This design comes from an exercise in tuning for small area and a short achievable clock period on the open sky130 flow, not from production work.
At most, simulation tests tie the RTL to the original design; equivalence was not proved.
Not every run is shown, and edits may drop behaviour that the tests do not exercise.
Function not checked in runs 4 to 7: the RTL went through the layout flow alone.
Power is estimated from default activity; no workload was simulated.

`flow/design.v`:
```
module paintr_core (
	input  logic         clk,
	input  logic         rst,
	input  logic         step,
	input  logic [7:0]   pos_x,
	input  logic [7:0]   pos_y,
	input  logic         sw_save,
	input  logic         sw_load,
	input  logic [639:0] ram_q,
	input  logic         fb_rdata,
	output logic [8:0]   ram_addr,
	output logic [639:0] ram_data,
	output logic         ram_wren,
	output logic [18:0]  fb_waddr,
	output logic         fb_wdata,
	output logic [18:0]  fb_raddr,
	output logic [7:0]   VGA_R,
	output logic [7:0]   VGA_G,
	output logic [7:0]   VGA_B,
	output logic         VGA_BLANK_N,
	output logic         VGA_CLK,
	output logic         VGA_HS,
	output logic         VGA_SYNC_N,
	output logic         VGA_VS
);
	logic [10:0] cx, cy;
	always_ff @(posedge clk) begin
		if (rst) begin
			cx <= 11'd0;
			cy <= 11'd0;
		end else if (step) begin
			if (pos_x > 8'h30) cx <= pos_x[7] ? cx - 11'd1 : cx + 11'd1;
			if (pos_y > 8'h30) cy <= pos_y[7] ? cy + 11'd1 : cy - 11'd1;
		end
	end
	logic [9:0] load_x;
	logic [8:0] load_y;
	logic       color, act, wrap;
	logic [639:0] q_sh;    
	assign q_sh = {1'b0, ram_q[639:1]};
	logic [7:0]  s0, s1;
	logic [9:0]  s2;
	logic [79:0] g1;
	logic [9:0]  g2;
	logic        q_mux;
	always_comb begin
		for (int k = 0; k < 8; k++)  s0[k] = (load_x[2:0] == k);
		for (int k = 0; k < 8; k++)  s1[k] = (load_x[5:3] == k);
		for (int k = 0; k < 10; k++) s2[k] = (load_x[9:6] == k);
		for (int h = 0; h < 80; h++) g1[h] = |(q_sh[8*h +: 8] & s0);
		for (int m = 0; m < 10; m++) g2[m] = |(g1[8*m +: 8] & s1);
		q_mux = |(g2 & s2);
	end
	logic row_end, all_done, upd;
	assign row_end  = act & ~wrap & (load_x == 10'd638);          
	assign all_done = act & wrap & (load_y == 9'd478);            
	assign upd      = ~row_end & ~all_done;
	always_ff @(posedge clk) begin
		if (rst) begin
			load_x <= 10'd0;
			load_y <= 9'd0;
			color  <= 1'b0;
		end else if (sw_load & upd) begin
			load_x <= (act & ~wrap) ? load_x + 10'd1 : 10'd0;
			load_y <= act ? (wrap ? load_y + 9'd1 : load_y) : 9'd0;
			color  <= (act & ~wrap) ? q_mux : ram_q[0];
		end
	end
	always_ff @(posedge clk) begin
		if (rst | ~sw_load) begin
			act  <= 1'b0;
			wrap <= 1'b0;
		end else begin
			act  <= 1'b1;
			if (row_end) wrap <= 1'b1;
			else if (upd) wrap <= 1'b0;
		end
	end
	logic [10:0] x, y;
	assign x = sw_load ? {1'b0, load_x} : cx;
	assign y = sw_load ? {2'b0, load_y} : cy;
	logic [8:0]   write_addr;
	logic [639:0] data;
	logic         eq_l, eq_c, en;
	assign eq_l = (write_addr == load_y);
	assign eq_c = ({2'b00, write_addr} == cy);
	assign en   = sw_save & ~rst & (sw_load ? eq_l : eq_c);
	logic [79:0] rsel;
	logic [7:0]  csel;
	always_comb begin
		for (int j = 0; j < 80; j++) rsel[j] = en & (x[10:3] == j);
		for (int k = 0; k < 8; k++)  csel[k] = (x[2:0] == k);
	end
	always_ff @(posedge clk) begin
		for (int i = 0; i < 640; i++)
			data[i] <= (data[i] & en) | (rsel[i >> 3] & csel[i & 7]);
	end
	always_ff @(posedge clk) begin
		if (rst | ~sw_save) write_addr <= 9'd0;
		else                write_addr <= y[8:0];
	end
	assign ram_data = data;
	assign ram_wren = sw_save;
	assign ram_addr = sw_load ? (act ? load_y : 9'd0) : (sw_save ? write_addr : 9'd500);
	logic [11:0] ac, al;
	logic        mx, my, cx_c;
	assign mx   = step & (pos_x > 8'h30);
	assign my   = step & (pos_y > 8'h30);
	assign cx_c = mx & (pos_x[7] ? (cx[6:0] == 7'd0) : (cx[6:0] == 7'h7f));
	logic [5:0]  dx, dy, dac;
	logic        cy_w;
	assign dx   = ~cx_c ? 6'd0 :
	              pos_x[7] ? ((cx[10:7] == 4'd0)  ? 6'd15 : 6'h3f) :
	                         ((cx[10:7] == 4'd15) ? 6'h31 : 6'd1);
	assign dy   = ~my ? 6'd0 : pos_y[7] ? 6'd5 : 6'h3b;
	assign cy_w = my & (pos_y[7] ? (cy == 11'h7ff) : (cy == 11'd0));
	assign dac  = dx + dy;
	always_ff @(posedge clk) begin
		if (rst) ac <= 12'd0;
		else     ac <= ac + {cy_w ^ dac[5], {5{dac[5]}}, dac};
	end
	always_ff @(posedge clk) begin
		if (rst) al <= 12'd0;
		else if (sw_load & upd) begin
			if (~act) al <= 12'd0;
			else if (wrap | (load_x[6:0] == 7'h7f)) al <= al + 12'd1;
		end
	end
	assign fb_waddr = sw_load ? {al, load_x[6:0]} : {ac, cx[6:0]};
	assign fb_wdata = sw_load ? color : 1'b1;
	logic [10:0] hcount;
	logic [9:0]  vcount;
	logic        eol, eof, blank, pixel;
	assign eol = (hcount == 11'd1599);
	assign eof = (vcount == 10'd524);
	logic [10:0] hnext;
	logic [9:0]  vnext;
	logic [11:0] ra;       
	logic        hs, vs;
	assign hnext = eol ? 11'd0 : hcount + 11'd1;
	assign vnext = eol ? (eof ? 10'd0 : vcount + 10'd1) : vcount;
	always_ff @(posedge clk) begin
		if (rst) begin
			hcount <= 11'd0;
			vcount <= 10'd0;
			ra     <= 12'd0;
			hs     <= 1'b1;
			vs     <= 1'b1;
		end else begin
			hcount <= hnext;
			vcount <= vnext;
			if (eol)                      ra <= eof ? 12'd0 : ra - 12'd1;
			else if (hcount[7:0] == 8'hff) ra <= ra + 12'd1;
			hs <= !((hnext[10:7] == 4'b1010) & (hnext[6] | hnext[5]));
			vs <= !(vnext[9:1] == 9'd245);
		end
	end
	assign VGA_HS = hs;
	assign VGA_VS = vs;
	assign VGA_SYNC_N = 1'b1;
	assign VGA_CLK = hcount[0];
	assign blank = (hcount[10] & (hcount[9] | hcount[8])) | vcount[9] | (vcount[8:5] == 4'b1111);
	assign fb_raddr = {ra, hcount[7:1]};
	always_ff @(posedge clk) begin
		if (rst) begin
			pixel <= 1'b0;
			VGA_BLANK_N <= 1'b0;
		end else if (hcount[0]) begin
			pixel <= fb_rdata;
			VGA_BLANK_N <= ~blank;
		end
	end
	assign VGA_R = {8{pixel}};
	assign VGA_G = {8{pixel}};
	assign VGA_B = {8{pixel}};
endmodule
```
`flow/flow/run.sh`:
```
#!/bin/bash
# Standard ORFS layout (standard.sh), with two layout choices added to
# config.mk: port buffers use the smallest buffer cell, and pins may sit on
# adjacent routing tracks so that a smaller die still holds all 1370 ports.
set -euo pipefail
cat flow/extra.mk >> config.mk
bash standard.sh > standard.log 2>&1
```
`flow/flow/extra.mk`:
```
export BUFFER_PORTS_ARGS = -buffer_cell sky130_fd_sc_hd__buf_1
export PLACE_PINS_ARGS = -min_distance 1 -min_distance_in_tracks
```
`flow/standard.sh`:
```
#!/bin/bash
# synth_recipe.tcl (not shown) runs the flow's synth.tcl, then flattens the netlist and writes it again
# the make line also repeats each setting of config.mk as NAME=value (left out here)
make -C /OpenROAD-flow-scripts/flow DESIGN_CONFIG=/design/flow/config.mk WORK_HOME=/design/flow/orfs CLKGATE_MAP_FILE= SYNTH_SCRIPT=/design/flow/synth_recipe.tcl "${@:-finish}"
```
`flow/config.mk`:
```
export PLATFORM = sky130hd
export DESIGN_NAME = paintr_core
export DESIGN_NICKNAME = paintr_core
export VERILOG_FILES = /design/flow/design.v
export SDC_FILE = /design/flow/constraint.sdc
export NUM_CORES = 4
export LEC_CHECK = 0
export CAP_MARGIN = 20
export CORE_AREA = 5 5 355 355
export CTS_BUF_LIST = sky130_fd_sc_hd__clkbuf_8
export CTS_CLUSTER_SIZE = 24
export DIE_AREA = 0 0 360 360
export SETUP_SLACK_MARGIN = 3.0
export SLEW_MARGIN = 20
export BUFFER_PORTS_ARGS = -buffer_cell sky130_fd_sc_hd__buf_1
export PLACE_PINS_ARGS = -min_distance 1 -min_distance_in_tracks
```
`flow/constraint.sdc`:
```
create_clock -name core_clock -period 6.5 [get_ports {clk}]
set_input_delay 1.3000 -clock core_clock [delete_from_list [all_inputs] [get_ports {clk}]]
set_output_delay 1.3000 -clock core_clock [all_outputs]
set_load 0.01 [all_outputs]
```
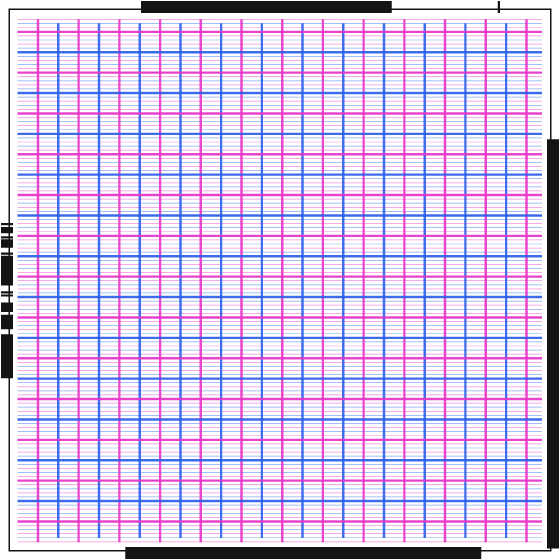
Fig. 1. Floorplan with the power grid (run 1).
Pins as bars on the die edge.
- blue: VDD
- magenta: VSS
- met5 straps: 25
- rows: 128
- met4 straps: 25
- met1 rails: 129
- signal pins: 1380
Max rail drop VDD: 0.189 mV
Die H: 360 um
Core Region: 0.122 mm2
die width: 360 um

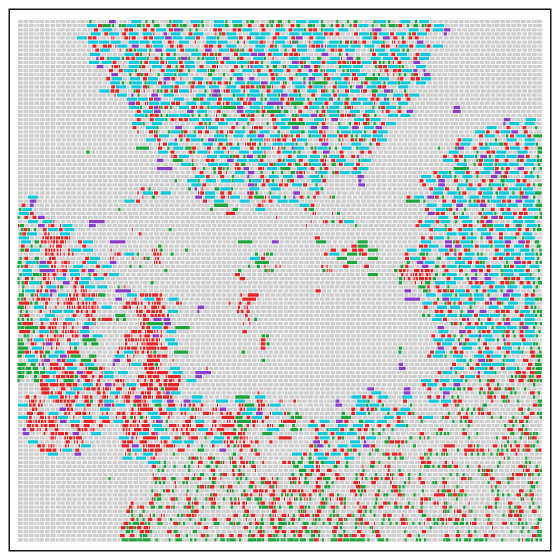
Fig. 2. Placed cells, one colour a class (run 1).
Fill, decap, tap and diode cells in grey.
- cyan: registers (cells 754; share of their area 37%)
- red: remaining logic cells (cells 2037; share of their area 38%)
- green: remaining buffers and delay cells (cells 1519; share of their area 18%)
- purple: clock drivers and dummy loads (cells 227; share of their area 6.8%)
Rows: 128
Core Util, Final: 34.9%
Design Area, Final: 0.0424 mm2
Seq/total area: 35.6%

==> run summary, run 1 <==
status=finished clean; dpl cell area=around 0.038 mm2; clk_skew=approximately 48 ps; H-tree Lvls=4; Clk power=around 4.6 mW; clock root buffer=clkbuf_8; post-route setup TNS=0 ps; mux contribution to synthesized area=under 10%; top routing layer in use=met5; P_int=between 7 and 8 mW; GR Layer Usage met1=a little under a third; GPL Wtd Cong=approximately 1; Setup Viol. Count Final=0; main combinational cell family by area after synthesis=compound AO/OA/AOI/OAI gates; CP cell instances=buf_6, nor4_4, nor2_2, o31ai_4, clkinvlp_4, ha_4, inv_2, fa_2, xnor2_1, ha_1, a21o_1, a21o_1, a21o_1, a21oi_2, o21a_1, o21ai_1, xnor2_1, nor2_1; CP delay by family, top=compound AO/OA/AOI/OAI gates; Max power group=sequential cells; crit path max fanout=3; Tot GR Track Use=~25%; unrepaired setup endpoints after global routing=yes; Yosys reg bits=roughly 750; post-detail-place hpwl=around 120000 um; total CTS buffers=between 100 and 150; achievable frequency=approximately 270 MHz; Logic power comb=1.22 mW; syn_area_per_cell=a little over 10 um2; Worst-path clk slew=~50 ps; Worst slew margin=31.9%; CP max stage delay=290 ps; Crit path required time=7180 ps; cell count after synthesis=approximately 3100; commonest non-fill, non-tap cell in the layout=buf_1; area delta synth->final=35.8%; met3 usage=8.64%; Syn. warnings=1; Post-Synth XOR/XNOR Area=2.22%; top cell type's share of synthesized area=around half; period utilization=~56%; Antenna Nets Post-Route=0; Worst path slowest cell=ha_1; Worst EP arrival=~4300 ps; Longest Clk Path Bufs=3; maximum number of pins on one net before global-route repair=around 210; CP endpoint kind=register; critical path launch point type=input port; vias per cell=about 5.6; Reg power frac=45.0%; Overflow after GRT=0; NumNets Final=5156; routed wire length=around 180000 um; clk sink count=about 750; Pwr Density=about 250 mW/mm2; Initial Util=between 20 and 30%; WL met2=71700 um; wl on met1=70100 um; starting DRC count in detailed routing=4911; compound-cell area share of the yosys netlist=between 20% and 30%; met2 Use GR=about a third; fillers=between 10000 and 15000; MaxCap Viol Count=0; first-pass GRT wire length=about 240000 um; IO buf count=approximately 1400; Gate power share=a little under an eighth; initial antenna violation count=39; Slew @ Worst Pin=a little over 1000 ps; TritonCTS clock tree=built; share of layout cells above drive strength 1=between 10 and 15%; Yosys top cell by area=dfxtp_1; post-synthesis simple-gate area fraction=between 10% and 20%; switching pwr=about 2.9 mW; met3 routed WL=between 15000 and 20000 um; WP buf/inv=3; post-synthesis sequential area ratio=48.3%; Synth cell types=71; cell repeated most along the worst path=a21o_1; Clk network pwr share=roughly 44%
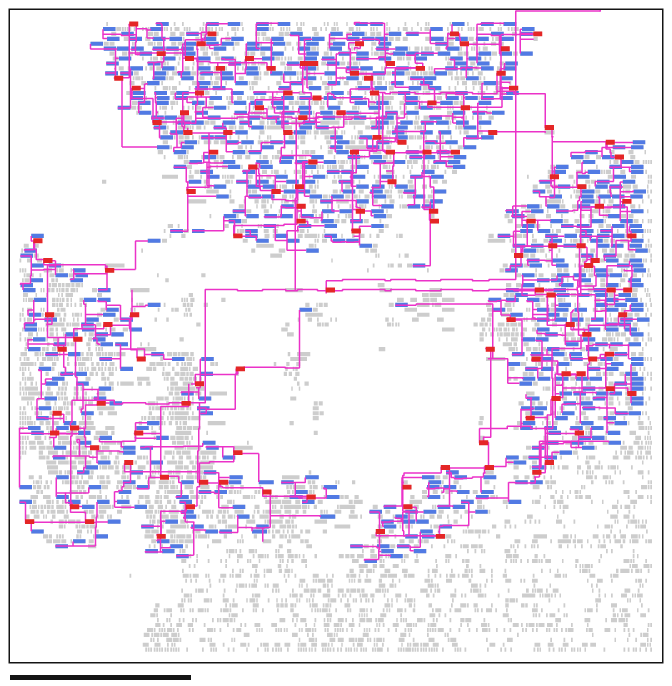
Fig. 3. Clock distribution (run 1).
Bar = 100 um.
- blue: flip-flops (count 754)
- red: clock-net drivers (count 131)
- magenta: clock wires (length 10800 um)
- routed clock nets: 132

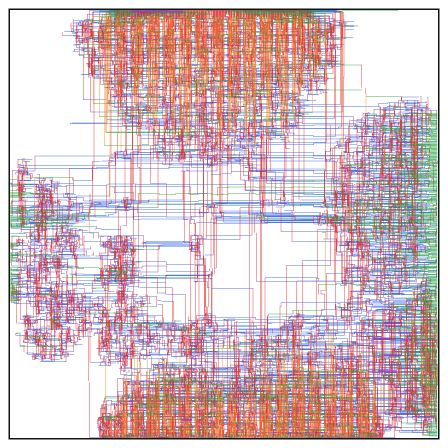
Fig. 4. Metal layers overlaid (run 1).
- green: M3 (wire length 18700 um)
- red: M2 (wire length 71.7 mm)
- purple: M5 (wire length 105 um)
- blue: M1 (wire length 70.1 mm)
- orange: M4 (wire length 16300 um)

## run 1: repair_timing
| action | 4_1_cts | 5_1_grt |
|---|---|---|
| cloned | 8 | 7 |
| gates resized for setup | 105 | 45 |
| endpoints found under the setup margin | 682 | 513 |
| pin swaps | 21 | 33 |
| buffers inserted | 35 | 24 |
| hold buffers | 0 | 0 |
## run 1: stage by stage
stage	total power, mW	cells	hold WS (ps)	setup WS, ps
global placement	5.89	5859	460	1280
detailed placement	5.90	5860	462	1230
finish	10.5	6196	475	2840
global route	11.0	6193	484	2710
floorplan	5.48	3098	472	2190
CTS	10.6	6130	479	2890
## run 1: worst paths after layout
kind,from,cells after the start,slack [ps],end
max,pos_y[3],18,2840,ac[10]$_SDFF_PP0_
min,data[309]$_DFF_P_,1,470,data[309]$_DFF_P_
max reg2reg,cx[4]$_SDFFE_PP0P_,15,3040,ac[10]$_SDFF_PP0_
min reg2reg,data[309]$_DFF_P_,1,470,data[309]$_DFF_P_
## run 1: registers in the layout, summed over array words and instances, names as in the netlist
register and flops:
data 640, ac 12, al 12, ra 12
cx 11, cy 11, hcount 11, load_x 10
vcount 10, load_y 9, write_addr 9, VGA_BLANK_N 1
act 1, color 1, hs 1, pixel 1
vs 1, wrap 1
## run 1: cell type report
| type | count | area, um2 | area share [%] |
|---|---|---|---|
| inverter | 41 | 171 | 0.404 |
| antenna | 34 | 85.1 | 0.201 |
| timing repair buffer | 1519 | 7070 | 16.7 |
| clock inverter | 71 | 591 | 1.39 |
| multi-input combinational | 1996 | 15200 | 35.9 |
| clock buffer | 156 | 2150 | 5.06 |
| sequential | 754 | 15100 | 35.6 |
| tap | 1625 | 2030 | 4.79 |
## run 1: cell usage after synthesis, drive strengths merged (8+ instances only)
| library cell | instances |
|---|---|
| dfxtp | 754 |
| a22o | 641 |
| nor2 | 291 |
| nand2 | 214 |
| a222oi | 208 |
| buf | 183 |
| clkbuf | 125 |
| a21oi | 75 |
| ha | 47 |
| nand3 | 47 |
| xor2 | 40 |
| inv | 39 |
| xnor2 | 39 |
| mux2 | 34 |
| o21ai | 33 |
| o22ai | 30 |
| nor3 | 28 |
| nor4 | 27 |
| mux2i | 26 |
| nand4 | 20 |
| a22oi | 19 |
| nor2b | 17 |
| a21o | 13 |
| a31oi | 12 |
| and3 | 12 |
| or4 | 12 |
| o31ai | 8 |
Fig. 5: run 1, wires after detailed routing
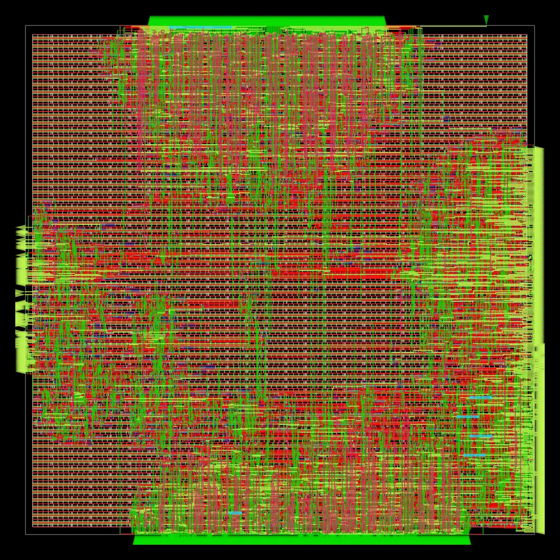

==> run 2: changes to the inputs <==
--- a/flow/config.mk
+++ b/flow/config.mk
@@ -12,3 +12,2 @@
 export DIE_AREA = 0 0 360 360
-export SETUP_SLACK_MARGIN = 3.0
 export SLEW_MARGIN = 20
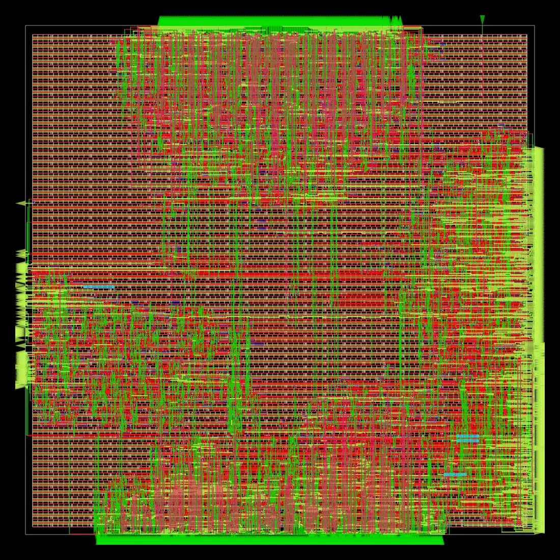
Fig. 6. Wires after detailed routing (run 2).
top routing layer in use: met5
routed via count: 33800

==> run 2 against run 1 <==
  * Still clean on timing, DRC and antenna
  * Via count is 2.5% lower
  * Count of clock-buffer cells in the layout is 12 lower
  * Global-route usage shrank 0.95 points
  * Cell count fell by 1.5%
  * Sequential cell count is the same
==> run summary, run 2 <==
status=finished clean (unchanged); Worst-path clk slew=60 ps (was 50 ps); min-delay src=data[365]$_DFF_P_ (was data[309]$_DFF_P_); ranking of synthesized cells by area=dfxtp_1, a22o_1, a222oi_1, nor2_1, nand2_1 (unchanged); Detailed Routing Iterations Pass 1=13 (was 17); ys flop type=dfxtp_1 (unchanged); area delta synth->final=28.8% (was 35.8%); post-route setup TNS=0 ps (unchanged); Cell Area, Synth=0.0312 mm2 (unchanged); most frequent cells in the layout=buf_1, dfxtp_1, a22o_1 (unchanged); Crit path required time=5200 ps (was 7180 ps); Hold Buf Count CTS=0 (unchanged); share of layout cells above drive strength 1=7.35% (was 11.3%); clock root buffer=clkbuf_8 (unchanged); maximum number of pins on one net before global-route repair=236 (was 214); met3 usage=8.90% (was 8.64%); routed wire length=168000 um (was 177000 um); Syn. warnings=1 (unchanged); Pwr Density=246 mW/mm2 (was 248 mW/mm2); Core Region=0.122 mm2 (unchanged); Post-synth EDFFs=0 (unchanged); TritonCTS clock tree=built (unchanged); Core Util, Final=33.1% (was 34.9%); Worst slew margin=24.5% (was 31.9%); final hold vios=0 (unchanged); clock latency on the worst-skew pair=790 ps (was 830 ps); total CTS buffers=119 (was 131); Die H=360 um (unchanged); achievable frequency=214 MHz (was 274 MHz); initial antenna violation count=28 (was 39); met2 Use GR=33.3% (was 34.7%); Max Slew Vio Count=0 (unchanged); NumNets Final=5069 (was 5156); min Tclk post-route=4660 ps (was 3660 ps); Longest Clk Path Bufs=3 (unchanged); post-detail-place hpwl=125000 um (about the same); worst hold path class=register to register (unchanged); H-tree Lvls=3 (was 4); Yosys reg bits=754 (unchanged); Leak=14.8 nW (was 15.7 nW); top cell type's share of synthesized area=48.3% (unchanged); cell count after synthesis=3098 (unchanged); clk sink count=754 (unchanged); critical path launch point type=input port (unchanged); Top Usage Layer GRT=met2 (unchanged); Worst path slowest cell=mux2i_1 (was ha_1); period utilization=71.8% (was 56.2%); Initial Util=25.7% (unchanged); Hold WS=475 ps (about the same); commonest non-fill, non-tap cell in the layout=buf_1 (unchanged); CP endpoint kind=output port (was register); die footprint=0.130 mm2 (unchanged); Reg with most FFs=data (unchanged); Reg2Reg Setup Slack=1970 ps (was 3040 ps); Synth cell types=71 (unchanged); Overflow after GRT=0 (unchanged); Hold Crit Endpoint=data[365]$_DFF_P_ (was data[309]$_DFF_P_); Yosys top cell by area=dfxtp_1 (unchanged); Resize count post-CTS=0 (was 105); GPL Wtd Cong=1.01 (was 0.999); routed len/inst=27.6 um (was 28.5 um); GR Layer Usage met1=29.2% (was 30.9%); Max rail drop VDD=0.169 mV (was 0.189 mV); crit path kind=input port to output port (was input port to register); IO buf count=1378 (unchanged); Worst EP arrival=3360 ps (was 4330 ps); # DRC=0 (unchanged); vias per cell=5.54 (was 5.60); starting DRC count in detailed routing=4284 (was 4911); Post CTS Setup Buffer Count=0 (was 35); asr flop ratio synth=0% (unchanged); CP delay by family, top=buffers and inverters (was compound AO/OA/AOI/OAI gates); CP max stage delay=580 ps (was 290 ps); vias in the first global route=31800 (was 32400); cell with the most instances after synthesis=dfxtp_1 (unchanged); die width=360 um (unchanged); Tot GR Track Use=24.1% (was 25.1%); hold depth=1 (unchanged); Rows=128 (unchanged); reg2reg start=load_x[0]$_SDFFE_PP0P_ (was cx[4]$_SDFFE_PP0P_); clk_skew=59.6 ps (was 47.9 ps); crit path max fanout=33 (was 3); Setup Viol. Count Final=0 (unchanged); WP buf/inv=4 (was 3); capture point of the worst reg-to-reg path=color$_SDFFE_PP0P_ (was ac[10]$_SDFF_PP0_); Post-synth top cells=dfxtp_1, a22o_1, nor2_1, nand2_1, a222oi_1 (unchanged); max FFs per register=640 (unchanged); Ports=1380 (unchanged); syn_area_per_cell=10.1 um2 (unchanged); unrepaired setup endpoints after global routing=no (was yes); MaxCap Viol Count=0 (unchanged); Reg2Reg Depth=12 (was 15); CP cell instances=buf_2, buf_4, mux2i_1, inv_1, buf_1 (was buf_6, nor4_4, nor2_2, o31ai_4, clkinvlp_4, ha_4, inv_2, fa_2, xnor2_1, ha_1, a21o_1, a21o_1, a21o_1, a21oi_2, o21a_1, o21ai_1, xnor2_1, nor2_1); Slew @ Worst Pin=1130 ps (was 1020 ps); post-synthesis sequential area ratio=48.3% (unchanged); Antenna Nets Post-Route=0 (unchanged); first-pass GRT wire length=233000 um (was 241000 um)
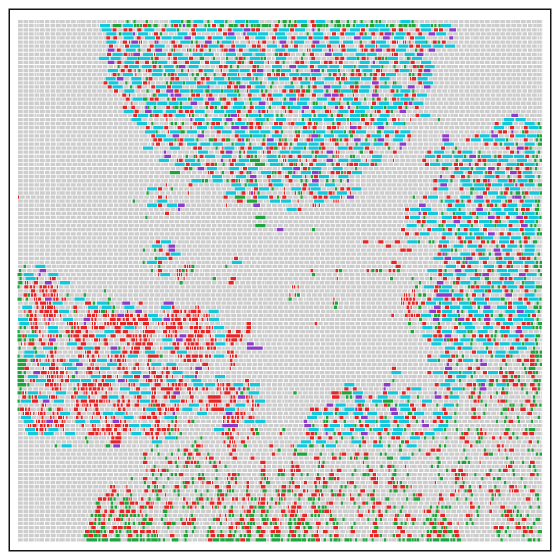
Fig. 7. Placed cells, one colour a class (run 2).
Fill, decap, tap and diode cells in grey.
- purple: clock drivers and dummy loads (cells 215; share of their area 6.3%)
- red: remaining logic cells (cells 2036; share of their area 39%)
- cyan: registers (cells 754; share of their area 40%)
- green: remaining buffers and delay cells (cells 1445; share of their area 15%)

run 2: changes by cell type in the layout (fill, tap and decap cells not counted), sizes merged:
cell and delta:
clkinvlp -7, nor2 -1, inv -2, bufbuf -2
clkbuf -20, bufinv -5, buf -64, diode -5
clkinv +14
run 2: cells by family (layout without fill, tap and decap cells):
logic type / count (synthesis) / count (layout) / synth area share [%]
AO/OA/AOI/OAI: 1090 / 1090 / 29.6
XOR/XNOR: 79 / 79 / 2.22
adder cells (fa/ha/maj): 51 / 51 / 2.14
buffers and inverters: 349 / 1701 / 5.19
flip-flops: 754 / 754 / 48.3
multiplexers: 60 / 60 / 2.06
other: 1 / 30 / 0.0120
AND/OR/NAND/NOR: 714 / 714 / 10.4
run 2: report_power, final:
| part | total [mW] | switching (mW) | internal [mW] |
|---|---|---|---|
| sequential | 4.72 | 0.0562 | 4.67 |
| combinational | 1.06 | 0.675 | 0.381 |
| clock | 4.10 | 1.97 | 2.13 |
run 2: area by class of cell:
class / count / area, um2
fill: 12900 / 81500
sequential: 754 / 15100
multi-input combinational: 1995 / 14700
timing repair buffer: 1445 / 5800
tap: 1625 / 2030
clock buffer: 144 / 1980
clock inverter: 71 / 437
inverter: 41 / 154
antenna: 29 / 72.6
run 2: per-layer routing:
metal | vias to the layer above | part of all wire (%)
met1 | 16300 | 40
met3 | 748 | 10
met4 | 8 | 11
li1 | 14600 | -
met5 | - | 0.036
met2 | 2200 | 39
run 2: stage by stage:
stage	cell area (um2)	total power, mW	setup slack, ps	std cells
floorplan	31200	5.45	1640	3098
global placement	37700	5.86	1350	5860
detailed placement	37700	5.87	1280	5860
CTS	40200	9.95	1840	6075
global route	40200	10.3	1650	6096
finish	40200	9.88	1840	6104
run 2: worst max-delay path by stage:
stage,from,to,cells past startpoint
finish,sw_load,fb_waddr[2],5
global route,sw_load,fb_waddr[2],5
CTS,sw_load,fb_waddr[4],5
detailed placement,sw_load,data[78]$_DFF_P_,8
global placement,pos_y[7],ac[10]$_SDFF_PP0_,17
floorplan,pos_x[0],ac[11]$_SDFF_PP0_,17
Fig. 8: run 2, metal layers overlaid
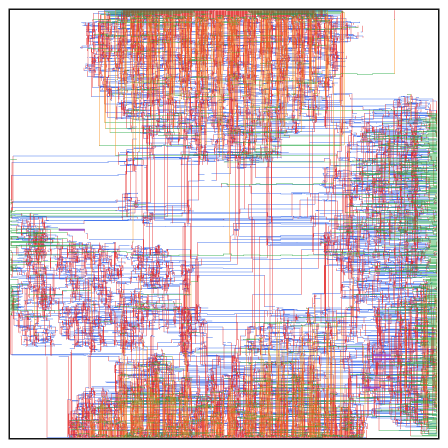

==> run 3: changes to the inputs <==
--- a/flow/config.mk
+++ b/flow/config.mk
@@ -9,4 +9,2 @@
 export CORE_AREA = 5 5 355 355
-export CTS_BUF_LIST = sky130_fd_sc_hd__clkbuf_8
-export CTS_CLUSTER_SIZE = 24
 export DIE_AREA = 0 0 360 360
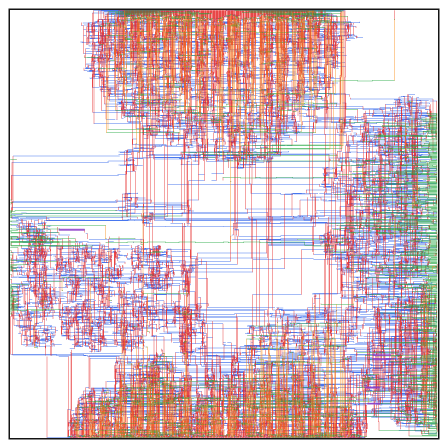
Fig. 9. Metal layers overlaid (run 3).
- blue: M1 (wire length 66.3 mm)
- red: M2 (wire length 67.0 mm)
- purple: M5 (wire length 68.1 um)
- green: M3 (wire length 17200 um)
- orange: M4 (wire length 17400 um)

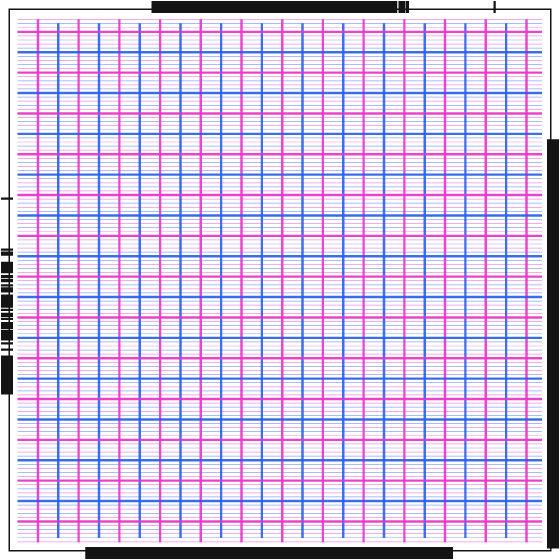
Fig. 10. Floorplan with the power grid (run 3).
Pins as bars on the die edge.
- blue: VDD
- magenta: VSS
- met5 straps: 25
- signal pins: 1380
- met4 straps: 25
- met1 rails: 129
- rows: 128

==> run 3 against run 2 <==
  * Highest routed layer unchanged
  * Synthesized area did not move
  * Non-clock buffer count unchanged
  * Maximum frequency decreased by 0.75%
  * Sequential power barely moved
  * Routed wire length down 0.31%
  * Clock skew is 7.1 ps lower
  * Cell count decreased by 1.3%
==> run summary, run 3 <==
maximum number of pins on one net before global-route repair=236 (unchanged); Post-synth EDFFs=0 (unchanged); commonest non-fill, non-tap cell in the layout=buf_1 (unchanged); Initial Util=25.7% (unchanged); status=finished clean (unchanged); Gate power share=10.2% (was 10.7%); Reg2Reg Depth=12 (unchanged); Reg power frac=45.6% (was 47.8%); Overall Power=10.4 mW (was 9.88 mW); Tot GR Track Use=24.0% (was 24.1%); Syn. warnings=1 (unchanged); period utilization=72.3% (was 71.8%); share of layout cells above drive strength 1=6.31% (was 7.35%); Yosys reg bits=754 (unchanged); clk_skew=52.5 ps (was 59.6 ps); CP max stage delay=580 ps (about the same); cell count after synthesis=3098 (unchanged); crit path kind=input port to output port (unchanged); asr flop ratio synth=0% (unchanged); GPL Wtd Cong=1.01 (unchanged); area delta synth->final=29.4% (was 28.8%); CP cell instances=buf_2, buf_4, mux2i_1, inv_1, buf_1 (unchanged); post-synthesis sequential area ratio=48.3% (unchanged); worst hold path class=register to register (unchanged); Pwr Density=256 mW/mm2 (was 246 mW/mm2); fillers=12900 (about the same); TritonCTS clock tree=built (unchanged); CP delay by family, top=buffers and inverters (unchanged); Core Region=0.122 mm2 (unchanged); critical path launch point type=input port (unchanged); achievable frequency=213 MHz (was 214 MHz); total CTS buffers=79 (was 119); clk sink count=754 (unchanged); P_int=7.65 mW (was 7.18 mW); fin cells=6025 (was 6104); post-route setup TNS=0 ps (unchanged); min Tclk post-route=4700 ps (was 4660 ps); Clk network pwr share=44.2% (was 41.5%); Yosys top cell by area=dfxtp_1 (unchanged); capture point of the worst reg-to-reg path=color$_SDFFE_PP0P_ (unchanged); routed via count=33400 (was 33800); Worst EP arrival=3400 ps (was 3360 ps); Reg2Reg Setup Slack=1900 ps (was 1970 ps); Worst path slowest cell=mux2i_1 (unchanged); Antenna Nets Post-Route=0 (unchanged); Worst-path clk slew=50 ps (was 60 ps); Slew @ Worst Pin=1080 ps (was 1130 ps); Core Util, Final=33.2% (was 33.1%); Die H=360 um (unchanged); die footprint=0.130 mm2 (unchanged); crit path max fanout=33 (unchanged); Leak=14.7 nW (was 14.8 nW); Post CTS Setup Buffer Count=0 (unchanged); Longest Clk Path Bufs=3 (unchanged); switching pwr=2.71 mW (was 2.70 mW); crit path launch=sw_load (unchanged); unrepaired setup endpoints after global routing=no (unchanged); NumNets Final=5029 (was 5069); Max rail drop VDD=0.189 mV (was 0.169 mV); Rows=128 (unchanged); ranking of synthesized cells by area=dfxtp_1, a22o_1, a222oi_1, nor2_1, nand2_1 (unchanged); hold depth=1 (unchanged); WP buf/inv=4 (unchanged); syn_area_per_cell=10.1 um2 (unchanged); Post-synth top cells=dfxtp_1, a22o_1, nor2_1, nand2_1, a222oi_1 (unchanged); cell with the most instances after synthesis=dfxtp_1 (unchanged); Crit path required time=5200 ps (about the same); top cell type's share of synthesized area=48.3% (unchanged); CP endpoint kind=output port (unchanged); Worst slew margin=27.7% (was 24.5%); max FFs per register=640 (unchanged); Levels on crit path=5 (unchanged); reg2reg start=load_x[0]$_SDFFE_PP0P_ (unchanged); Reg with most FFs=data (unchanged); MaxCap Viol Count=0 (unchanged); Synth cell types=71 (unchanged); # DRC=0 (unchanged); Setup Viol. Count Final=0 (unchanged); switch share=26.1% (was 27.3%); vias in the first global route=31500 (was 31800); post-detail-place hpwl=125000 um (unchanged); vias per cell=5.55 (was 5.54); routed wire length=168000 um (about the same); Overflow after GRT=0 (unchanged)
==> run 3: final cells by class <==
type                            instances  area [um2]  area share, %
Antenna cell                           24        60.1          0.149
Timing Repair Buffer                 1445        5800           14.4
Multi-Input combinational cell       1995       14700           36.2
Sequential cell                       754       15100           37.3
Clock buffer                          113        2290           5.65
Inverter                               41         154          0.381
Tap cell                             1625        2030           5.03
Clock inverter                         28         340          0.842
==> run 3: per-stage QoR <==
stage | worst slack [ps] | cell area [um2]
6_report | 1800 | 40400
5_1_grt | 1640 | 40400
4_1_cts | 1830 | 40400
3_5_place_dp | 1280 | 37700
3_3_place_gp | 1350 | 37700
2_1_floorplan | 1640 | 31200
==> run 3: per-layer routing <==
layer,GRT usage [%],part of all wire (%)
met1,29.4,39
met2,33.6,40
met3,8.12,10
met4,20.2,10
met5,0,0.040
==> run 3: worst register-to-register path, stage by stage, from the launching register on <==
cell      delay [ps]
dfxtp_1          510
inv_1            180
ha_4             350
buf_4            430
buf_4            440
a222oi_1        1050
nand2_1          120
a222oi_1         300
o22ai_1          170
nor4_1           510
a211oi_1         100
nor3_1           210
o32ai_1          100
==> run 3: cells by family (layout without fill, tap and decap cells) <==
kind of cell | after synthesis | count (layout) | synth area share, %
buffers and inverters | 349 | 1627 | 5.19
adder cells (fa/ha/maj) | 51 | 51 | 2.14
AND/OR/NAND/NOR | 714 | 714 | 10.4
multiplexers | 60 | 60 | 2.06
other | 1 | 25 | 0.0120
AO/OA/AOI/OAI | 1090 | 1090 | 29.6
flip-flops | 754 | 754 | 48.3
XOR/XNOR | 79 | 79 | 2.22
==> run 3: power groups by stage <==
stage / combinational, mW / sequential [mW] / clock [mW]
final: 1.06 / 4.72 / 4.58
after global routing: 1.15 / 4.73 / 4.85
after CTS: 1.05 / 4.72 / 4.67
after detailed placement: 1.04 / 4.82 / 0
after global placement: 1.04 / 4.82 / 0
after floorplan: 0.644 / 4.80 / 0
==> run 3: worst min path at each step <==
stage                             startpoint                  to  slack (ps)
after floorplan           al[1]$_SDFFE_PP0P_  al[1]$_SDFFE_PP0P_         470
after global placement     data[185]$_DFF_P_   data[185]$_DFF_P_         460
after detailed placement   data[387]$_DFF_P_   data[387]$_DFF_P_         460
after CTS                  data[201]$_DFF_P_   data[201]$_DFF_P_         480
after global routing       data[616]$_DFF_P_   data[616]$_DFF_P_         490
final                      data[201]$_DFF_P_   data[201]$_DFF_P_         480
Fig. 11: run 3, wires after detailed routing
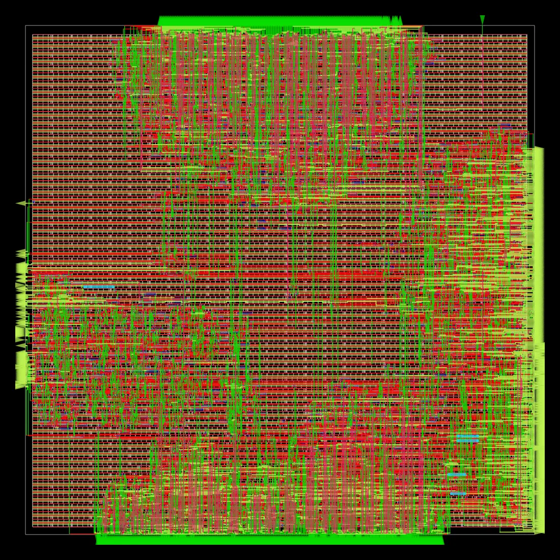

==> run 4: changes to the inputs <==
--- a/flow/design.v
+++ b/flow/design.v
@@ -87,7 +87,7 @@
 	assign en   = sw_save & ~rst & (sw_load ? eq_l : eq_c);
-	logic [79:0] rsel;
-	logic [7:0]  csel;
+	logic [19:0] rsel;
+	logic [31:0] csel;
 	always_comb begin
-		for (int j = 0; j < 80; j++) rsel[j] = en & (x[10:3] == j);
-		for (int k = 0; k < 8; k++)  csel[k] = (x[2:0] == k);
+		for (int j = 0; j < 20; j++) rsel[j] = en & (x[10:5] == j);
+		for (int k = 0; k < 32; k++) csel[k] = (x[4:0] == k);
 	end
@@ -95,3 +95,3 @@
 		for (int i = 0; i < 640; i++)
-			data[i] <= (data[i] & en) | (rsel[i >> 3] & csel[i & 7]);
+			data[i] <= (data[i] & en) | (rsel[i >> 5] & csel[i & 31]);
 	end
@@ -109,13 +109,34 @@
 	assign cx_c = mx & (pos_x[7] ? (cx[6:0] == 7'd0) : (cx[6:0] == 7'h7f));
-	logic [5:0]  dx, dy, dac;
+	logic [5:0]  dxr;      
 	logic        cy_w;
-	assign dx   = ~cx_c ? 6'd0 :
-	              pos_x[7] ? ((cx[10:7] == 4'd0)  ? 6'd15 : 6'h3f) :
-	                         ((cx[10:7] == 4'd15) ? 6'h31 : 6'd1);
-	assign dy   = ~my ? 6'd0 : pos_y[7] ? 6'd5 : 6'h3b;
+	assign dxr  = (cx[6:0] == 7'h7f) ? ((cx[10:7] == 4'd15) ? 6'h31 : 6'd1) :
+	              (cx[6:0] == 7'd0)  ? ((cx[10:7] == 4'd0)  ? 6'd15 : 6'h3f) : 6'd0;
 	assign cy_w = my & (pos_y[7] ? (cy == 11'h7ff) : (cy == 11'd0));
-	assign dac  = dx + dy;
+	logic [5:0]  kd [6];   
+	logic [6:0]  ks [6];
+	logic [5:0]  klo [6];
+	logic [5:0]  kup, kdn;
+	always_comb begin
+		kd[0] = 6'd0;        kd[1] = 6'd5;         kd[2] = 6'h3b;
+		kd[3] = dxr;         kd[4] = dxr + 6'd5;   kd[5] = dxr + 6'h3b;
+		for (int k = 0; k < 6; k++) begin
+			ks[k]  = {1'b0, ac[5:0]} + {1'b0, kd[k]};
+			klo[k] = ks[k][5:0];
+			kup[k] = ks[k][6] & ~kd[k][5];
+			kdn[k] = ~ks[k][6] & kd[k][5];
+		end
+	end
+	logic [2:0]  ksel;
+	assign ksel = (cx_c ? 3'd3 : 3'd0) + (~my ? 3'd0 : pos_y[7] ? 3'd1 : 3'd2);
+	logic [5:0]  ac_up, ac_dn, ac_hi, ac_lo;
+	logic        sel_up, sel_dn;
+	assign ac_up  = ac[11:6] + 6'd1;
+	assign ac_dn  = ac[11:6] - 6'd1;
+	assign ac_lo  = klo[ksel];
+	assign sel_up = kup[ksel];
+	assign sel_dn = kdn[ksel];
+	assign ac_hi  = sel_up ? ac_up : sel_dn ? ac_dn : ac[11:6];
 	always_ff @(posedge clk) begin
 		if (rst) ac <= 12'd0;
-		else     ac <= ac + {cy_w ^ dac[5], {5{dac[5]}}, dac};
+		else     ac <= {ac_hi[5] ^ cy_w, ac_hi[4:0], ac_lo};
 	end
--- a/flow/config.mk
+++ b/flow/config.mk
@@ -8,4 +8,8 @@
 export CAP_MARGIN = 20
-export CORE_AREA = 5 5 355 355
-export DIE_AREA = 0 0 360 360
+export CORE_AREA = 12 12 368 368
+export CTS_BUF_LIST = sky130_fd_sc_hd__clkbuf_8 sky130_fd_sc_hd__clkbuf_16
+export CTS_CLUSTER_DIAMETER = 100
+export CTS_CLUSTER_SIZE = 30
+export DIE_AREA = 0 0 380 380
+export SETUP_SLACK_MARGIN = 3.0
 export SLEW_MARGIN = 20
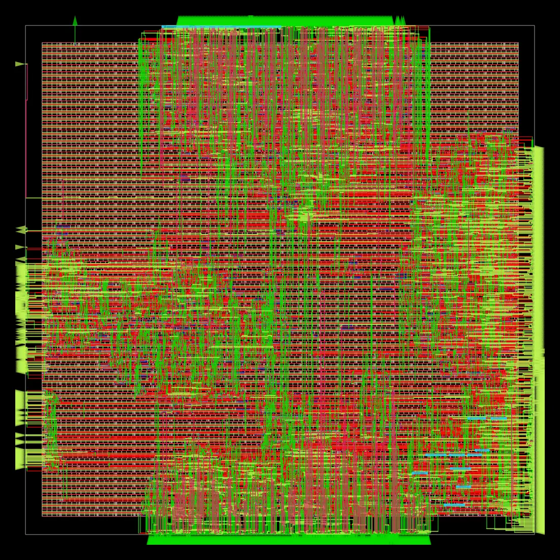
Fig. 12. Wires after detailed routing (run 4).
Tot GR Track Use: 24.7%
WL met2: 76400 um

==> run 4 against run 3 <==
  * Register-to-register slack better by 270 ps
  * Setup slack better by 370 ps
  * First-iteration DRC count up 5.7%
  * Sequential cell count unchanged
  * Synthesized area up 2.9%
  * Clock power down 35%
  * Critical endpoint is now color$_SDFFE_PP0P_
  * Sequential share of layout area down 1.4 points
  * Combinational power up about 60%
  * Cell area up 3.9%
  * Clock skew down 4.2 ps
  * Still clean
  * Synthesized cell count up 6.0%
==> run summary, run 4 <==
Reg with most FFs=data (unchanged); Max rail drop VDD=0.168 mV (was 0.189 mV); Worst path slowest cell=a222oi_1 (was mux2i_1); Logic power comb=1.70 mW (was 1.06 mW); Rows=130 (was 128); Detailed Routing Iterations Pass 1=15 (was 14); Longest Clk Path Bufs=3 (unchanged); Yosys top cell by area=dfxtp_1 (unchanged); Cell Area, Synth=0.0322 mm2 (was 0.0312 mm2); clock root buffer=clkbuf_16 (unchanged); Max Slew Vio Count=0 (unchanged); MaxCap Viol Count=0 (unchanged); sequential power=4.76 mW (was 4.72 mW); starting DRC count in detailed routing=4576 (was 4331); asr flop ratio synth=0% (unchanged); adder-cell share of the synthesized area=2.51% (was 2.14%); share of layout cells above drive strength 1=10.6% (was 6.31%); TritonCTS clock tree=built (unchanged); total CTS buffers=38 (was 79); post-route setup TNS=0 ps (unchanged); switching pwr=2.86 mW (was 2.71 mW); die width=380 um (was 360 um); Clk power=2.97 mW (was 4.58 mW); routed len/inst=31.1 um (was 27.9 um); main combinational cell family by area after synthesis=compound AO/OA/AOI/OAI gates (unchanged); Leak=14.6 nW (was 14.7 nW); P_int=6.58 mW (was 7.65 mW); vias in the first global route=32600 (was 31500); area delta synth->final=30.6% (was 29.4%); clock latency on the worst-skew pair=620 ps (was 660 ps); Gate power share=18.1% (was 10.2%); switch share=30.3% (was 26.1%); critical path launch point type=input port (unchanged); unrepaired setup endpoints after global routing=yes (was no); status=finished clean (unchanged); cell repeated most along the worst path=a222oi_1; routed via count=35000 (was 33400); worst hold path class=register to register (unchanged); Final WS setup=2170 ps (was 1800 ps); Worst slew margin=20.0% (was 27.7%)
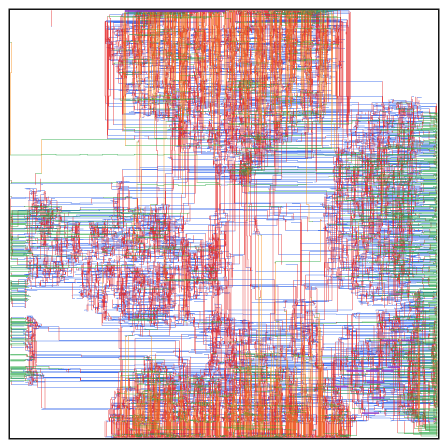
Fig. 13. Metal layers overlaid (run 4).
- blue: M1 (wire length 78.9 mm)
- red: M2 (wire length 76.4 mm)
- purple: M5 (wire length 199 um)
- orange: M4 (wire length 16800 um)
- green: M3 (wire length 20.4 mm)

==> run 4: area by class of cell <==
cell class | count | area (um2) | share of cell area (%)
Tap cell | 1650 | 2060 | 4.91
Clock buffer | 40 | 990 | 2.36
Antenna cell | 21 | 52.6 | 0.125
Multi-Input combinational cell | 2125 | 16100 | 38.4
Sequential cell | 754 | 15100 | 36.0
Inverter | 54 | 229 | 0.545
Clock inverter | 14 | 303 | 0.721
Timing Repair Buffer | 1547 | 7120 | 16.9
==> run 4: what timing repair did <==
item / CTS / global route
gates resized for setup: 161 / 53
setup buffers: 75 / 34
cloned: 20 / 2
pin swaps: 47 / 30
endpoints found under the setup margin: 685 / 428
hold endpoints to repair: 0 / 0
==> run 4: critical path, delay by kind of cell <==
family	cells	cell delay, ps
compound gates	5	2510
simple gates	2	860
buf+inv	1	120
==> run 4: cells by family (layout without fill, tap and decap cells) <==
group,count (synthesis),in the layout
other,1,23
muxes,59,59
buffers and inverters,421,1655
and+or+nand+nor,773,789
adders and majority gates,61,61
xor gates and xnor gates,77,77
AOI/OAI and AO/OA,1137,1137
DFF,754,754
==> run 4: per-layer routing <==
| metal | share of wire (%) | global-route usage [%] | wire, um | up-vias |
|---|---|---|---|---|
| li1 | - | - | - | 14900 |
| met1 | 41 | 30.9 | 78900 | 17100 |
| met2 | 40 | 34.7 | 76400 | 2383 |
| met3 | 11 | 8.30 | 20400 | 640 |
| met4 | 8.7 | 17.9 | 16800 | 22 |
| met5 | 0.10 | 0.437 | 198 | - |
==> run 4: worst paths after layout <==
check	startpoint	end	cells past startpoint
hold / removal	data[89]$_DFF_P_	data[89]$_DFF_P_	2
hold reg to reg	data[89]$_DFF_P_	data[89]$_DFF_P_	2
setup / recovery	ram_q[50]	color$_SDFFE_PP0P_	8
setup reg to reg	load_x[1]$_SDFFE_PP0P_	color$_SDFFE_PP0P_	9
==> run 4: stage by stage <==
step | cell area [um2] | cells | power (mW) | utilization, %
2_1_floorplan | 32600 | 3284 | 5.75 | -
3_3_place_gp | 38500 | 5999 | 6.22 | 30.6
3_5_place_dp | 38500 | 5999 | 6.24 | 30.7
4_1_cts | 41400 | 6148 | 9.39 | 32.9
5_1_grt | 42000 | 6195 | 9.79 | 33.4
6_report | 42000 | 6205 | 9.44 | 33.4
Fig. 14: run 4, floorplan with the power grid
Pins as bars on the die edge.
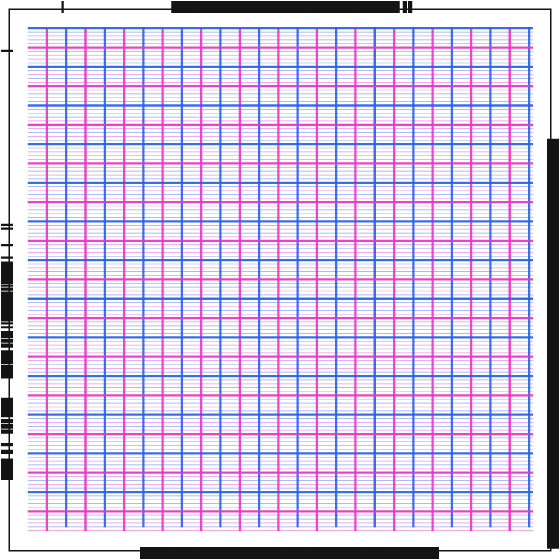

==> run 5: changes to the inputs <==
--- a/flow/design.v
+++ b/flow/design.v
@@ -128,4 +128,12 @@
 	end
-	logic [2:0]  ksel;
-	assign ksel = (cx_c ? 3'd3 : 3'd0) + (~my ? 3'd0 : pos_y[7] ? 3'd1 : 3'd2);
+	logic        yu, yd;
+	assign yu = my & pos_y[7];
+	assign yd = my & ~pos_y[7];
+	logic [7:0]  kv [6];   
+	logic [7:0]  kx, k0, kk;
+	always_comb
+		for (int k = 0; k < 6; k++) kv[k] = {klo[k], kup[k], kdn[k]};
+	assign k0 = yu ? kv[1] : yd ? kv[2] : kv[0];
+	assign kx = yu ? kv[4] : yd ? kv[5] : kv[3];
+	assign kk = cx_c ? kx : k0;
 	logic [5:0]  ac_up, ac_dn, ac_hi, ac_lo;
@@ -134,5 +142,3 @@
 	assign ac_dn  = ac[11:6] - 6'd1;
-	assign ac_lo  = klo[ksel];
-	assign sel_up = kup[ksel];
-	assign sel_dn = kdn[ksel];
+	assign {ac_lo, sel_up, sel_dn} = kk;
 	assign ac_hi  = sel_up ? ac_up : sel_dn ? ac_dn : ac[11:6];
--- a/flow/config.mk
+++ b/flow/config.mk
@@ -8,7 +8,6 @@
 export CAP_MARGIN = 20
-export CORE_AREA = 12 12 368 368
-export CTS_BUF_LIST = sky130_fd_sc_hd__clkbuf_8 sky130_fd_sc_hd__clkbuf_16
-export CTS_CLUSTER_DIAMETER = 100
-export CTS_CLUSTER_SIZE = 30
-export DIE_AREA = 0 0 380 380
+export CORE_AREA = 5 5 355 355
+export CTS_BUF_LIST = sky130_fd_sc_hd__clkbuf_8
+export CTS_CLUSTER_SIZE = 24
+export DIE_AREA = 0 0 360 360
 export SETUP_SLACK_MARGIN = 3.0
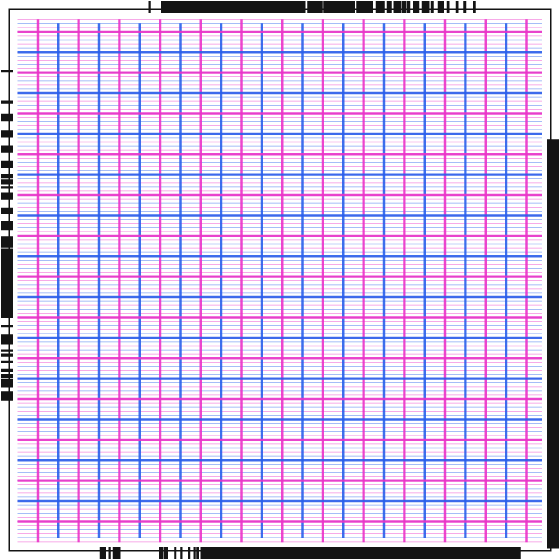
Fig. 15. Floorplan with the power grid (run 5).
Pins as bars on the die edge.
- blue: VDD
- magenta: VSS
- met5 straps: 25
- met4 straps: 25
- rows: 128
- signal pins: 1380
- met1 rails: 129

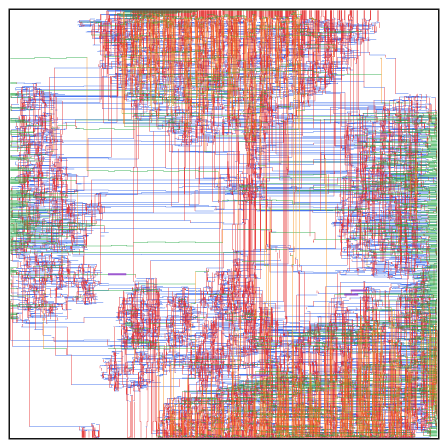
Fig. 16. Metal layers overlaid (run 5).
- red: M2 (wire length 74.4 mm)
- green: M3 (wire length 19700 um)
- orange: M4 (wire length 16100 um)
- blue: M1 (wire length 68.6 mm)
- purple: M5 (wire length 46.9 um)

==> run 5 against run 4 <==
  * Via count down 0.16%
  * Routed wire length down 7.2%
  * Non-clock buffer count down 18
  * Sequential cell count unchanged
  * Cell area up 0.30%
  * Synthesized cell count down 1.6%
  * Cell count up 1.9%
  * Count of clock-buffer cells in the layout up 104
  * Maximum frequency up 8.8%
  * Sequential power about the same
  * Clock power up 42%
  * Hold slack worse by 24 ps
  * Critical path type is now register to register
  * Critical endpoint unchanged
  * Largest cell class unchanged
  * Largest power group unchanged
==> run summary, run 5 <==
status=finished clean (unchanged); post-detail-place hpwl=123000 um (was 136000 um); reg2reg start=load_x[0]$_SDFFE_PP0P_ (was load_x[1]$_SDFFE_PP0P_); final hold vios=0 (unchanged); Slew @ Worst Pin=1180 ps (was 1200 ps); starting DRC count in detailed routing=4689 (was 4576); first-pass GRT wire length=243000 um (was 262000 um); top cell type's share of synthesized area=48.3% (was 46.9%); worst hold path class=register to register (unchanged); die footprint=0.130 mm2 (was 0.144 mm2); compound-cell area share of the yosys netlist=29.2% (was 28.4%); most frequent cells in the layout=buf_1, dfxtp_1, a22o_1 (unchanged); Post-synth top cells=dfxtp_1, a22o_1, nor2_1, clkbuf_1, a222oi_1 (was dfxtp_1, a22o_1, nor2_1, nand2_1, a222oi_1); # DRC=0 (unchanged); Initial Util=25.7% (was 25.6%); CP endpoint kind=register (unchanged); asr flop ratio synth=0% (unchanged); Clk network pwr share=40.9% (was 31.5%); switch share=28.2% (was 30.3%); Reg with most FFs=data (unchanged); max FFs per register=640 (unchanged); min Tclk post-route=3980 ps (was 4330 ps); CP cell instances=inv_4, ha_4, buf_12, buf_4, a222oi_1, nand2_1, a222oi_1, o22ai_1, or4_1, mux4_2, a311oi_2, o22ai_1 (was buf_1, a222oi_1, nand2_2, a222oi_1, o22ai_1, or4b_1, a311oi_2, a21oi_1); switching pwr=2.90 mW (was 2.86 mW); Max Slew Vio Count=0 (unchanged); clock root buffer=clkbuf_8 (was clkbuf_16); Post-synth EDFFs=0 (unchanged); period utilization=61.2% (was 66.6%); Worst path slowest cell=a222oi_1 (unchanged); CP max stage delay=640 ps (was 1080 ps); WP buf/inv=3 (was 1); clk sink count=754 (unchanged); adder-cell share of the synthesized area=2.44% (was 2.51%); Crit path required time=7200 ps (was 6990 ps); Yosys reg bits=754 (unchanged); achievable frequency=251 MHz (was 231 MHz); unrepaired setup endpoints after global routing=yes (unchanged); Antenna Nets Post-Route=0 (unchanged); cell with the most instances after synthesis=dfxtp_1 (unchanged); hold depth=1 (was 2); syn_area_per_cell=9.68 um2 (was 9.79 um2); Post-Synth XOR/XNOR Area=2.44% (was 2.10%); Reg2Reg Depth=12 (was 9); Reg power frac=46.1% (was 50.4%); capture point of the worst reg-to-reg path=color$_SDFFE_PP0P_ (unchanged); Hold Crit Endpoint=hs$_SDFF_PP1_ (was data[89]$_DFF_P_); routed len/inst=28.3 um (was 31.1 um); critical path launch point type=register (was input port); GPL Wtd Cong=1.04 (was 0.964); Core Region=0.122 mm2 (was 0.126 mm2); IO buf count=1378 (unchanged); Tot GR Track Use=25.3% (was 24.7%); commonest non-fill, non-tap cell in the layout=buf_1 (unchanged); clk_skew=57.2 ps (was 48.3 ps); Worst-path clk slew=60 ps (was 110 ps); post-route setup TNS=0 ps (unchanged); vias per cell=5.53 (was 5.64); mux contribution to synthesized area=1.58% (was 1.95%); crit path max fanout=5 (was 1); Worst EP arrival=4680 ps (was 4820 ps); NumNets Final=5248 (was 5243); TritonCTS clock tree=built (unchanged); fillers=12700 (was 13200); CP delay by family, top=compound AO/OA/AOI/OAI gates (unchanged); Leak=15.0 nW (was 14.6 nW); Setup Viol. Count Final=0 (unchanged); routed via count=35000 (about the same); Gate power share=13.0% (was 18.1%); H-tree Lvls=3 (was 2); min-delay src=hcount[10]$_SDFF_PP0_ (was data[89]$_DFF_P_); Synth cell types=73 (was 87); Detailed Routing Iterations Pass 1=17 (was 15)
## run 5: power by group through the flow
| stage | Sequential (mW) | Clock (mW) | Combinational, mW |
|---|---|---|---|
| floorplan | 4.80 | 0 | 0.741 |
| global placement | 4.83 | 0 | 1.14 |
| detailed placement | 4.83 | 0 | 1.15 |
| CTS | 4.73 | 4.31 | 1.27 |
| global route | 4.74 | 4.52 | 1.44 |
| finish | 4.74 | 4.21 | 1.34 |
## run 5: worst max-delay path by stage
stage | from | slack [ps] | to | cells past startpoint
after floorplan | sw_load | 2930 | fb_waddr[15] | 6
after CTS | load_x[0]$_SDFFE_PP0P_ | 2640 | color$_SDFFE_PP0P_ | 11
after detailed placement | sw_load | 1100 | data[454]$_DFF_P_ | 9
after global placement | sw_load | 1170 | data[207]$_DFF_P_ | 9
final | load_x[0]$_SDFFE_PP0P_ | 2520 | color$_SDFFE_PP0P_ | 12
after global routing | load_x[0]$_SDFFE_PP0P_ | 2480 | color$_SDFFE_PP0P_ | 12
## run 5: repair_timing
action,4_1_cts,5_1_grt
pin swaps,32,25
buffers inserted,61,27
gates resized for setup,96,95
gates cloned,10,6
setup endpoints to repair,628,445
## run 5: metrics by stage
stage	cells	setup WS [ps]	cell area (um2)	total power, mW	hold slack (ps)
2_1_floorplan	3230	2930	31400	5.54	400
3_3_place_gp	5923	1170	37700	5.97	447
3_5_place_dp	5925	1100	37800	5.99	452
4_1_cts	6214	2640	41300	10.3	467
5_1_grt	6316	2480	42100	10.7	482
6_report	6323	2520	42100	10.3	455
## run 5: kinds of logic after synthesis
group           count (synthesis)
compound gates               1137
flops                         754
simple gates                  728
buf+inv                       418
xor+xnor                       87
fa+ha+maj                      58
mux                            46
other cells                     1
## run 5: area by class of cell
| class | count | area, um2 | share of cell area, % |
|---|---|---|---|
| diodes | 75 | 188 | 0.445 |
| clock buffers | 144 | 1980 | 4.70 |
| clock inverters | 74 | 493 | 1.17 |
| inverters | 52 | 204 | 0.484 |
| multi-input cells | 2070 | 15200 | 36.2 |
| flip-flops and latches | 754 | 15100 | 35.9 |
| well taps | 1625 | 2030 | 4.83 |
| repair buffers | 1529 | 6860 | 16.3 |
## run 5: per-layer routing
metal / routed length (um) / GRT usage [%] / part of all wire [%]
met1: 68600 / 30.6 / 38
met2: 74400 / 36.6 / 42
met3: 19700 / 9.21 / 11
met4: 16100 / 19.6 / 9.0
met5: 46 / 0 / 0.026
Fig. 17: run 5, clock distribution
Bar = 100 um.
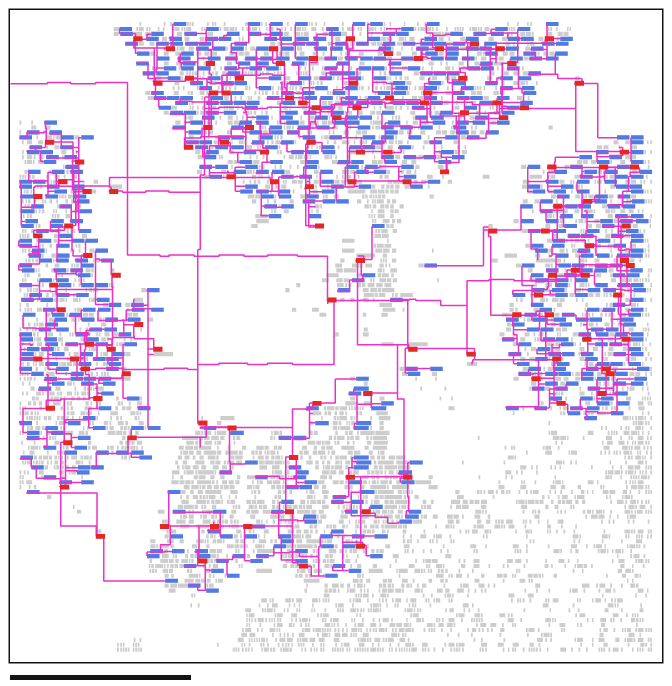

==> run 6: changes to the inputs <==
--- a/flow/config.mk
+++ b/flow/config.mk
@@ -9,6 +9,7 @@
 export CORE_AREA = 5 5 355 355
-export CTS_BUF_LIST = sky130_fd_sc_hd__clkbuf_8
-export CTS_CLUSTER_SIZE = 24
+export CTS_BUF_LIST = sky130_fd_sc_hd__clkbuf_8 sky130_fd_sc_hd__clkbuf_16
+export CTS_CLUSTER_DIAMETER = 60
+export CTS_CLUSTER_SIZE = 20
 export DIE_AREA = 0 0 360 360
-export SETUP_SLACK_MARGIN = 3.0
+export SETUP_SLACK_MARGIN = 3.3
 export SLEW_MARGIN = 20
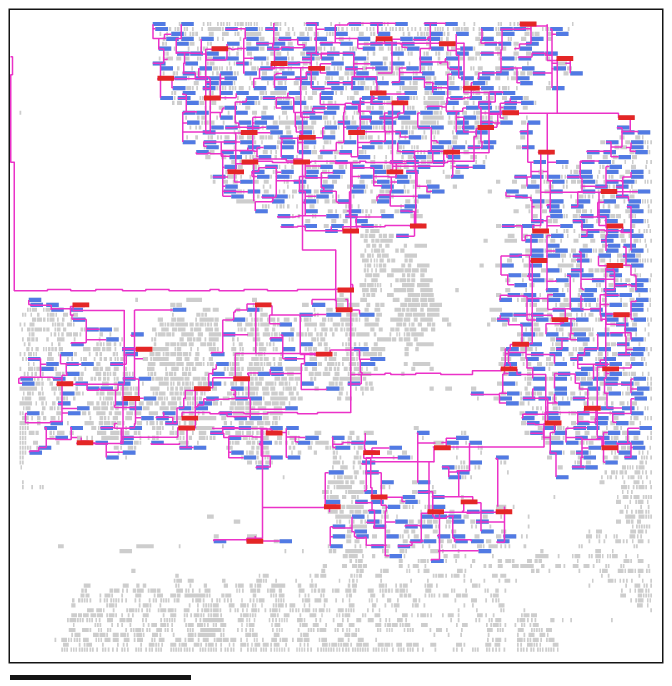
Fig. 18. Clock distribution (run 6).
Bar = 100 um.
- red: clock-net drivers (count 61)
- blue: flip-flops (count 754)
- magenta: clock wires (length 9320 um)
- routed clock nets: 62

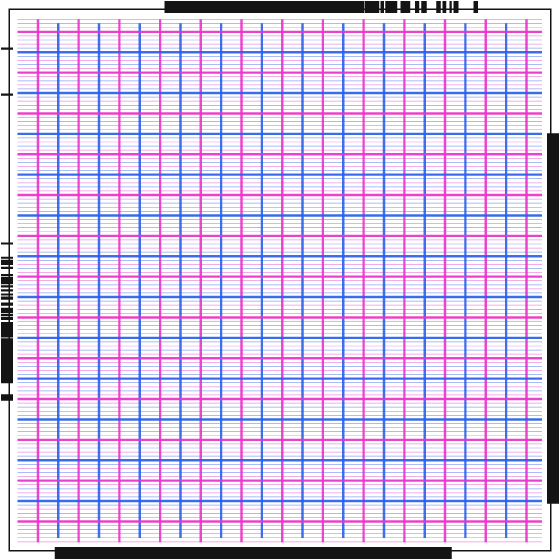
Fig. 19. Floorplan with the power grid (run 6).
Pins as bars on the die edge.
- magenta: VSS
- blue: VDD
- rows: 128
- signal pins: 1380

==> run 6 against run 5 <==
  * Still clean on timing, DRC and antenna
  * Routed wire length shrank 2.2%
  * Critical endpoint is now ac[11]$_SDFF_PP0_
  * Largest cell class unchanged
  * Clock power is 5.9% lower
  * Sequential power is essentially flat
  * Register-to-register slack gained 330 ps
  * Combinational power rose by 4%
  * Total power down 1.9%
  * Synthesized cell count unchanged
  * Hold slack better by 13 ps
  * First-iteration DRC count is 7.1% higher
  * Sequential share of layout area decreased by 0.40 points
==> run summary, run 6 <==
status=finished clean (unchanged); Clk network pwr share=39.2% (was 40.9%); Slew @ Worst Pin=1220 ps (was 1180 ps); GPL Wtd Cong=0.974 (was 1.04); Yosys reg bits=754 (unchanged); Max Slew Vio Count=0 (unchanged); asr flop ratio synth=0% (unchanged); Hold Crit Endpoint=data[19]$_DFF_P_ (was hs$_SDFF_PP1_); Tot GR Track Use=24.3% (was 25.3%); cell repeated most along the worst path=ha_4; Gate power share=13.8% (was 13.0%); Worst-path clk slew=80 ps (was 60 ps); ranking of synthesized cells by area=dfxtp_1, a22o_1, a222oi_1, nor2_1, clkbuf_1 (unchanged); unrepaired setup endpoints after global routing=yes (unchanged); post-route setup TNS=0 ps (unchanged); Initial Util=25.7% (unchanged); Worst slew margin=18.5% (was 21.0%); Synth cell types=73 (unchanged); Worst EP arrival=4210 ps (was 4680 ps); switch share=28.8% (was 28.2%); CP cell instances=nor4_4, nand2_2, a221o_2, inv_2, ha_4, inv_1, ha_4, o211a_1, o21ai_1, nand4_1, o21ai_2, o21ai_4, buf_6, or4_4, a21oi_2, nor3_2 (was inv_4, ha_4, buf_12, buf_4, a222oi_1, nand2_1, a222oi_1, o22ai_1, or4_1, mux4_2, a311oi_2, o22ai_1); Detailed Routing Iterations Pass 1=14 (was 17); crit path kind=register to register (unchanged); MaxCap Viol Count=0 (unchanged); final hold vios=0 (unchanged); Post-synth EDFFs=0 (unchanged); Resize count post-CTS=190 (was 96); NumNets Final=5208 (was 5248); fillers=12600 (was 12700); hold depth=2 (was 1); Crit path required time=7060 ps (was 7200 ps); top cell type's share of synthesized area=48.3% (unchanged); crit path max fanout=4 (was 5); cell with the most instances after synthesis=dfxtp_1 (unchanged); post-detail-place hpwl=118000 um (was 123000 um); min Tclk post-route=3650 ps (was 3980 ps); syn_area_per_cell=9.68 um2 (unchanged); ys flop type=dfxtp_1 (unchanged); capture point of the worst reg-to-reg path=ac[11]$_SDFF_PP0_ (was color$_SDFFE_PP0P_); cell count after synthesis=3229 (unchanged); Leak=15.0 nW (about the same); initial antenna violation count=9 (was 75); Longest Clk Path Bufs=3 (unchanged); min-delay src=data[19]$_DFF_P_ (was hcount[10]$_SDFF_PP0_); Hold Buf Count CTS=0 (unchanged); Ports=1380 (unchanged); IO buf count=1378 (unchanged); max FFs per register=640 (unchanged); Antenna Nets Post-Route=0 (unchanged); routed len/inst=28.4 um (was 28.3 um); Syn. warnings=5 (unchanged); TritonCTS clock tree=built (unchanged); Reg with most FFs=data (unchanged); Overall Power=10.1 mW (was 10.3 mW); Yosys top cell by area=dfxtp_1 (unchanged); dpl ws=1360 ps (was 1100 ps); H-tree Lvls=2 (was 3); total CTS buffers=61 (was 121); Reg2Reg Setup Slack=2850 ps (was 2520 ps); clk sink count=754 (unchanged); area delta synth->final=36.2% (was 34.7%); share of layout cells above drive strength 1=11.5% (was 11.4%); Max rail drop VDD=0.260 mV (was 0.201 mV); die width=360 um (unchanged); Pwr Density=237 mW/mm2 (was 244 mW/mm2); Die H=360 um (unchanged); most frequent cells in the layout=buf_1, dfxtp_1, a22o_1 (unchanged); Post-synth top cells=dfxtp_1, a22o_1, nor2_1, clkbuf_1, a222oi_1 (unchanged); area of the multi-input gates=0.0155 mm2 (was 0.0152 mm2); die footprint=0.130 mm2 (unchanged); Core Region=0.122 mm2 (unchanged); P_int=7.19 mW (was 7.39 mW); Overflow after GRT=0 (unchanged); Reg power frac=46.9% (was 46.1%); routed via count=34700 (was 35000); CP endpoint kind=register (unchanged); clock latency on the worst-skew pair=740 ps (was 830 ps); Hold WS=468 ps (was 455 ps); Rows=128 (unchanged); critical path launch point type=register (unchanged)
-- run 6: cell count changes in the layout (fill, tap and decap cells not counted), moves of 9 or more --
cell,change
buf_6,+22
clkbuf_8,-144
diode_2,-71
inv_1,-44
buf_12,+9
clkbuf_16,+67
-- run 6: power by group through the flow --
stage	clock network (mW)	logic, mW	registers (mW)
CTS	4.02	1.32	4.73
global route	4.21	1.50	4.74
finish	3.96	1.40	4.73
detailed placement	0	1.17	4.83
floorplan	0	0.767	4.80
global placement	0	1.15	4.83
-- run 6: area by class of cell --
| cell class | count | area share, % |
|---|---|---|
| tap | 1625 | 4.77 |
| clock inverter | 42 | 1.29 |
| multi-input combinational | 2069 | 36.4 |
| sequential | 754 | 35.5 |
| inverter | 52 | 0.493 |
| antenna | 4 | 0.0235 |
| timing repair buffer | 1550 | 17.9 |
| clock buffer | 63 | 3.65 |
-- run 6: per-stage QoR --
step	instances	instance area (um2)
finish	6159	42600
global route	6156	42600
CTS	6116	41700
detailed placement	5930	37900
global placement	5929	37900
floorplan	3230	31800
-- run 6: metal layers --
layer	up-vias	GRT usage, %	wire length, um
met4	8	19.0	17200
met3	723	7.85	18500
li1	14800	-	-
met2	2332	34.6	71500
met5	-	0.944	189
met1	16800	30.0	67500
-- run 6: worst max path at each step --
stage | start | end | slack (ps) | depth (start not counted)
floorplan | sw_load | fb_waddr[15] | 2930 | 6
global placement | sw_load | data[435]$_DFF_P_ | 1360 | 8
detailed placement | sw_load | data[451]$_DFF_P_ | 1360 | 8
CTS | load_x[1]$_SDFFE_PP0P_ | color$_SDFFE_PP0P_ | 2950 | 11
global route | cx[6]$_SDFFE_PP0P_ | ac[11]$_SDFF_PP0_ | 2750 | 16
finish | cx[6]$_SDFFE_PP0P_ | ac[11]$_SDFF_PP0_ | 2850 | 16
-- run 6: critical path, delay by kind of cell (launching register included) --
family | cells | cell delay, ps
flops | 1 | 370
compound gates | 6 | 1250
buf+inv | 3 | 310
fa+ha+maj | 2 | 410
simple gates | 5 | 1150
-- run 6: cells by family after synthesis --
group,after synthesis,synth area share (%)
simple gates,728,10.3
compound gates,1137,29.2
buf+inv,418,5.77
flops,754,48.3
other cells,1,0.0120
xor+xnor,87,2.44
fa+ha+maj,58,2.44
mux,46,1.58
Fig. 20: run 6, metal layers overlaid
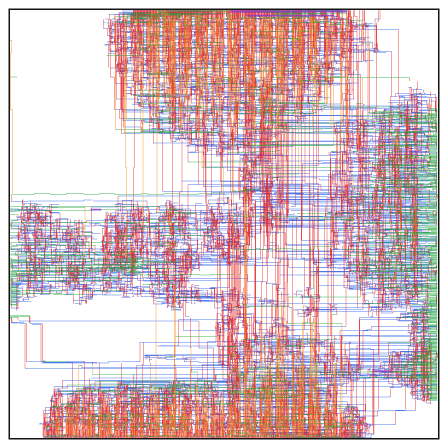

==> run 7: changes to the inputs <==
--- a/flow/design.v
+++ b/flow/design.v
@@ -35,2 +35,24 @@
 	end
+	logic f_l1, f_l0, f_h1, f_h0;
+	logic cx_inc, cx_dec;
+	assign cx_inc = step & (pos_x > 8'h30) & ~pos_x[7];
+	assign cx_dec = step & (pos_x > 8'h30) & pos_x[7];
+	always_ff @(posedge clk) begin
+		if (rst) begin
+			f_l1 <= 1'b0;
+			f_l0 <= 1'b1;
+			f_h1 <= 1'b0;
+			f_h0 <= 1'b1;
+		end else if (cx_inc) begin
+			f_l1 <= (cx[6:0] == 7'h7e);
+			f_l0 <= f_l1;
+			f_h1 <= f_l1 ? (cx[10:7] == 4'd14) : f_h1;
+			f_h0 <= f_l1 ? (cx[10:7] == 4'd15) : f_h0;
+		end else if (cx_dec) begin
+			f_l1 <= f_l0;
+			f_l0 <= (cx[6:0] == 7'd1);
+			f_h1 <= f_l0 ? (cx[10:7] == 4'd0) : f_h1;
+			f_h0 <= f_l0 ? (cx[10:7] == 4'd1) : f_h0;
+		end
+	end
 	logic [9:0] load_x;
@@ -108,7 +130,6 @@
 	assign my   = step & (pos_y > 8'h30);
-	assign cx_c = mx & (pos_x[7] ? (cx[6:0] == 7'd0) : (cx[6:0] == 7'h7f));
+	assign cx_c = (cx_dec & f_l0) | (cx_inc & f_l1);
 	logic [5:0]  dxr;      
 	logic        cy_w;
-	assign dxr  = (cx[6:0] == 7'h7f) ? ((cx[10:7] == 4'd15) ? 6'h31 : 6'd1) :
-	              (cx[6:0] == 7'd0)  ? ((cx[10:7] == 4'd0)  ? 6'd15 : 6'h3f) : 6'd0;
+	assign dxr  = f_l1 ? (f_h1 ? 6'h31 : 6'd1) : f_l0 ? (f_h0 ? 6'd15 : 6'h3f) : 6'd0;
 	assign cy_w = my & (pos_y[7] ? (cy == 11'h7ff) : (cy == 11'd0));
@@ -120,3 +141,5 @@
 		kd[0] = 6'd0;        kd[1] = 6'd5;         kd[2] = 6'h3b;
-		kd[3] = dxr;         kd[4] = dxr + 6'd5;   kd[5] = dxr + 6'h3b;
+		kd[3] = dxr;
+		kd[4] = f_l1 ? (f_h1 ? 6'h36 : 6'd6)  : f_l0 ? (f_h0 ? 6'd20 : 6'd4)  : 6'd5;
+		kd[5] = f_l1 ? (f_h1 ? 6'h2c : 6'h3c) : f_l0 ? (f_h0 ? 6'd10 : 6'h3a) : 6'h3b;
 		for (int k = 0; k < 6; k++) begin
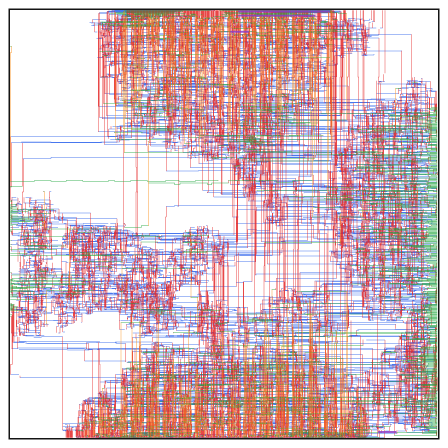
Fig. 21. Metal layers overlaid (run 7).
- orange: M4 (wire length 17300 um)
- green: M3 (wire length 20.1 mm)
- blue: M1 (wire length 75.7 mm)
- red: M2 (wire length 78.4 mm)
- purple: M5 (wire length 167 um)
Tot GR Track Use: 27.2%
routed via count: 35500
routed len/inst: 30.5 um
routed wire length: 192000 um

==> run 7 against run 6 <==
  * Cell count grew 2.1%
  * Sequential cell count up 4
  * Clock power shrank 3%
  * Combinational power fell by 6%
  * Highest routed layer unchanged
==> run summary, run 7 <==
max FFs per register=640 (unchanged); Detailed Routing Iterations Pass 1=13 (was 14); starting DRC count in detailed routing=5120 (was 5022); most frequent cells in the layout=buf_1, dfxtp_1, a22o_1 (unchanged); crit path max fanout=52 (was 4); Max rail drop VDD=0.225 mV (was 0.260 mV); post-synthesis sequential area ratio=47.4% (was 48.3%); Rows=128 (unchanged); # DRC=0 (unchanged); IO buf count=1378 (unchanged); maximum number of pins on one net before global-route repair=115 (was 122); Design Area, Final=0.0432 mm2 (was 0.0426 mm2); worst hold path class=register to register (unchanged); Overflow after GRT=0 (unchanged); Ports=1380 (unchanged); top cell type's share of synthesized area=47.4% (was 48.3%); post-route setup TNS=0 ps (unchanged); Yosys top cell by area=dfxtp_1 (unchanged); status=finished clean (unchanged); Post-synth top cells=dfxtp_1, a22o_1, nor2_1, a21oi_1, clkbuf_1 (was dfxtp_1, a22o_1, nor2_1, clkbuf_1, a222oi_1); H-tree Lvls=2 (unchanged); total CTS buffers=58 (was 61); clk_skew=38.6 ps (was 94.0 ps); Longest Clk Path Bufs=3 (unchanged); share of layout cells above drive strength 1=11.7% (was 11.5%); cell with the most instances after synthesis=dfxtp_1 (unchanged); Reg with most FFs=data (unchanged); Post-synth EDFFs=0 (unchanged); Worst slew margin=36.2% (was 18.5%); commonest non-fill, non-tap cell in the layout=buf_1 (unchanged); dpl cell area=0.0384 mm2 (was 0.0379 mm2); WP buf/inv=1 (was 3); unrepaired setup endpoints after global routing=yes (unchanged); ys flop type=dfxtp_1 (unchanged); Yosys reg bits=758 (was 754); Synth cell types=90 (was 73); Die H=360 um (unchanged); CP delay by family, top=compound AO/OA/AOI/OAI gates (unchanged); clk sink count=758 (was 754); CP max stage delay=710 ps (was 510 ps); die footprint=0.130 mm2 (unchanged); Core Util, Final=35.5% (was 35.0%); ranking of synthesized cells by area=dfxtp_1, a22o_1, a222oi_1, nor2_1, a21oi_1 (was dfxtp_1, a22o_1, a222oi_1, nor2_1, clkbuf_1); achievable frequency=283 MHz (was 274 MHz); syn_area_per_cell=9.77 um2 (was 9.68 um2); vias in the first global route=32600 (was 31800); first-pass GRT wire length=258000 um (was 234000 um); Worst EP arrival=4120 ps (was 4210 ps); Initial Util=26.3% (was 25.7%); post-detail-place hpwl=128000 um (was 118000 um)
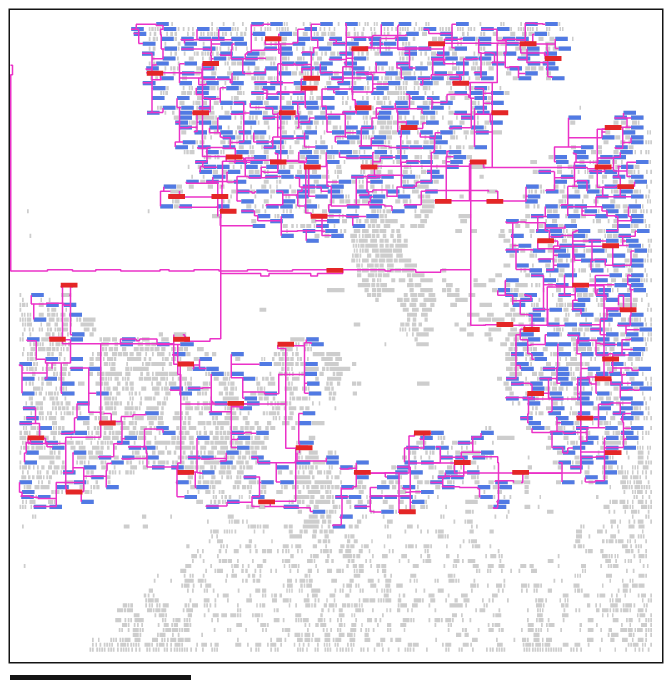
Fig. 22. Clock distribution (run 7).
Bar = 100 um.
- blue: flip-flops (count 758)
- magenta: clock wires (length 9070 um)
- red: clock-net drivers (count 58)
- routed clock nets: 59

## run 7: cell types whose count changed in the layout (fill, tap and decap cells not counted), moves of 20 or more
cell	previous run	this run
a221oi_1	4	31
o22ai_1	35	15
diode_2	4	36
a222oi_1	218	174
nor2_4	30	63
buf_4	101	138
buf_12	28	48
## run 7: stage by stage
step	hold slack (ps)	power, mW	setup slack (ps)	instances
after floorplan	399	5.53	3030	3275
after global placement	448	5.95	1680	5978
after detailed placement	432	5.96	1680	5979
after CTS	471	9.88	2880	6209
after global routing	485	10.2	2990	6286
final	468	9.90	2960	6290
## run 7: tightest hold or removal path: stages (launching register included)
cell and delay (ps):
dfxtp_1 320, a21oi_1 40, nor2_1 70
## run 7: final timing paths
path                           from                 end  cells past startpoint
max reg2reg  load_x[0]$_SDFFE_PP0P_  color$_SDFFE_PP0P_                      9
max          load_x[0]$_SDFFE_PP0P_  color$_SDFFE_PP0P_                      9
min reg2reg        data[21]$_DFF_P_    data[21]$_DFF_P_                      2
min                data[21]$_DFF_P_    data[21]$_DFF_P_                      2
## run 7: power by group
group	switching [mW]	internal [mW]
clock	1.92	1.91
sequential	0.0737	4.68
combinational	0.792	0.520
## run 7: what timing repair did
item,in CTS,in global routing
gates cloned,39,2
pin swaps,59,35
buffers inserted,95,41
setup endpoints to repair,691,620
resized for setup,159,51
## run 7: final cells by class
class | instances | area (um2) | share of cell area (%)
Antenna cell | 36 | 90.1 | 0.209
Clock buffer | 61 | 1500 | 3.48
Clock inverter | 35 | 462 | 1.07
Inverter | 61 | 246 | 0.571
Multi-Input combinational cell | 2121 | 15800 | 36.5
Sequential cell | 758 | 15200 | 35.2
Tap cell | 1625 | 2030 | 4.71
Timing Repair Buffer | 1593 | 7870 | 18.2
## run 7: cells by family (layout without fill, tap and decap cells)
| group | count (synthesis) | count (layout) | synth area share, % |
|---|---|---|---|
| compound gates | 1162 | 1162 | 29.1 |
| xor+xnor | 79 | 79 | 2.16 |
| fa+ha+maj | 53 | 53 | 2.19 |
| buf+inv | 427 | 1750 | 6.32 |
| flops | 758 | 758 | 47.4 |
| mux | 63 | 63 | 2.10 |
| other cells | 1 | 37 | 0.0117 |
| simple gates | 732 | 763 | 10.7 |
## run 7: metal layers
metal,up-vias,wire (um),global-route usage (%)
met5,-,166,0.799
met4,8,17300,20.2
met3,687,20100,8.20
met2,2381,78400,39.2
met1,17400,75700,34.3
li1,15100,-,-
Fig. 23: run 7, placed cells, one colour a class
Fill, decap, tap and diode cells in grey.
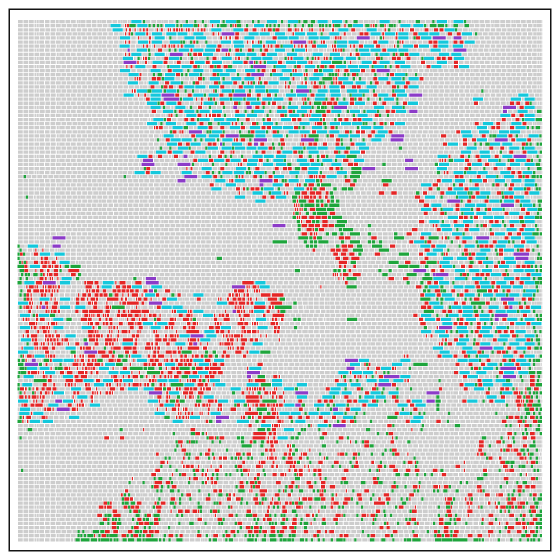

==> run 8: changes to the inputs <==
--- a/flow/design.v
+++ b/flow/design.v
@@ -68,3 +68,2 @@
 	always_comb begin
-		for (int k = 0; k < 8; k++)  s0[k] = (load_x[2:0] == k);
 		for (int k = 0; k < 8; k++)  s1[k] = (load_x[5:3] == k);
@@ -79,2 +78,6 @@
 	assign upd      = ~row_end & ~all_done;
+	always_ff @(posedge clk) begin
+		if (rst) s0 <= 8'd1;
+		else if (sw_load & upd) s0 <= (act & ~wrap) ? {s0[6:0], s0[7]} : 8'd1;
+	end
 	always_ff @(posedge clk) begin
@@ -106,4 +109,11 @@
 	logic         eq_l, eq_c, en;
-	assign eq_l = (write_addr == load_y);
-	assign eq_c = ({2'b00, write_addr} == cy);
+	logic [8:0]   wa_nx, ly_nx;
+	logic [10:0]  cy_nx;
+	assign wa_nx = (rst | ~sw_save) ? 9'd0 : y[8:0];
+	assign ly_nx = rst ? 9'd0 : (sw_load & upd) ? (act ? (wrap ? load_y + 9'd1 : load_y) : 9'd0) : load_y;
+	assign cy_nx = rst ? 11'd0 : (step & (pos_y > 8'h30)) ? (pos_y[7] ? cy + 11'd1 : cy - 11'd1) : cy;
+	always_ff @(posedge clk) begin
+		eq_l <= (wa_nx == ly_nx);
+		eq_c <= ({2'b00, wa_nx} == cy_nx);
+	end
 	assign en   = sw_save & ~rst & (sw_load ? eq_l : eq_c);
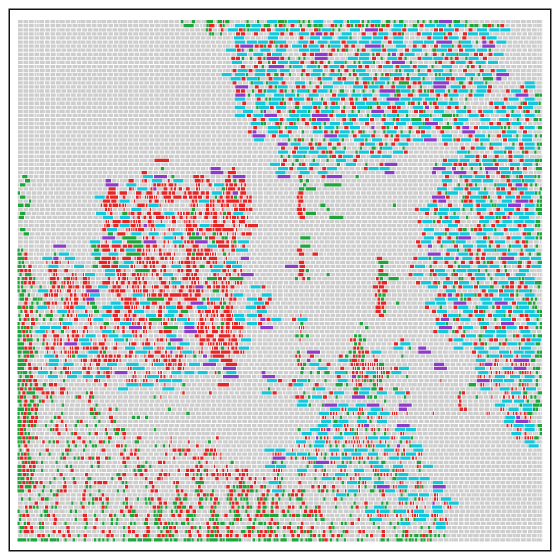
Fig. 24. Placed cells, one colour a class (run 8).
Fill, decap, tap and diode cells in grey.
- purple: clock drivers and dummy loads (cells 133; share of their area 6.4%)
- green: remaining buffers and delay cells (cells 1505; share of their area 17%)
- cyan: registers (cells 768; share of their area 38%)
- red: remaining logic cells (cells 2295; share of their area 39%)
Design Area, Final: 0.0431 mm2
Core Util, Final: 35.4%
Seq/total area: 35.7%

==> run 8 against run 7 <==
  * Hold slack got worse by 14 ps
  * Utilization barely moved
  * Setup slack improved by 68 ps
  * Count of clock-buffer cells in the layout rose by 14
  * Still clean
  * Cell count rose by 1.3%
  * Register-to-register slack improved by 440 ps
  * Maximum frequency rose by 2.0%
  * Critical path depth fell by 4
  * Synthesized area barely moved
==> run summary, run 8 <==
status=finished clean (unchanged); syn_area_per_cell=9.47 um2 (was 9.77 um2); CP max stage delay=270 ps (was 710 ps); CP endpoint kind=output port (was register); Core Region=0.122 mm2 (unchanged); # DRC=0 (unchanged); achievable frequency=288 MHz (was 283 MHz); Gate power share=10.6% (was 13.3%); H-tree Lvls=3 (was 2); cell count after synthesis=3380 (was 3275); min-delay src=data[444]$_DFF_P_ (was data[21]$_DFF_P_); crit path launch=sw_load (was load_x[0]$_SDFFE_PP0P_); critical path launch point type=input port (was register); Max Slew Vio Count=0 (unchanged); IO buf count=1378 (unchanged); Antenna Nets Post-Route=0 (unchanged); fin cells=6374 (was 6290); Leak=15.0 nW (was 15.3 nW); routed len/inst=27.5 um (was 30.5 um); Worst slew margin=25.8% (was 36.2%); Post-synth EDFFs=0 (unchanged); ranking of synthesized cells by area=dfxtp_1, a22o_1, a22oi_1, nand2_1, clkbuf_1 (was dfxtp_1, a22o_1, a222oi_1, nor2_1, a21oi_1); ys flop type=dfxtp_1 (unchanged); post-detail-place hpwl=126000 um (was 128000 um); Final WS setup=3030 ps (was 2960 ps); switch share=27.5% (was 28.2%); most frequent cells in the layout=buf_1, dfxtp_1, a22o_1 (unchanged); Worst EP arrival=2170 ps (was 4120 ps); Tot GR Track Use=24.9% (was 27.2%); fillers=12700 (was 12600); routed wire length=175000 um (was 192000 um); top cell type's share of synthesized area=48.0% (was 47.4%); Reg power frac=45.4% (was 48.0%); crit path kind=input port to output port (was register to register); unrepaired setup endpoints after global routing=yes (unchanged); routed via count=35000 (was 35500); period utilization=53.4% (was 54.4%); Die H=360 um (unchanged); area of the multi-input gates=0.0159 mm2 (was 0.0158 mm2); Crit path required time=5200 ps (was 7080 ps); P_int=7.71 mW (was 7.11 mW); initial antenna violation count=51 (was 46); Worst-path clk slew=70 ps (about the same); vias in the first global route=32800 (was 32600); placed cells=6115 (was 5979); WP buf/inv=4 (was 1); first-pass GRT wire length=240000 um (was 258000 um); total CTS buffers=72 (was 58); Longest Clk Path Bufs=3 (unchanged); vias per cell=5.50 (was 5.65); switching pwr=2.92 mW (was 2.79 mW); Ports=1380 (unchanged); Pwr Density=246 mW/mm2 (was 229 mW/mm2); starting DRC count in detailed routing=3667 (was 5120); MaxCap Viol Count=0 (unchanged); GPL Wtd Cong=1.03 (was 1.04); Syn. warnings=5 (unchanged); Rows=128 (unchanged); dpl ws=1930 ps (was 1680 ps); Setup Viol. Count Final=0 (unchanged); die footprint=0.130 mm2 (unchanged); area delta synth->final=34.8% (was 34.9%); clk sink count=768 (was 758); share of layout cells above drive strength 1=10.0% (was 11.7%); Reg2Reg Setup Slack=3400 ps (was 2960 ps); clock latency on the worst-skew pair=660 ps (was 650 ps); Synth cell types=81 (was 90); asr flop ratio synth=0% (unchanged); commonest non-fill, non-tap cell in the layout=buf_1 (unchanged); Detailed Routing Iterations Pass 1=6 (was 13); hold depth=2 (unchanged); post-route setup TNS=0 ps (unchanged); Post-synth top cells=dfxtp_1, a22o_1, a22oi_1, nand2_1, clkbuf_1 (was dfxtp_1, a22o_1, nor2_1, a21oi_1, clkbuf_1); NumNets Final=5353 (was 5308); final hold vios=0 (unchanged); Slew @ Worst Pin=1110 ps (was 957 ps); Reg with most FFs=data (unchanged); clk_skew=66.5 ps (was 38.6 ps); Clk network pwr share=44.0% (was 38.7%); capture point of the worst reg-to-reg path=color$_SDFFE_PP0N_ (was color$_SDFFE_PP0P_); Yosys reg bits=768 (was 758); CP delay by family, top=buffers and inverters (was compound AO/OA/AOI/OAI gates); register area=0.0154 mm2 (was 0.0152 mm2); Hold Crit Endpoint=data[444]$_DFF_P_ (was data[21]$_DFF_P_); Cell Area, Synth=0.0320 mm2 (about the same); TritonCTS clock tree=built (unchanged); post-synthesis sequential area ratio=48.0% (was 47.4%); Reg2Reg Depth=8 (was 9); reg2reg start=s0[3]$_SDFFE_PP0N_ (was load_x[0]$_SDFFE_PP0P_); min Tclk post-route=3470 ps (was 3540 ps); clock root buffer=clkbuf_16 (unchanged)
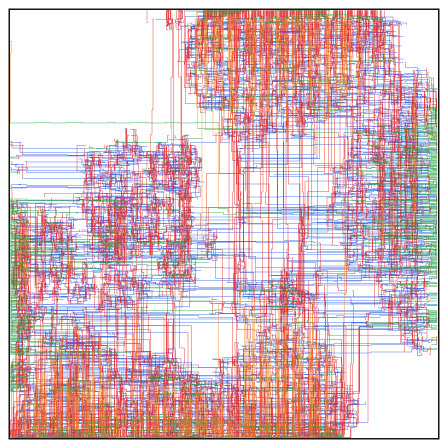
Fig. 25. Metal layers overlaid (run 8).
- red: M2 (wire length 75.1 mm)
- blue: M1 (wire length 69.1 mm)
- orange: M4 (wire length 16000 um)
- purple: M5 (wire length 54.3 um)
- green: M3 (wire length 15000 um)

run 8: cell families after synthesis:
group,after synthesis,share of synthesized area [%]
flip-flops,768,48.0
adder cells (fa/ha/maj),49,2.03
XOR/XNOR,80,2.21
AO/OA/AOI/OAI,1288,30.5
AND/OR/NAND/NOR,777,11.1
multiplexers,33,1.07
buffers and inverters,384,5.00
other,1,0.0117
run 8: worst min-delay path: cells and delay by family (launching register included):
family           cells  cell delay [ps]
AO/OA/AOI/OAI        1               50
AND/OR/NAND/NOR      1               40
flip-flops           1              330
run 8: worst max path at each step:
stage	endpoint	slack, ps	cells after the start
after floorplan	fb_waddr[15]	2900	6
after global placement	data[196]$_DFF_P_	1910	8
after detailed placement	data[132]$_DFF_P_	1930	8
after CTS	ram_addr[0]	3020	5
after global routing	ram_addr[3]	3010	5
final	ram_addr[3]	3030	5
run 8: power groups by stage:
stage | logic [mW] | clock network [mW] | registers, mW
2_1_floorplan | 0.630 | 0 | 4.89
3_3_place_gp | 0.975 | 0 | 4.93
3_5_place_dp | 0.983 | 0 | 4.93
4_1_cts | 1.07 | 4.77 | 4.82
5_1_grt | 1.22 | 4.95 | 4.84
6_report | 1.13 | 4.67 | 4.83
run 8: metal layers:
layer | wire length, um | vias up | track usage, %
met3 | 15000 | 669 | 6.86
met1 | 69100 | 16900 | 30.0
met2 | 75100 | 2118 | 37.4
met5 | 54 | - | 0
li1 | - | 15300 | -
met4 | 16000 | 8 | 19.7
run 8: final cells by class:
type	instances	share of cell area, %
clock inverters	58	1.84
flip-flops and latches	768	35.7
multi-input cells	2238	36.9
well taps	1625	4.71
inverters	57	0.574
repair buffers	1505	15.7
diodes	48	0.278
clock buffers	75	4.27
run 8: stage by stage:
| step | instance area (um2) | total power, mW | utilization, % | hold WS [ps] |
|---|---|---|---|---|
| 6_report | 43100 | 10.6 | 35.4 | 454 |
| 5_1_grt | 43100 | 11.0 | 35.4 | 475 |
| 4_1_cts | 42400 | 10.7 | 34.8 | 457 |
| 3_5_place_dp | 38700 | 5.91 | 31.8 | 440 |
| 3_3_place_gp | 38700 | 5.90 | 31.8 | 433 |
| 2_1_floorplan | 32300 | 5.53 | - | 406 |
run 8: repair_timing:
item,CTS,global route
setup buffers,20,38
gates resized for setup,151,69
endpoints found under the setup margin,606,428
pin swaps,13,22
hold buffers,0,0
gates cloned,15,4
Fig. 26: run 8, clock distribution
Bar = 100 um.
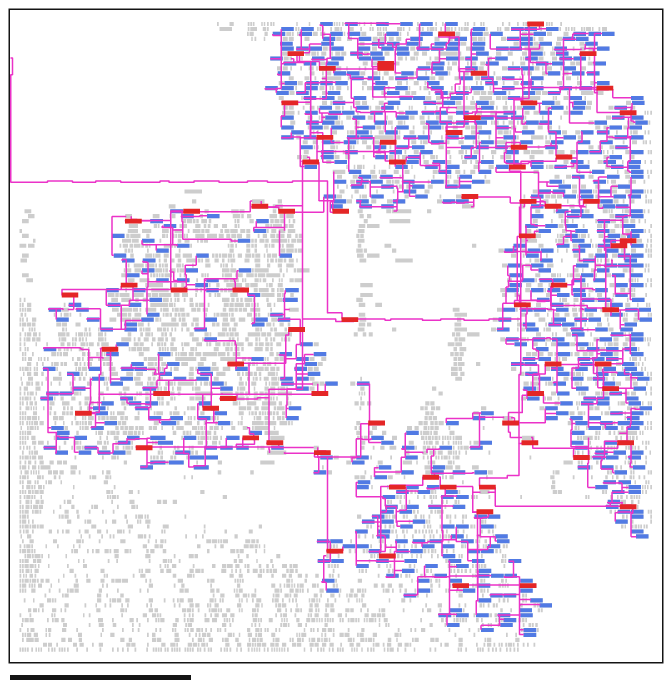

==> run 9: changes to the inputs <==
--- a/flow/config.mk
+++ b/flow/config.mk
@@ -9,3 +9,3 @@
 export CORE_AREA = 5 5 355 355
-export CTS_BUF_LIST = sky130_fd_sc_hd__clkbuf_8 sky130_fd_sc_hd__clkbuf_16
+export CTS_BUF_LIST = sky130_fd_sc_hd__clkbuf_8
 export CTS_CLUSTER_DIAMETER = 60
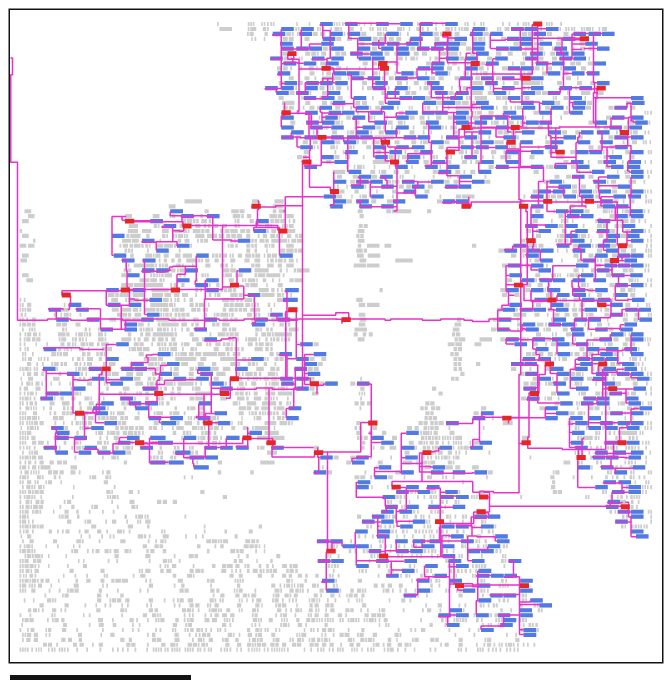
Fig. 27. Clock distribution (run 9).
Bar = 100 um.
- red: clock-net drivers (count 72)
- blue: flip-flops (count 768)
- magenta: clock wires (length 9600 um)
- flops lie: widely spread
- routed clock nets: 73
clk_skew: 97.0 ps
Clk network pwr share: 37.3%
clock latency on the worst-skew pair: 760 ps
Clk power: 3.53 mW

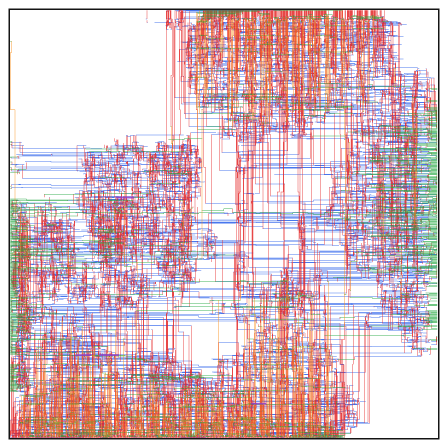
Fig. 28. Metal layers overlaid (run 9).
- green: M3 (wire length 15900 um)
- red: M2 (wire length 74.9 mm)
- orange: M4 (wire length 15900 um)
- blue: M1 (wire length 68.8 mm)
- purple: M5 (wire length 51.5 um)

==> run 9 against run 8 <==
  * Via count fell by 0.11%
  * Sequential share of layout area is 0.92 points higher
  * Register-to-register slack hardly changed
  * Cell area fell by 2.5%
  * Sequential power barely moved
  * Hold slack improved by 4.9 ps
  * Synthesized cell count did not move
  * Maximum frequency hardly changed
  * First-iteration DRC count is 3.3% lower
  * Critical endpoint unchanged
  * Highest routed layer unchanged
==> run summary, run 9 <==
status=finished clean (unchanged); critical path launch point type=input port (unchanged); Reg with most FFs=data (unchanged); Post-synth EDFFs=0 (unchanged); Setup Viol. Count Final=0 (unchanged); routed len/inst=27.6 um (was 27.5 um); capture point of the worst reg-to-reg path=color$_SDFFE_PP0N_ (unchanged); min-delay src=data[506]$_DFF_P_ (was data[444]$_DFF_P_); Crit path required time=5200 ps (about the same); Worst slew margin=15.6% (was 25.8%); worst hold path class=register to register (unchanged); Initial Util=26.3% (unchanged); Worst-path clk slew=60 ps (was 70 ps); placed cells=6115 (unchanged); ys flop type=dfxtp_1 (unchanged); Longest Clk Path Bufs=3 (unchanged); syn_area_per_cell=9.47 um2 (unchanged); max FFs per register=640 (unchanged); Hold WS=459 ps (was 454 ps); hold depth=2 (unchanged); die width=360 um (unchanged); cell count after synthesis=3380 (unchanged); Reg2Reg Depth=8 (unchanged); Hold Buf Count CTS=0 (unchanged); Ports=1380 (unchanged); Syn. warnings=5 (unchanged); MaxCap Viol Count=0 (unchanged); commonest non-fill, non-tap cell in the layout=buf_1 (unchanged); routed via count=35000 (about the same); Max rail drop VDD=0.140 mV (was 0.264 mV); Detailed Routing Iterations Pass 1=6 (unchanged); crit path max fanout=8 (unchanged); initial antenna violation count=51 (unchanged); IO buf count=1378 (unchanged); Max Slew Vio Count=0 (unchanged); final hold vios=0 (unchanged); achievable frequency=288 MHz (about the same); NumNets Final=5333 (was 5353); clock root buffer=clkbuf_8 (was clkbuf_16); vias per cell=5.51 (was 5.50); unrepaired setup endpoints after global routing=yes (unchanged); crit path kind=input port to output port (unchanged); post-route setup TNS=0 ps (unchanged); dpl ws=1930 ps (unchanged); starting DRC count in detailed routing=3545 (was 3667); Final WS setup=3030 ps (about the same); min Tclk post-route=3470 ps (about the same); ranking of synthesized cells by area=dfxtp_1, a22o_1, a22oi_1, nand2_1, clkbuf_1 (unchanged); Overall Power=9.47 mW (was 10.6 mW); Cell Area, Synth=0.0320 mm2 (unchanged); Antenna Nets Post-Route=0 (unchanged); Hold Crit Endpoint=data[506]$_DFF_P_ (was data[444]$_DFF_P_); Tot GR Track Use=24.6% (was 24.9%); CP endpoint kind=output port (unchanged); period utilization=53.4% (about the same); Slew @ Worst Pin=1260 ps (was 1110 ps); vias in the first global route=32600 (was 32800); area delta synth->final=31.5% (was 34.8%); post-synthesis sequential area ratio=48.0% (unchanged); most frequent cells in the layout=buf_1, dfxtp_1, a22o_1 (unchanged); Yosys reg bits=768 (unchanged); Leak=14.5 nW (was 15.0 nW); # DRC=0 (unchanged); Synth cell types=81 (unchanged); asr flop ratio synth=0% (unchanged); Core Region=0.122 mm2 (unchanged); Overflow after GRT=0 (unchanged); top cell type's share of synthesized area=48.0% (unchanged); cell with the most instances after synthesis=dfxtp_1 (unchanged); reg2reg start=s0[0]$_SDFFE_PP1N_ (was s0[3]$_SDFFE_PP0N_); maximum number of pins on one net before global-route repair=232 (was 117); Rows=128 (unchanged); post-detail-place hpwl=126000 um (unchanged); share of layout cells above drive strength 1=9.63% (was 10.0%); first-pass GRT wire length=238000 um (was 240000 um); clk sink count=768 (unchanged); H-tree Lvls=3 (unchanged); Yosys top cell by area=dfxtp_1 (unchanged); fin cells=6352 (was 6374); Post-synth top cells=dfxtp_1, a22o_1, a22oi_1, nand2_1, clkbuf_1 (unchanged); routed wire length=175000 um (about the same); Reg2Reg Setup Slack=3390 ps (was 3400 ps); Pwr Density=225 mW/mm2 (was 246 mW/mm2); Die H=360 um (unchanged); Worst EP arrival=2170 ps (about the same); die footprint=0.130 mm2 (unchanged); total CTS buffers=72 (unchanged); GPL Wtd Cong=1.03 (unchanged); TritonCTS clock tree=built (unchanged)
[run 9: cell types whose count changed in the layout (fill, tap and decap cells not counted), moves of 4 or more]
cell	previous run	this run
buf_4	93	74
clkbuf_16	74	2
clkbuf_8	4	76
dfxtp_1	756	752
dfxtp_2	3	7
nor2_2	29	36
nor2_4	31	24
[run 9: cell families after synthesis]
kind of cell / synth area share, %
buf+inv: 5.00
flops: 48.0
mux: 1.07
compound gates: 30.5
other cells: 0.0117
fa+ha+maj: 2.03
simple gates: 11.1
xor+xnor: 2.21
[run 9: layer usage]
metal  vias to the layer above  share of wire, %  global-route usage, %
met1                     16900                39                   29.8
met2                      2183                43                   36.8
met5                         -             0.029                      0
li1                      15200                 -                      -
met3                       680               9.1                   6.77
met4                         8               9.0                   19.4
[run 9: layout make-up]
type                       count  area (um2)
inverter                      57         249
multi-input combinational   2238       15900
tap                         1625        2030
fill                       12800       79600
sequential                   768       15400
clock buffer                  75        1030
clock inverter                58         746
antenna                       46         115
timing repair buffer        1485        6610
[run 9: worst max-delay path, stage by stage]
cell       delay, ps
clkbuf_16        180
buf_12           150
buf_16           130
a32o_2           270
buf_6            130
[run 9: how the worst max path moves through the flow]
stage | start | end | slack (ps) | cells after the start
after global placement | sw_load | data[196]$_DFF_P_ | 1910 | 8
after floorplan | sw_load | fb_waddr[15] | 2900 | 6
final | sw_load | ram_addr[3] | 3030 | 5
after CTS | sw_load | ram_addr[0] | 3030 | 5
after detailed placement | sw_load | data[132]$_DFF_P_ | 1930 | 8
after global routing | sw_load | ram_addr[3] | 3010 | 5
[run 9: what timing repair did]
item | CTS | global route
endpoints found under the setup margin | 582 | 510
buffers inserted | 18 | 20
pin swaps | 9 | 15
endpoints found under the hold margin | 0 | 0
resized for setup | 129 | 76
gates cloned | 10 | 9
[run 9: through the flow]
stage	cell area (um2)	utilization [%]
2_1_floorplan	32300	-
6_report	42100	34.6
4_1_cts	41300	33.9
3_3_place_gp	38700	31.8
3_5_place_dp	38700	31.8
5_1_grt	42100	34.6
[run 9: where the power goes]
| part | leakage, nW | internal, mW | switching (mW) | total [mW] |
|---|---|---|---|---|
| Sequential | 6.20 | 4.74 | 0.0869 | 4.83 |
| Combinational | 7.38 | 0.437 | 0.673 | 1.11 |
| Clock | 0.887 | 1.54 | 1.99 | 3.53 |
| Total | 14.5 | 6.72 | 2.75 | 9.47 |
Fig. 29: run 9, wires after detailed routing
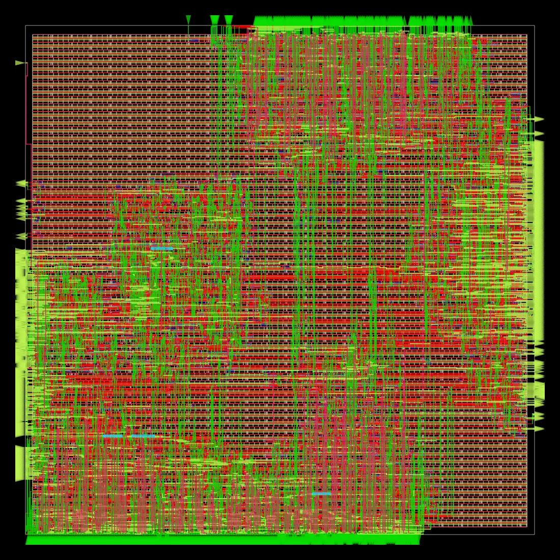

==> run 10: changes to the inputs <==
--- a/flow/config.mk
+++ b/flow/config.mk
@@ -8,7 +8,7 @@
 export CAP_MARGIN = 20
-export CORE_AREA = 5 5 355 355
-export CTS_BUF_LIST = sky130_fd_sc_hd__clkbuf_8
+export CORE_AREA = 5 5 295 295
+export CTS_BUF_LIST = sky130_fd_sc_hd__clkbuf_8 sky130_fd_sc_hd__clkbuf_16
 export CTS_CLUSTER_DIAMETER = 60
 export CTS_CLUSTER_SIZE = 20
-export DIE_AREA = 0 0 360 360
+export DIE_AREA = 0 0 300 300
 export SETUP_SLACK_MARGIN = 3.3
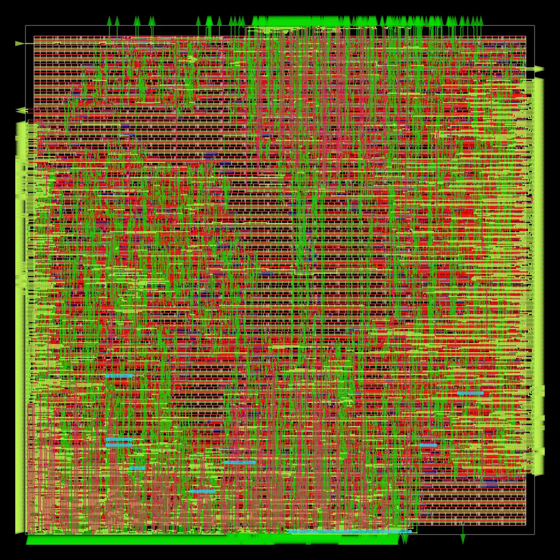
Fig. 30. Wires after detailed routing (run 10).
routed wire length: 156000 um
wl on met1: 61500 um
routed len/inst: 27.1 um

==> run 10 against run 9 <==
  * Clock skew down 44 ps
  * Combinational power about the same
  * Sequential power about the same
  * Critical endpoint is now fb_waddr[0]
  * Critical path type unchanged
  * Clock power up 14%
  * Count of clock-buffer cells in the layout down 13
  * Total power up 5.2%
  * Via count down 2.0%
  * Cell count down 9.1%
  * Register-to-register slack worse by 130 ps
  * Maximum frequency up 1.3%
  * Sequential cell count unchanged
==> run summary, run 10 <==
Max rail drop VDD=0.168 mV (was 0.140 mV); Ports=1380 (unchanged); period utilization=52.7% (was 53.4%); Post-synth EDFFs=0 (unchanged); Worst path slowest cell=a21boi_4 (was a32o_2); GPL Wtd Cong=1.11 (was 1.03); crit path max fanout=7 (was 8); CP max stage delay=220 ps (was 270 ps); starting DRC count in detailed routing=3520 (was 3545); vias in the first global route=31500 (was 32600); Slew @ Worst Pin=1120 ps (was 1260 ps); die footprint=0.0900 mm2 (was 0.130 mm2); Overflow after GRT=0 (unchanged); Yosys top cell by area=dfxtp_1 (unchanged); IO buf count=1378 (unchanged); post-route setup TNS=0 ps (unchanged); initial antenna violation count=46 (was 51); routed via count=34300 (was 35000); Detailed Routing Iterations Pass 1=8 (was 6); unrepaired setup endpoints after global routing=yes (unchanged); clock latency on the worst-skew pair=660 ps (was 760 ps); cell count after synthesis=3380 (unchanged); MaxCap Viol Count=0 (unchanged); Synth cell types=81 (unchanged); area delta synth->final=30.1% (was 31.5%); final hold vios=0 (unchanged); top routing layer in use=met5 (unchanged); commonest non-fill, non-tap cell in the layout=buf_1 (unchanged); top cell type's share of synthesized area=48.0% (unchanged); worst hold path class=register to register (unchanged); cell with the most instances after synthesis=dfxtp_1 (unchanged); ys flop type=dfxtp_1 (unchanged); Yosys reg bits=768 (unchanged); Setup Viol. Count Final=0 (unchanged); Worst-path clk slew=70 ps (was 60 ps); Max Slew Vio Count=0 (unchanged); Tot GR Track Use=31.8% (was 24.6%); Antenna Nets Post-Route=0 (unchanged); Crit path required time=5200 ps (about the same); Reg with most FFs=data (unchanged); Worst slew margin=24.9% (was 15.6%); clk_skew=53.1 ps (was 97.0 ps); ranking of synthesized cells by area=dfxtp_1, a22o_1, a22oi_1, nand2_1, clkbuf_1 (unchanged); vias per cell=5.94 (was 5.51); status=finished clean (unchanged); syn_area_per_cell=9.47 um2 (unchanged); TritonCTS clock tree=built (unchanged); Pwr Density=239 mW/mm2 (was 225 mW/mm2); Post-synth top cells=dfxtp_1, a22o_1, a22oi_1, nand2_1, clkbuf_1 (unchanged); WL met2=63500 um (was 74900 um); crit path kind=input port to output port (unchanged); fin cells=5775 (was 6352); post-detail-place hpwl=114000 um (was 126000 um); first-pass GRT wire length=219000 um (was 238000 um); clk sink count=768 (unchanged); Initial Util=38.3% (was 26.3%); # DRC=0 (unchanged); max FFs per register=640 (unchanged); total CTS buffers=59 (was 72); CP cell instances=clkbuf_16, buf_4, clkinv_8, a21boi_4, inv_2, buf_6 (was clkbuf_16, buf_12, buf_16, a32o_2, buf_6); post-synthesis sequential area ratio=48.0% (unchanged); clock root buffer=clkbuf_16 (was clkbuf_8); maximum number of pins on one net before global-route repair=219 (was 232); asr flop ratio synth=0% (unchanged); share of layout cells above drive strength 1=8.95% (was 9.63%); achievable frequency=292 MHz (was 288 MHz); Syn. warnings=5 (unchanged); min Tclk post-route=3430 ps (was 3470 ps)
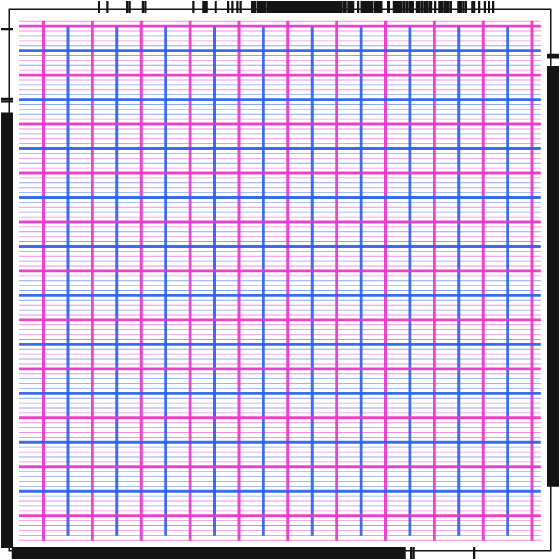
Fig. 31. Floorplan with the power grid (run 10).
Pins as bars on the die edge.
- magenta: VSS
- blue: VDD
- rows: 106
- met4 straps: 21
- met5 straps: 21
- met1 rails: 107
Core Region: 0.0836 mm2
die width: 300 um

run 10: cell counts after synthesis:
No cell type changed its count.
run 10: repair_timing:
item,in CTS,in global routing
hold buffers,0,0
buffers inserted,30,31
pin swaps,17,27
cloned,10,1
endpoints found under the setup margin,539,465
resized for setup,120,72
run 10: power breakdown:
part | switching, mW | total [mW] | internal, mW
logic | 0.644 | 1.10 | 0.452
registers | 0.0886 | 4.83 | 4.74
clock network | 1.97 | 4.04 | 2.06
total | 2.70 | 9.96 | 7.26
run 10: final cells by class:
| type | count | area, um2 |
|---|---|---|
| fillers | 8027 | 41900 |
| multi-input cells | 2230 | 15700 |
| flip-flops and latches | 768 | 15400 |
| repair buffers | 1504 | 6740 |
| clock buffers | 62 | 1520 |
| well taps | 1080 | 1350 |
| clock inverters | 36 | 597 |
| inverters | 57 | 253 |
| diodes | 38 | 95.1 |
run 10: final timing paths:
check                startpoint                  to  slack, ps  cells after the start
max                     sw_load         fb_waddr[0]       3070                      6
min           data[441]$_DFF_P_   data[441]$_DFF_P_        450                      2
max reg2reg  s0[6]$_SDFFE_PP0N_  color$_SDFFE_PP0N_       3260                      9
min reg2reg   data[441]$_DFF_P_   data[441]$_DFF_P_        450                      2
run 10: cell families (layout without fill, tap and decap cells):
logic type / Yosys count / in the layout / synth area share [%]
compound gates: 1288 / 1288 / 30.5
xor+xnor: 80 / 80 / 2.21
fa+ha+maj: 49 / 49 / 2.03
buf+inv: 384 / 1659 / 5.00
flops: 768 / 768 / 48.0
mux: 33 / 33 / 1.07
other cells: 1 / 39 / 0.0117
simple gates: 777 / 779 / 11.1
run 10: routing by layer:
metal,up-vias,track usage (%)
li1,15300,-
met2,2285,45.7
met5,-,0.758
met4,18,20.3
met3,585,11.5
met1,16100,40.4
run 10: worst max-delay path, delay by kind of cell:
kind	cells	cell delay, ps
AO/OA/AOI/OAI	1	220
buffers and inverters	5	600
run 10: metrics by stage:
step	instance area [um2]	setup WS, ps	utilization, %	hold slack, ps	power (mW)
after floorplan	32300	2900	-	406	5.53
after detailed placement	38000	2080	45.4	440	5.89
after CTS	40900	3070	49.0	458	9.95
after global placement	38000	2080	45.4	432	5.88
after global routing	41600	3060	49.8	476	10.3
final	41600	3070	49.8	454	9.96
Fig. 32: run 10, placed cells, one colour a class
Fill, decap, tap and diode cells in grey.
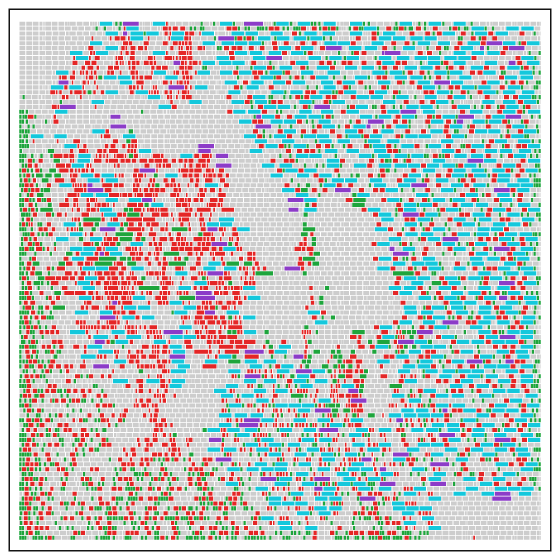

==> run 11: changes to the inputs <==
--- a/flow/config.mk
+++ b/flow/config.mk
@@ -15,2 +15,3 @@
 export SLEW_MARGIN = 20
+export TNS_END_PERCENT = 5
 export BUFFER_PORTS_ARGS = -buffer_cell sky130_fd_sc_hd__buf_1
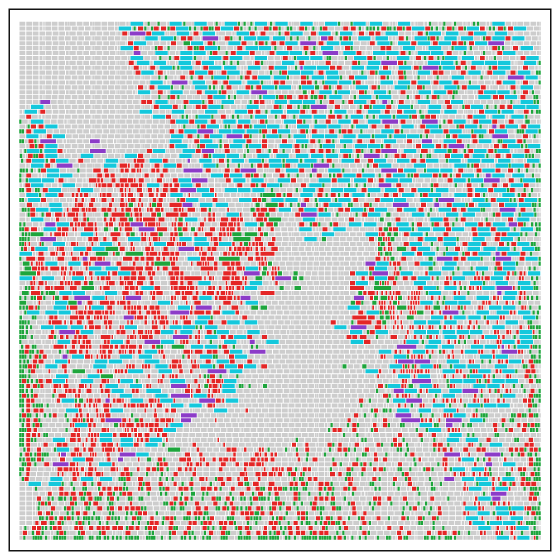
Fig. 33. Placed cells, one colour a class (run 11).
Fill, decap, tap and diode cells in grey.
- purple: clock drivers and dummy loads (cells 113; share of their area 5.9%)
- red: remaining logic cells (cells 2291; share of their area 40%)
- cyan: registers (cells 768; share of their area 39%)
- green: remaining buffers and delay cells (cells 1479; share of their area 16%)
Rows: 106
Design Area, Final: 0.0413 mm2
Seq/total area: 37.3%

==> run 11 against run 10 <==
  * Count of clock-buffer cells in the layout is 7 higher
  * Cell count fell by 0.31%
  * Critical path depth is 1 higher
  * Clock skew up 12 ps
  * Critical path type unchanged
==> run summary, run 11 <==
Clk network pwr share=42.0% (was 40.5%); max FFs per register=640 (unchanged); met3 usage=11.7% (was 11.5%); IO buf count=1378 (unchanged); die width=300 um (unchanged); Detailed Routing Iterations Pass 1=6 (was 8); H-tree Lvls=3 (was 2); Worst-path clk slew=60 ps (was 70 ps); Ports=1380 (unchanged); routed wire length=164000 um (was 156000 um); critical path launch point type=input port (unchanged); Setup Viol. Count Final=0 (unchanged); TritonCTS clock tree=built (unchanged); routed via count=34900 (was 34300); unrepaired setup endpoints after global routing=yes (unchanged); post-synthesis sequential area ratio=48.0% (unchanged); period utilization=53.6% (was 52.7%); die footprint=0.0900 mm2 (unchanged); crit path max fanout=6 (was 7); share of layout cells above drive strength 1=7.74% (was 8.95%); Max Slew Vio Count=0 (unchanged); top cell type's share of synthesized area=48.0% (unchanged); min Tclk post-route=3480 ps (was 3430 ps); NumNets Final=5318 (was 5331); Pwr Density=246 mW/mm2 (was 239 mW/mm2); cell count after synthesis=3380 (unchanged); Top Usage Layer GRT=met2 (unchanged); # DRC=0 (unchanged); Yosys top cell by area=dfxtp_1 (unchanged); clock latency on the worst-skew pair=670 ps (was 660 ps); Reg2Reg Setup Slack=3290 ps (was 3260 ps); vias in the first global route=32000 (was 31500); ranking of synthesized cells by area=dfxtp_1, a22o_1, a22oi_1, nand2_1, clkbuf_1 (unchanged); Gate power share=10.4% (was 11.0%); vias per cell=6.06 (was 5.94); area delta synth->final=29.0% (was 30.1%); clock root buffer=clkbuf_16 (unchanged); Post-synth EDFFs=0 (unchanged); GR Layer Usage met1=43.6% (was 40.4%); Worst slew margin=24.7% (was 24.9%); Hold Buf Count CTS=0 (unchanged); starting DRC count in detailed routing=3736 (was 3520); maximum number of pins on one net before global-route repair=222 (was 219); initial antenna violation count=31 (was 46); min-delay src=data[458]$_DFF_P_ (was data[441]$_DFF_P_); most frequent cells in the layout=buf_1, dfxtp_1, a22o_1 (unchanged); Yosys reg bits=768 (unchanged); syn_area_per_cell=9.47 um2 (unchanged); clk sink count=768 (unchanged); final hold vios=0 (unchanged); P_int=7.29 mW (was 7.26 mW); commonest non-fill, non-tap cell in the layout=buf_1 (unchanged); worst hold path class=register to register (unchanged); switch share=28.2% (was 27.1%); cell with the most instances after synthesis=dfxtp_1 (unchanged); Longest Clk Path Bufs=3 (unchanged); CP endpoint kind=output port (unchanged); post-route setup TNS=0 ps (unchanged); post-detail-place hpwl=118000 um (was 114000 um); crit path kind=input port to output port (unchanged); status=finished clean (unchanged); crit path launch=sw_load (unchanged); Slew @ Worst Pin=1120 ps (about the same); Cell Area, Synth=0.0320 mm2 (unchanged); met2 Use GR=45.6% (was 45.7%); ys flop type=dfxtp_1 (unchanged); Die H=300 um (unchanged); MaxCap Viol Count=0 (unchanged); Max rail drop VDD=0.221 mV (was 0.168 mV); Worst EP arrival=2180 ps (was 2130 ps); Synth cell types=81 (unchanged); Overflow after GRT=0 (unchanged); total CTS buffers=67 (was 59); Antenna Nets Post-Route=0 (unchanged); Crit path required time=5200 ps (about the same); switching pwr=2.86 mW (was 2.70 mW); Leak=14.5 nW (was 14.7 nW); achievable frequency=287 MHz (was 292 MHz); Post-synth top cells=dfxtp_1, a22o_1, a22oi_1, nand2_1, clkbuf_1 (unchanged); first-pass GRT wire length=227000 um (was 219000 um); reg2reg start=f_l1$_SDFFE_PP0P_ (was s0[6]$_SDFFE_PP0N_); Hold WS=456 ps (was 454 ps); clk_skew=65.0 ps (was 53.1 ps); Reg with most FFs=data (unchanged); Syn. warnings=5 (unchanged)
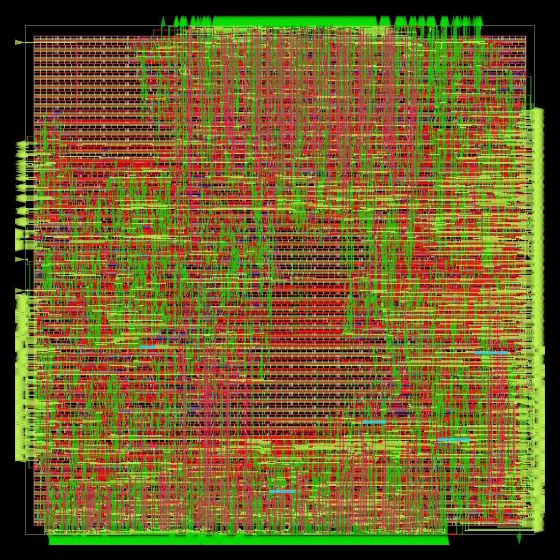
Fig. 34. Wires after detailed routing (run 11).
Tot GR Track Use: 33.5%
met3 routed WL: 18900 um
routed len/inst: 28.5 um

==> run 11: cell count changes in the layout (fill, tap and decap cells not counted), moves of 5 or more <==
cell / delta
nor2_1: +8
inv_6: +5
buf_6: -15
buf_4: -15
buf_1: +18
diode_2: -12
clkinv_2: +5
clkbuf_16: +7
bufinv_16: -5
buf_2: -7
==> run 11: worst paths after layout <==
kind,to,depth (start not counted)
setup / recovery,fb_waddr[1],7
hold / removal,data[458]$_DFF_P_,2
setup reg to reg,ac[9]$_SDFFE_PP0P_,13
hold reg to reg,data[458]$_DFF_P_,2
==> run 11: critical path: stages <==
cell	delay, ps
clkbuf_16	150
buf_16	160
nand2_4	60
a21boi_4	180
buf_6	140
inv_6	40
buf_8	130
==> run 11: cells by family (layout without fill, tap and decap cells) <==
logic type	after synthesis	count (layout)	synth area share, %
xor+xnor	80	80	2.21
other cells	1	27	0.0117
buf+inv	384	1649	5.00
fa+ha+maj	49	49	2.03
compound gates	1288	1289	30.5
flops	768	768	48.0
simple gates	777	782	11.1
mux	33	33	1.07
==> run 11: power groups by stage <==
stage	combinational [mW]	clock [mW]	sequential, mW
4_1_cts	1.02	4.33	4.82
3_5_place_dp	0.965	0	4.93
2_1_floorplan	0.616	0	4.89
6_report	1.06	4.27	4.83
3_3_place_gp	0.958	0	4.93
5_1_grt	1.15	4.50	4.83
==> run 11: through the flow <==
stage	worst slack, ps	util, %	area (um2)	instances	total power, mW
after floorplan	2900	-	32200	3380	5.51
after global placement	1940	45.4	37900	5569	5.89
after detailed placement	1880	45.4	38000	5570	5.89
after CTS	3030	48.9	40900	5709	10.2
after global routing	3000	49.4	41300	5753	10.5
final	3020	49.4	41300	5757	10.2
==> run 11: metal layers <==
layer	part of all wire (%)	wire, um
met5	0.040	65
met2	39	64100
met3	12	18900
met4	8.8	14500
met1	40	66200
==> run 11: what timing repair did <==
item	CTS	global route
cloned	7	3
resized for setup	90	43
pin swaps	10	16
endpoints found under the setup margin	673	632
setup buffers	19	19
==> run 11: cell type report <==
| type | instances | area [um2] |
|---|---|---|
| fill | 8161 | 42300 |
| multi-input combinational | 2234 | 15500 |
| sequential | 768 | 15400 |
| timing repair buffer | 1479 | 6330 |
| clock buffer | 69 | 1700 |
| tap | 1080 | 1350 |
| clock inverter | 44 | 651 |
| inverter | 57 | 245 |
| antenna | 26 | 65.1 |

==> layout pictures side by side <==
Clock distribution.
Bar = 100 um.
shot_01.png
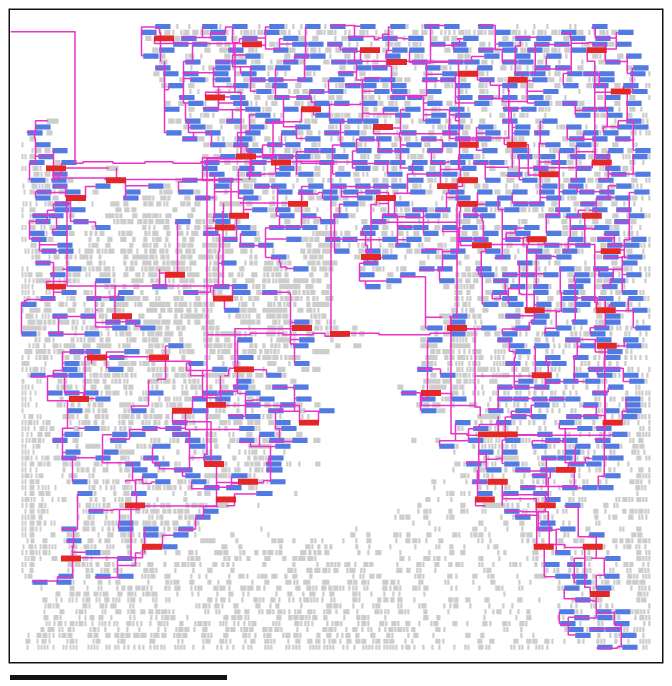
shot_02.png
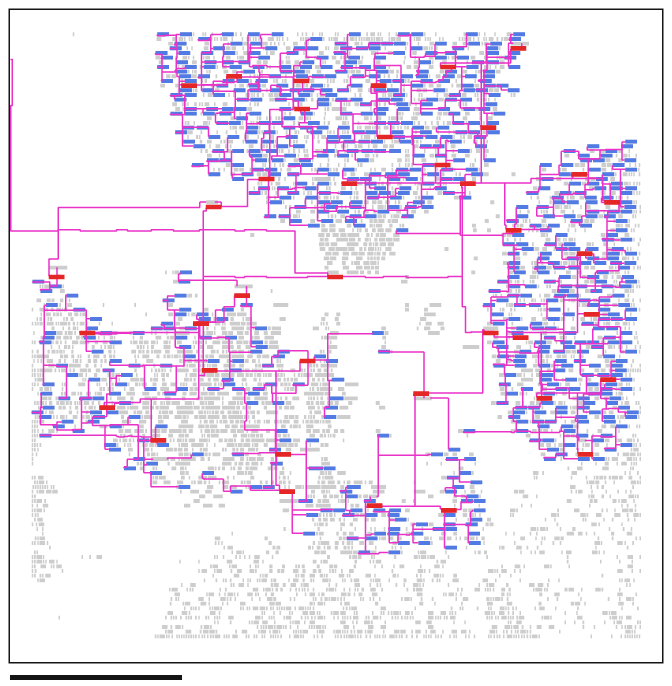
shot_03.png
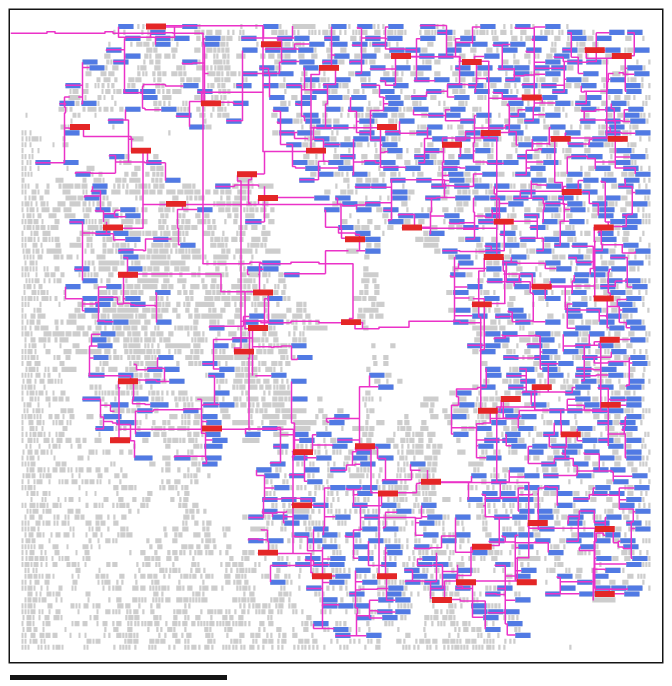
run 4: shot_02.png
run 11: shot_01.png
run 10: shot_03.png

Key to shot_02.png:
- magenta: clock wires (length 8990 um)
- red: clock-net drivers (count 38)
- blue: flip-flops (count 754)
- routed clock nets: 39

==> what the ideal ports hide <==
The flow's constraints put no driver on any port. The routed layouts listed below were extracted and timed again, unchanged, in two steps. Step 1 (the two cells are an assumption about what drives the block):
set clk [get_ports {clk}]
set_driving_cell -lib_cell sky130_fd_sc_hd__clkbuf_16 $clk
set_driving_cell -lib_cell sky130_fd_sc_hd__buf_2 [delete_from_list [all_inputs] $clk]
Step 2 adds t to the input delays and takes it off the output delays; t is the mean of the earliest and latest rising clock arrival at the registers after step 1. Input paths then give back, and output paths get back, about the clock's delay inside the block. a / b / c = no drivers / after step 1 / after step 2; a / b = the first two.
| run | shift t [ns] | setup slack, ns | worst setup path at the end |
|---|---|---|---|
| run 1 | 0.874 | 2.844 / 2.783 / 1.965 | input to register |
| run 2 | 0.812 | 1.836 / 1.760 / 1.076 | input to register |
| run 3 | 0.694 | 1.801 / 1.723 / 1.122 | input to register |
| run 4 | 0.663 | 2.170 / 2.173 / 1.517 | input to register |
| run 5 | 0.865 | 2.522 / 2.522 / 1.900 | input to register |
| run 6 | 0.750 | 2.850 / 2.709 / 2.004 | input to register |
| run 7 | 0.694 | 2.961 / 2.644 / 2.444 | input to register |
| run 8 | 0.689 | 3.030 / 2.821 / 2.434 | input to register |
| run 9 | 0.773 | 3.029 / 2.816 / 2.317 | input to register |
| run 10 | 0.705 | 3.072 / 2.795 / 2.450 | input to register |
| run 11 | 0.698 | 3.017 / 2.918 / 2.473 | input to register |
After both steps setup and hold are still met in every run listed. The setup slack of run 1, which loses most, moves by -0.061 ns with the drivers and by -0.879 ns with both steps.
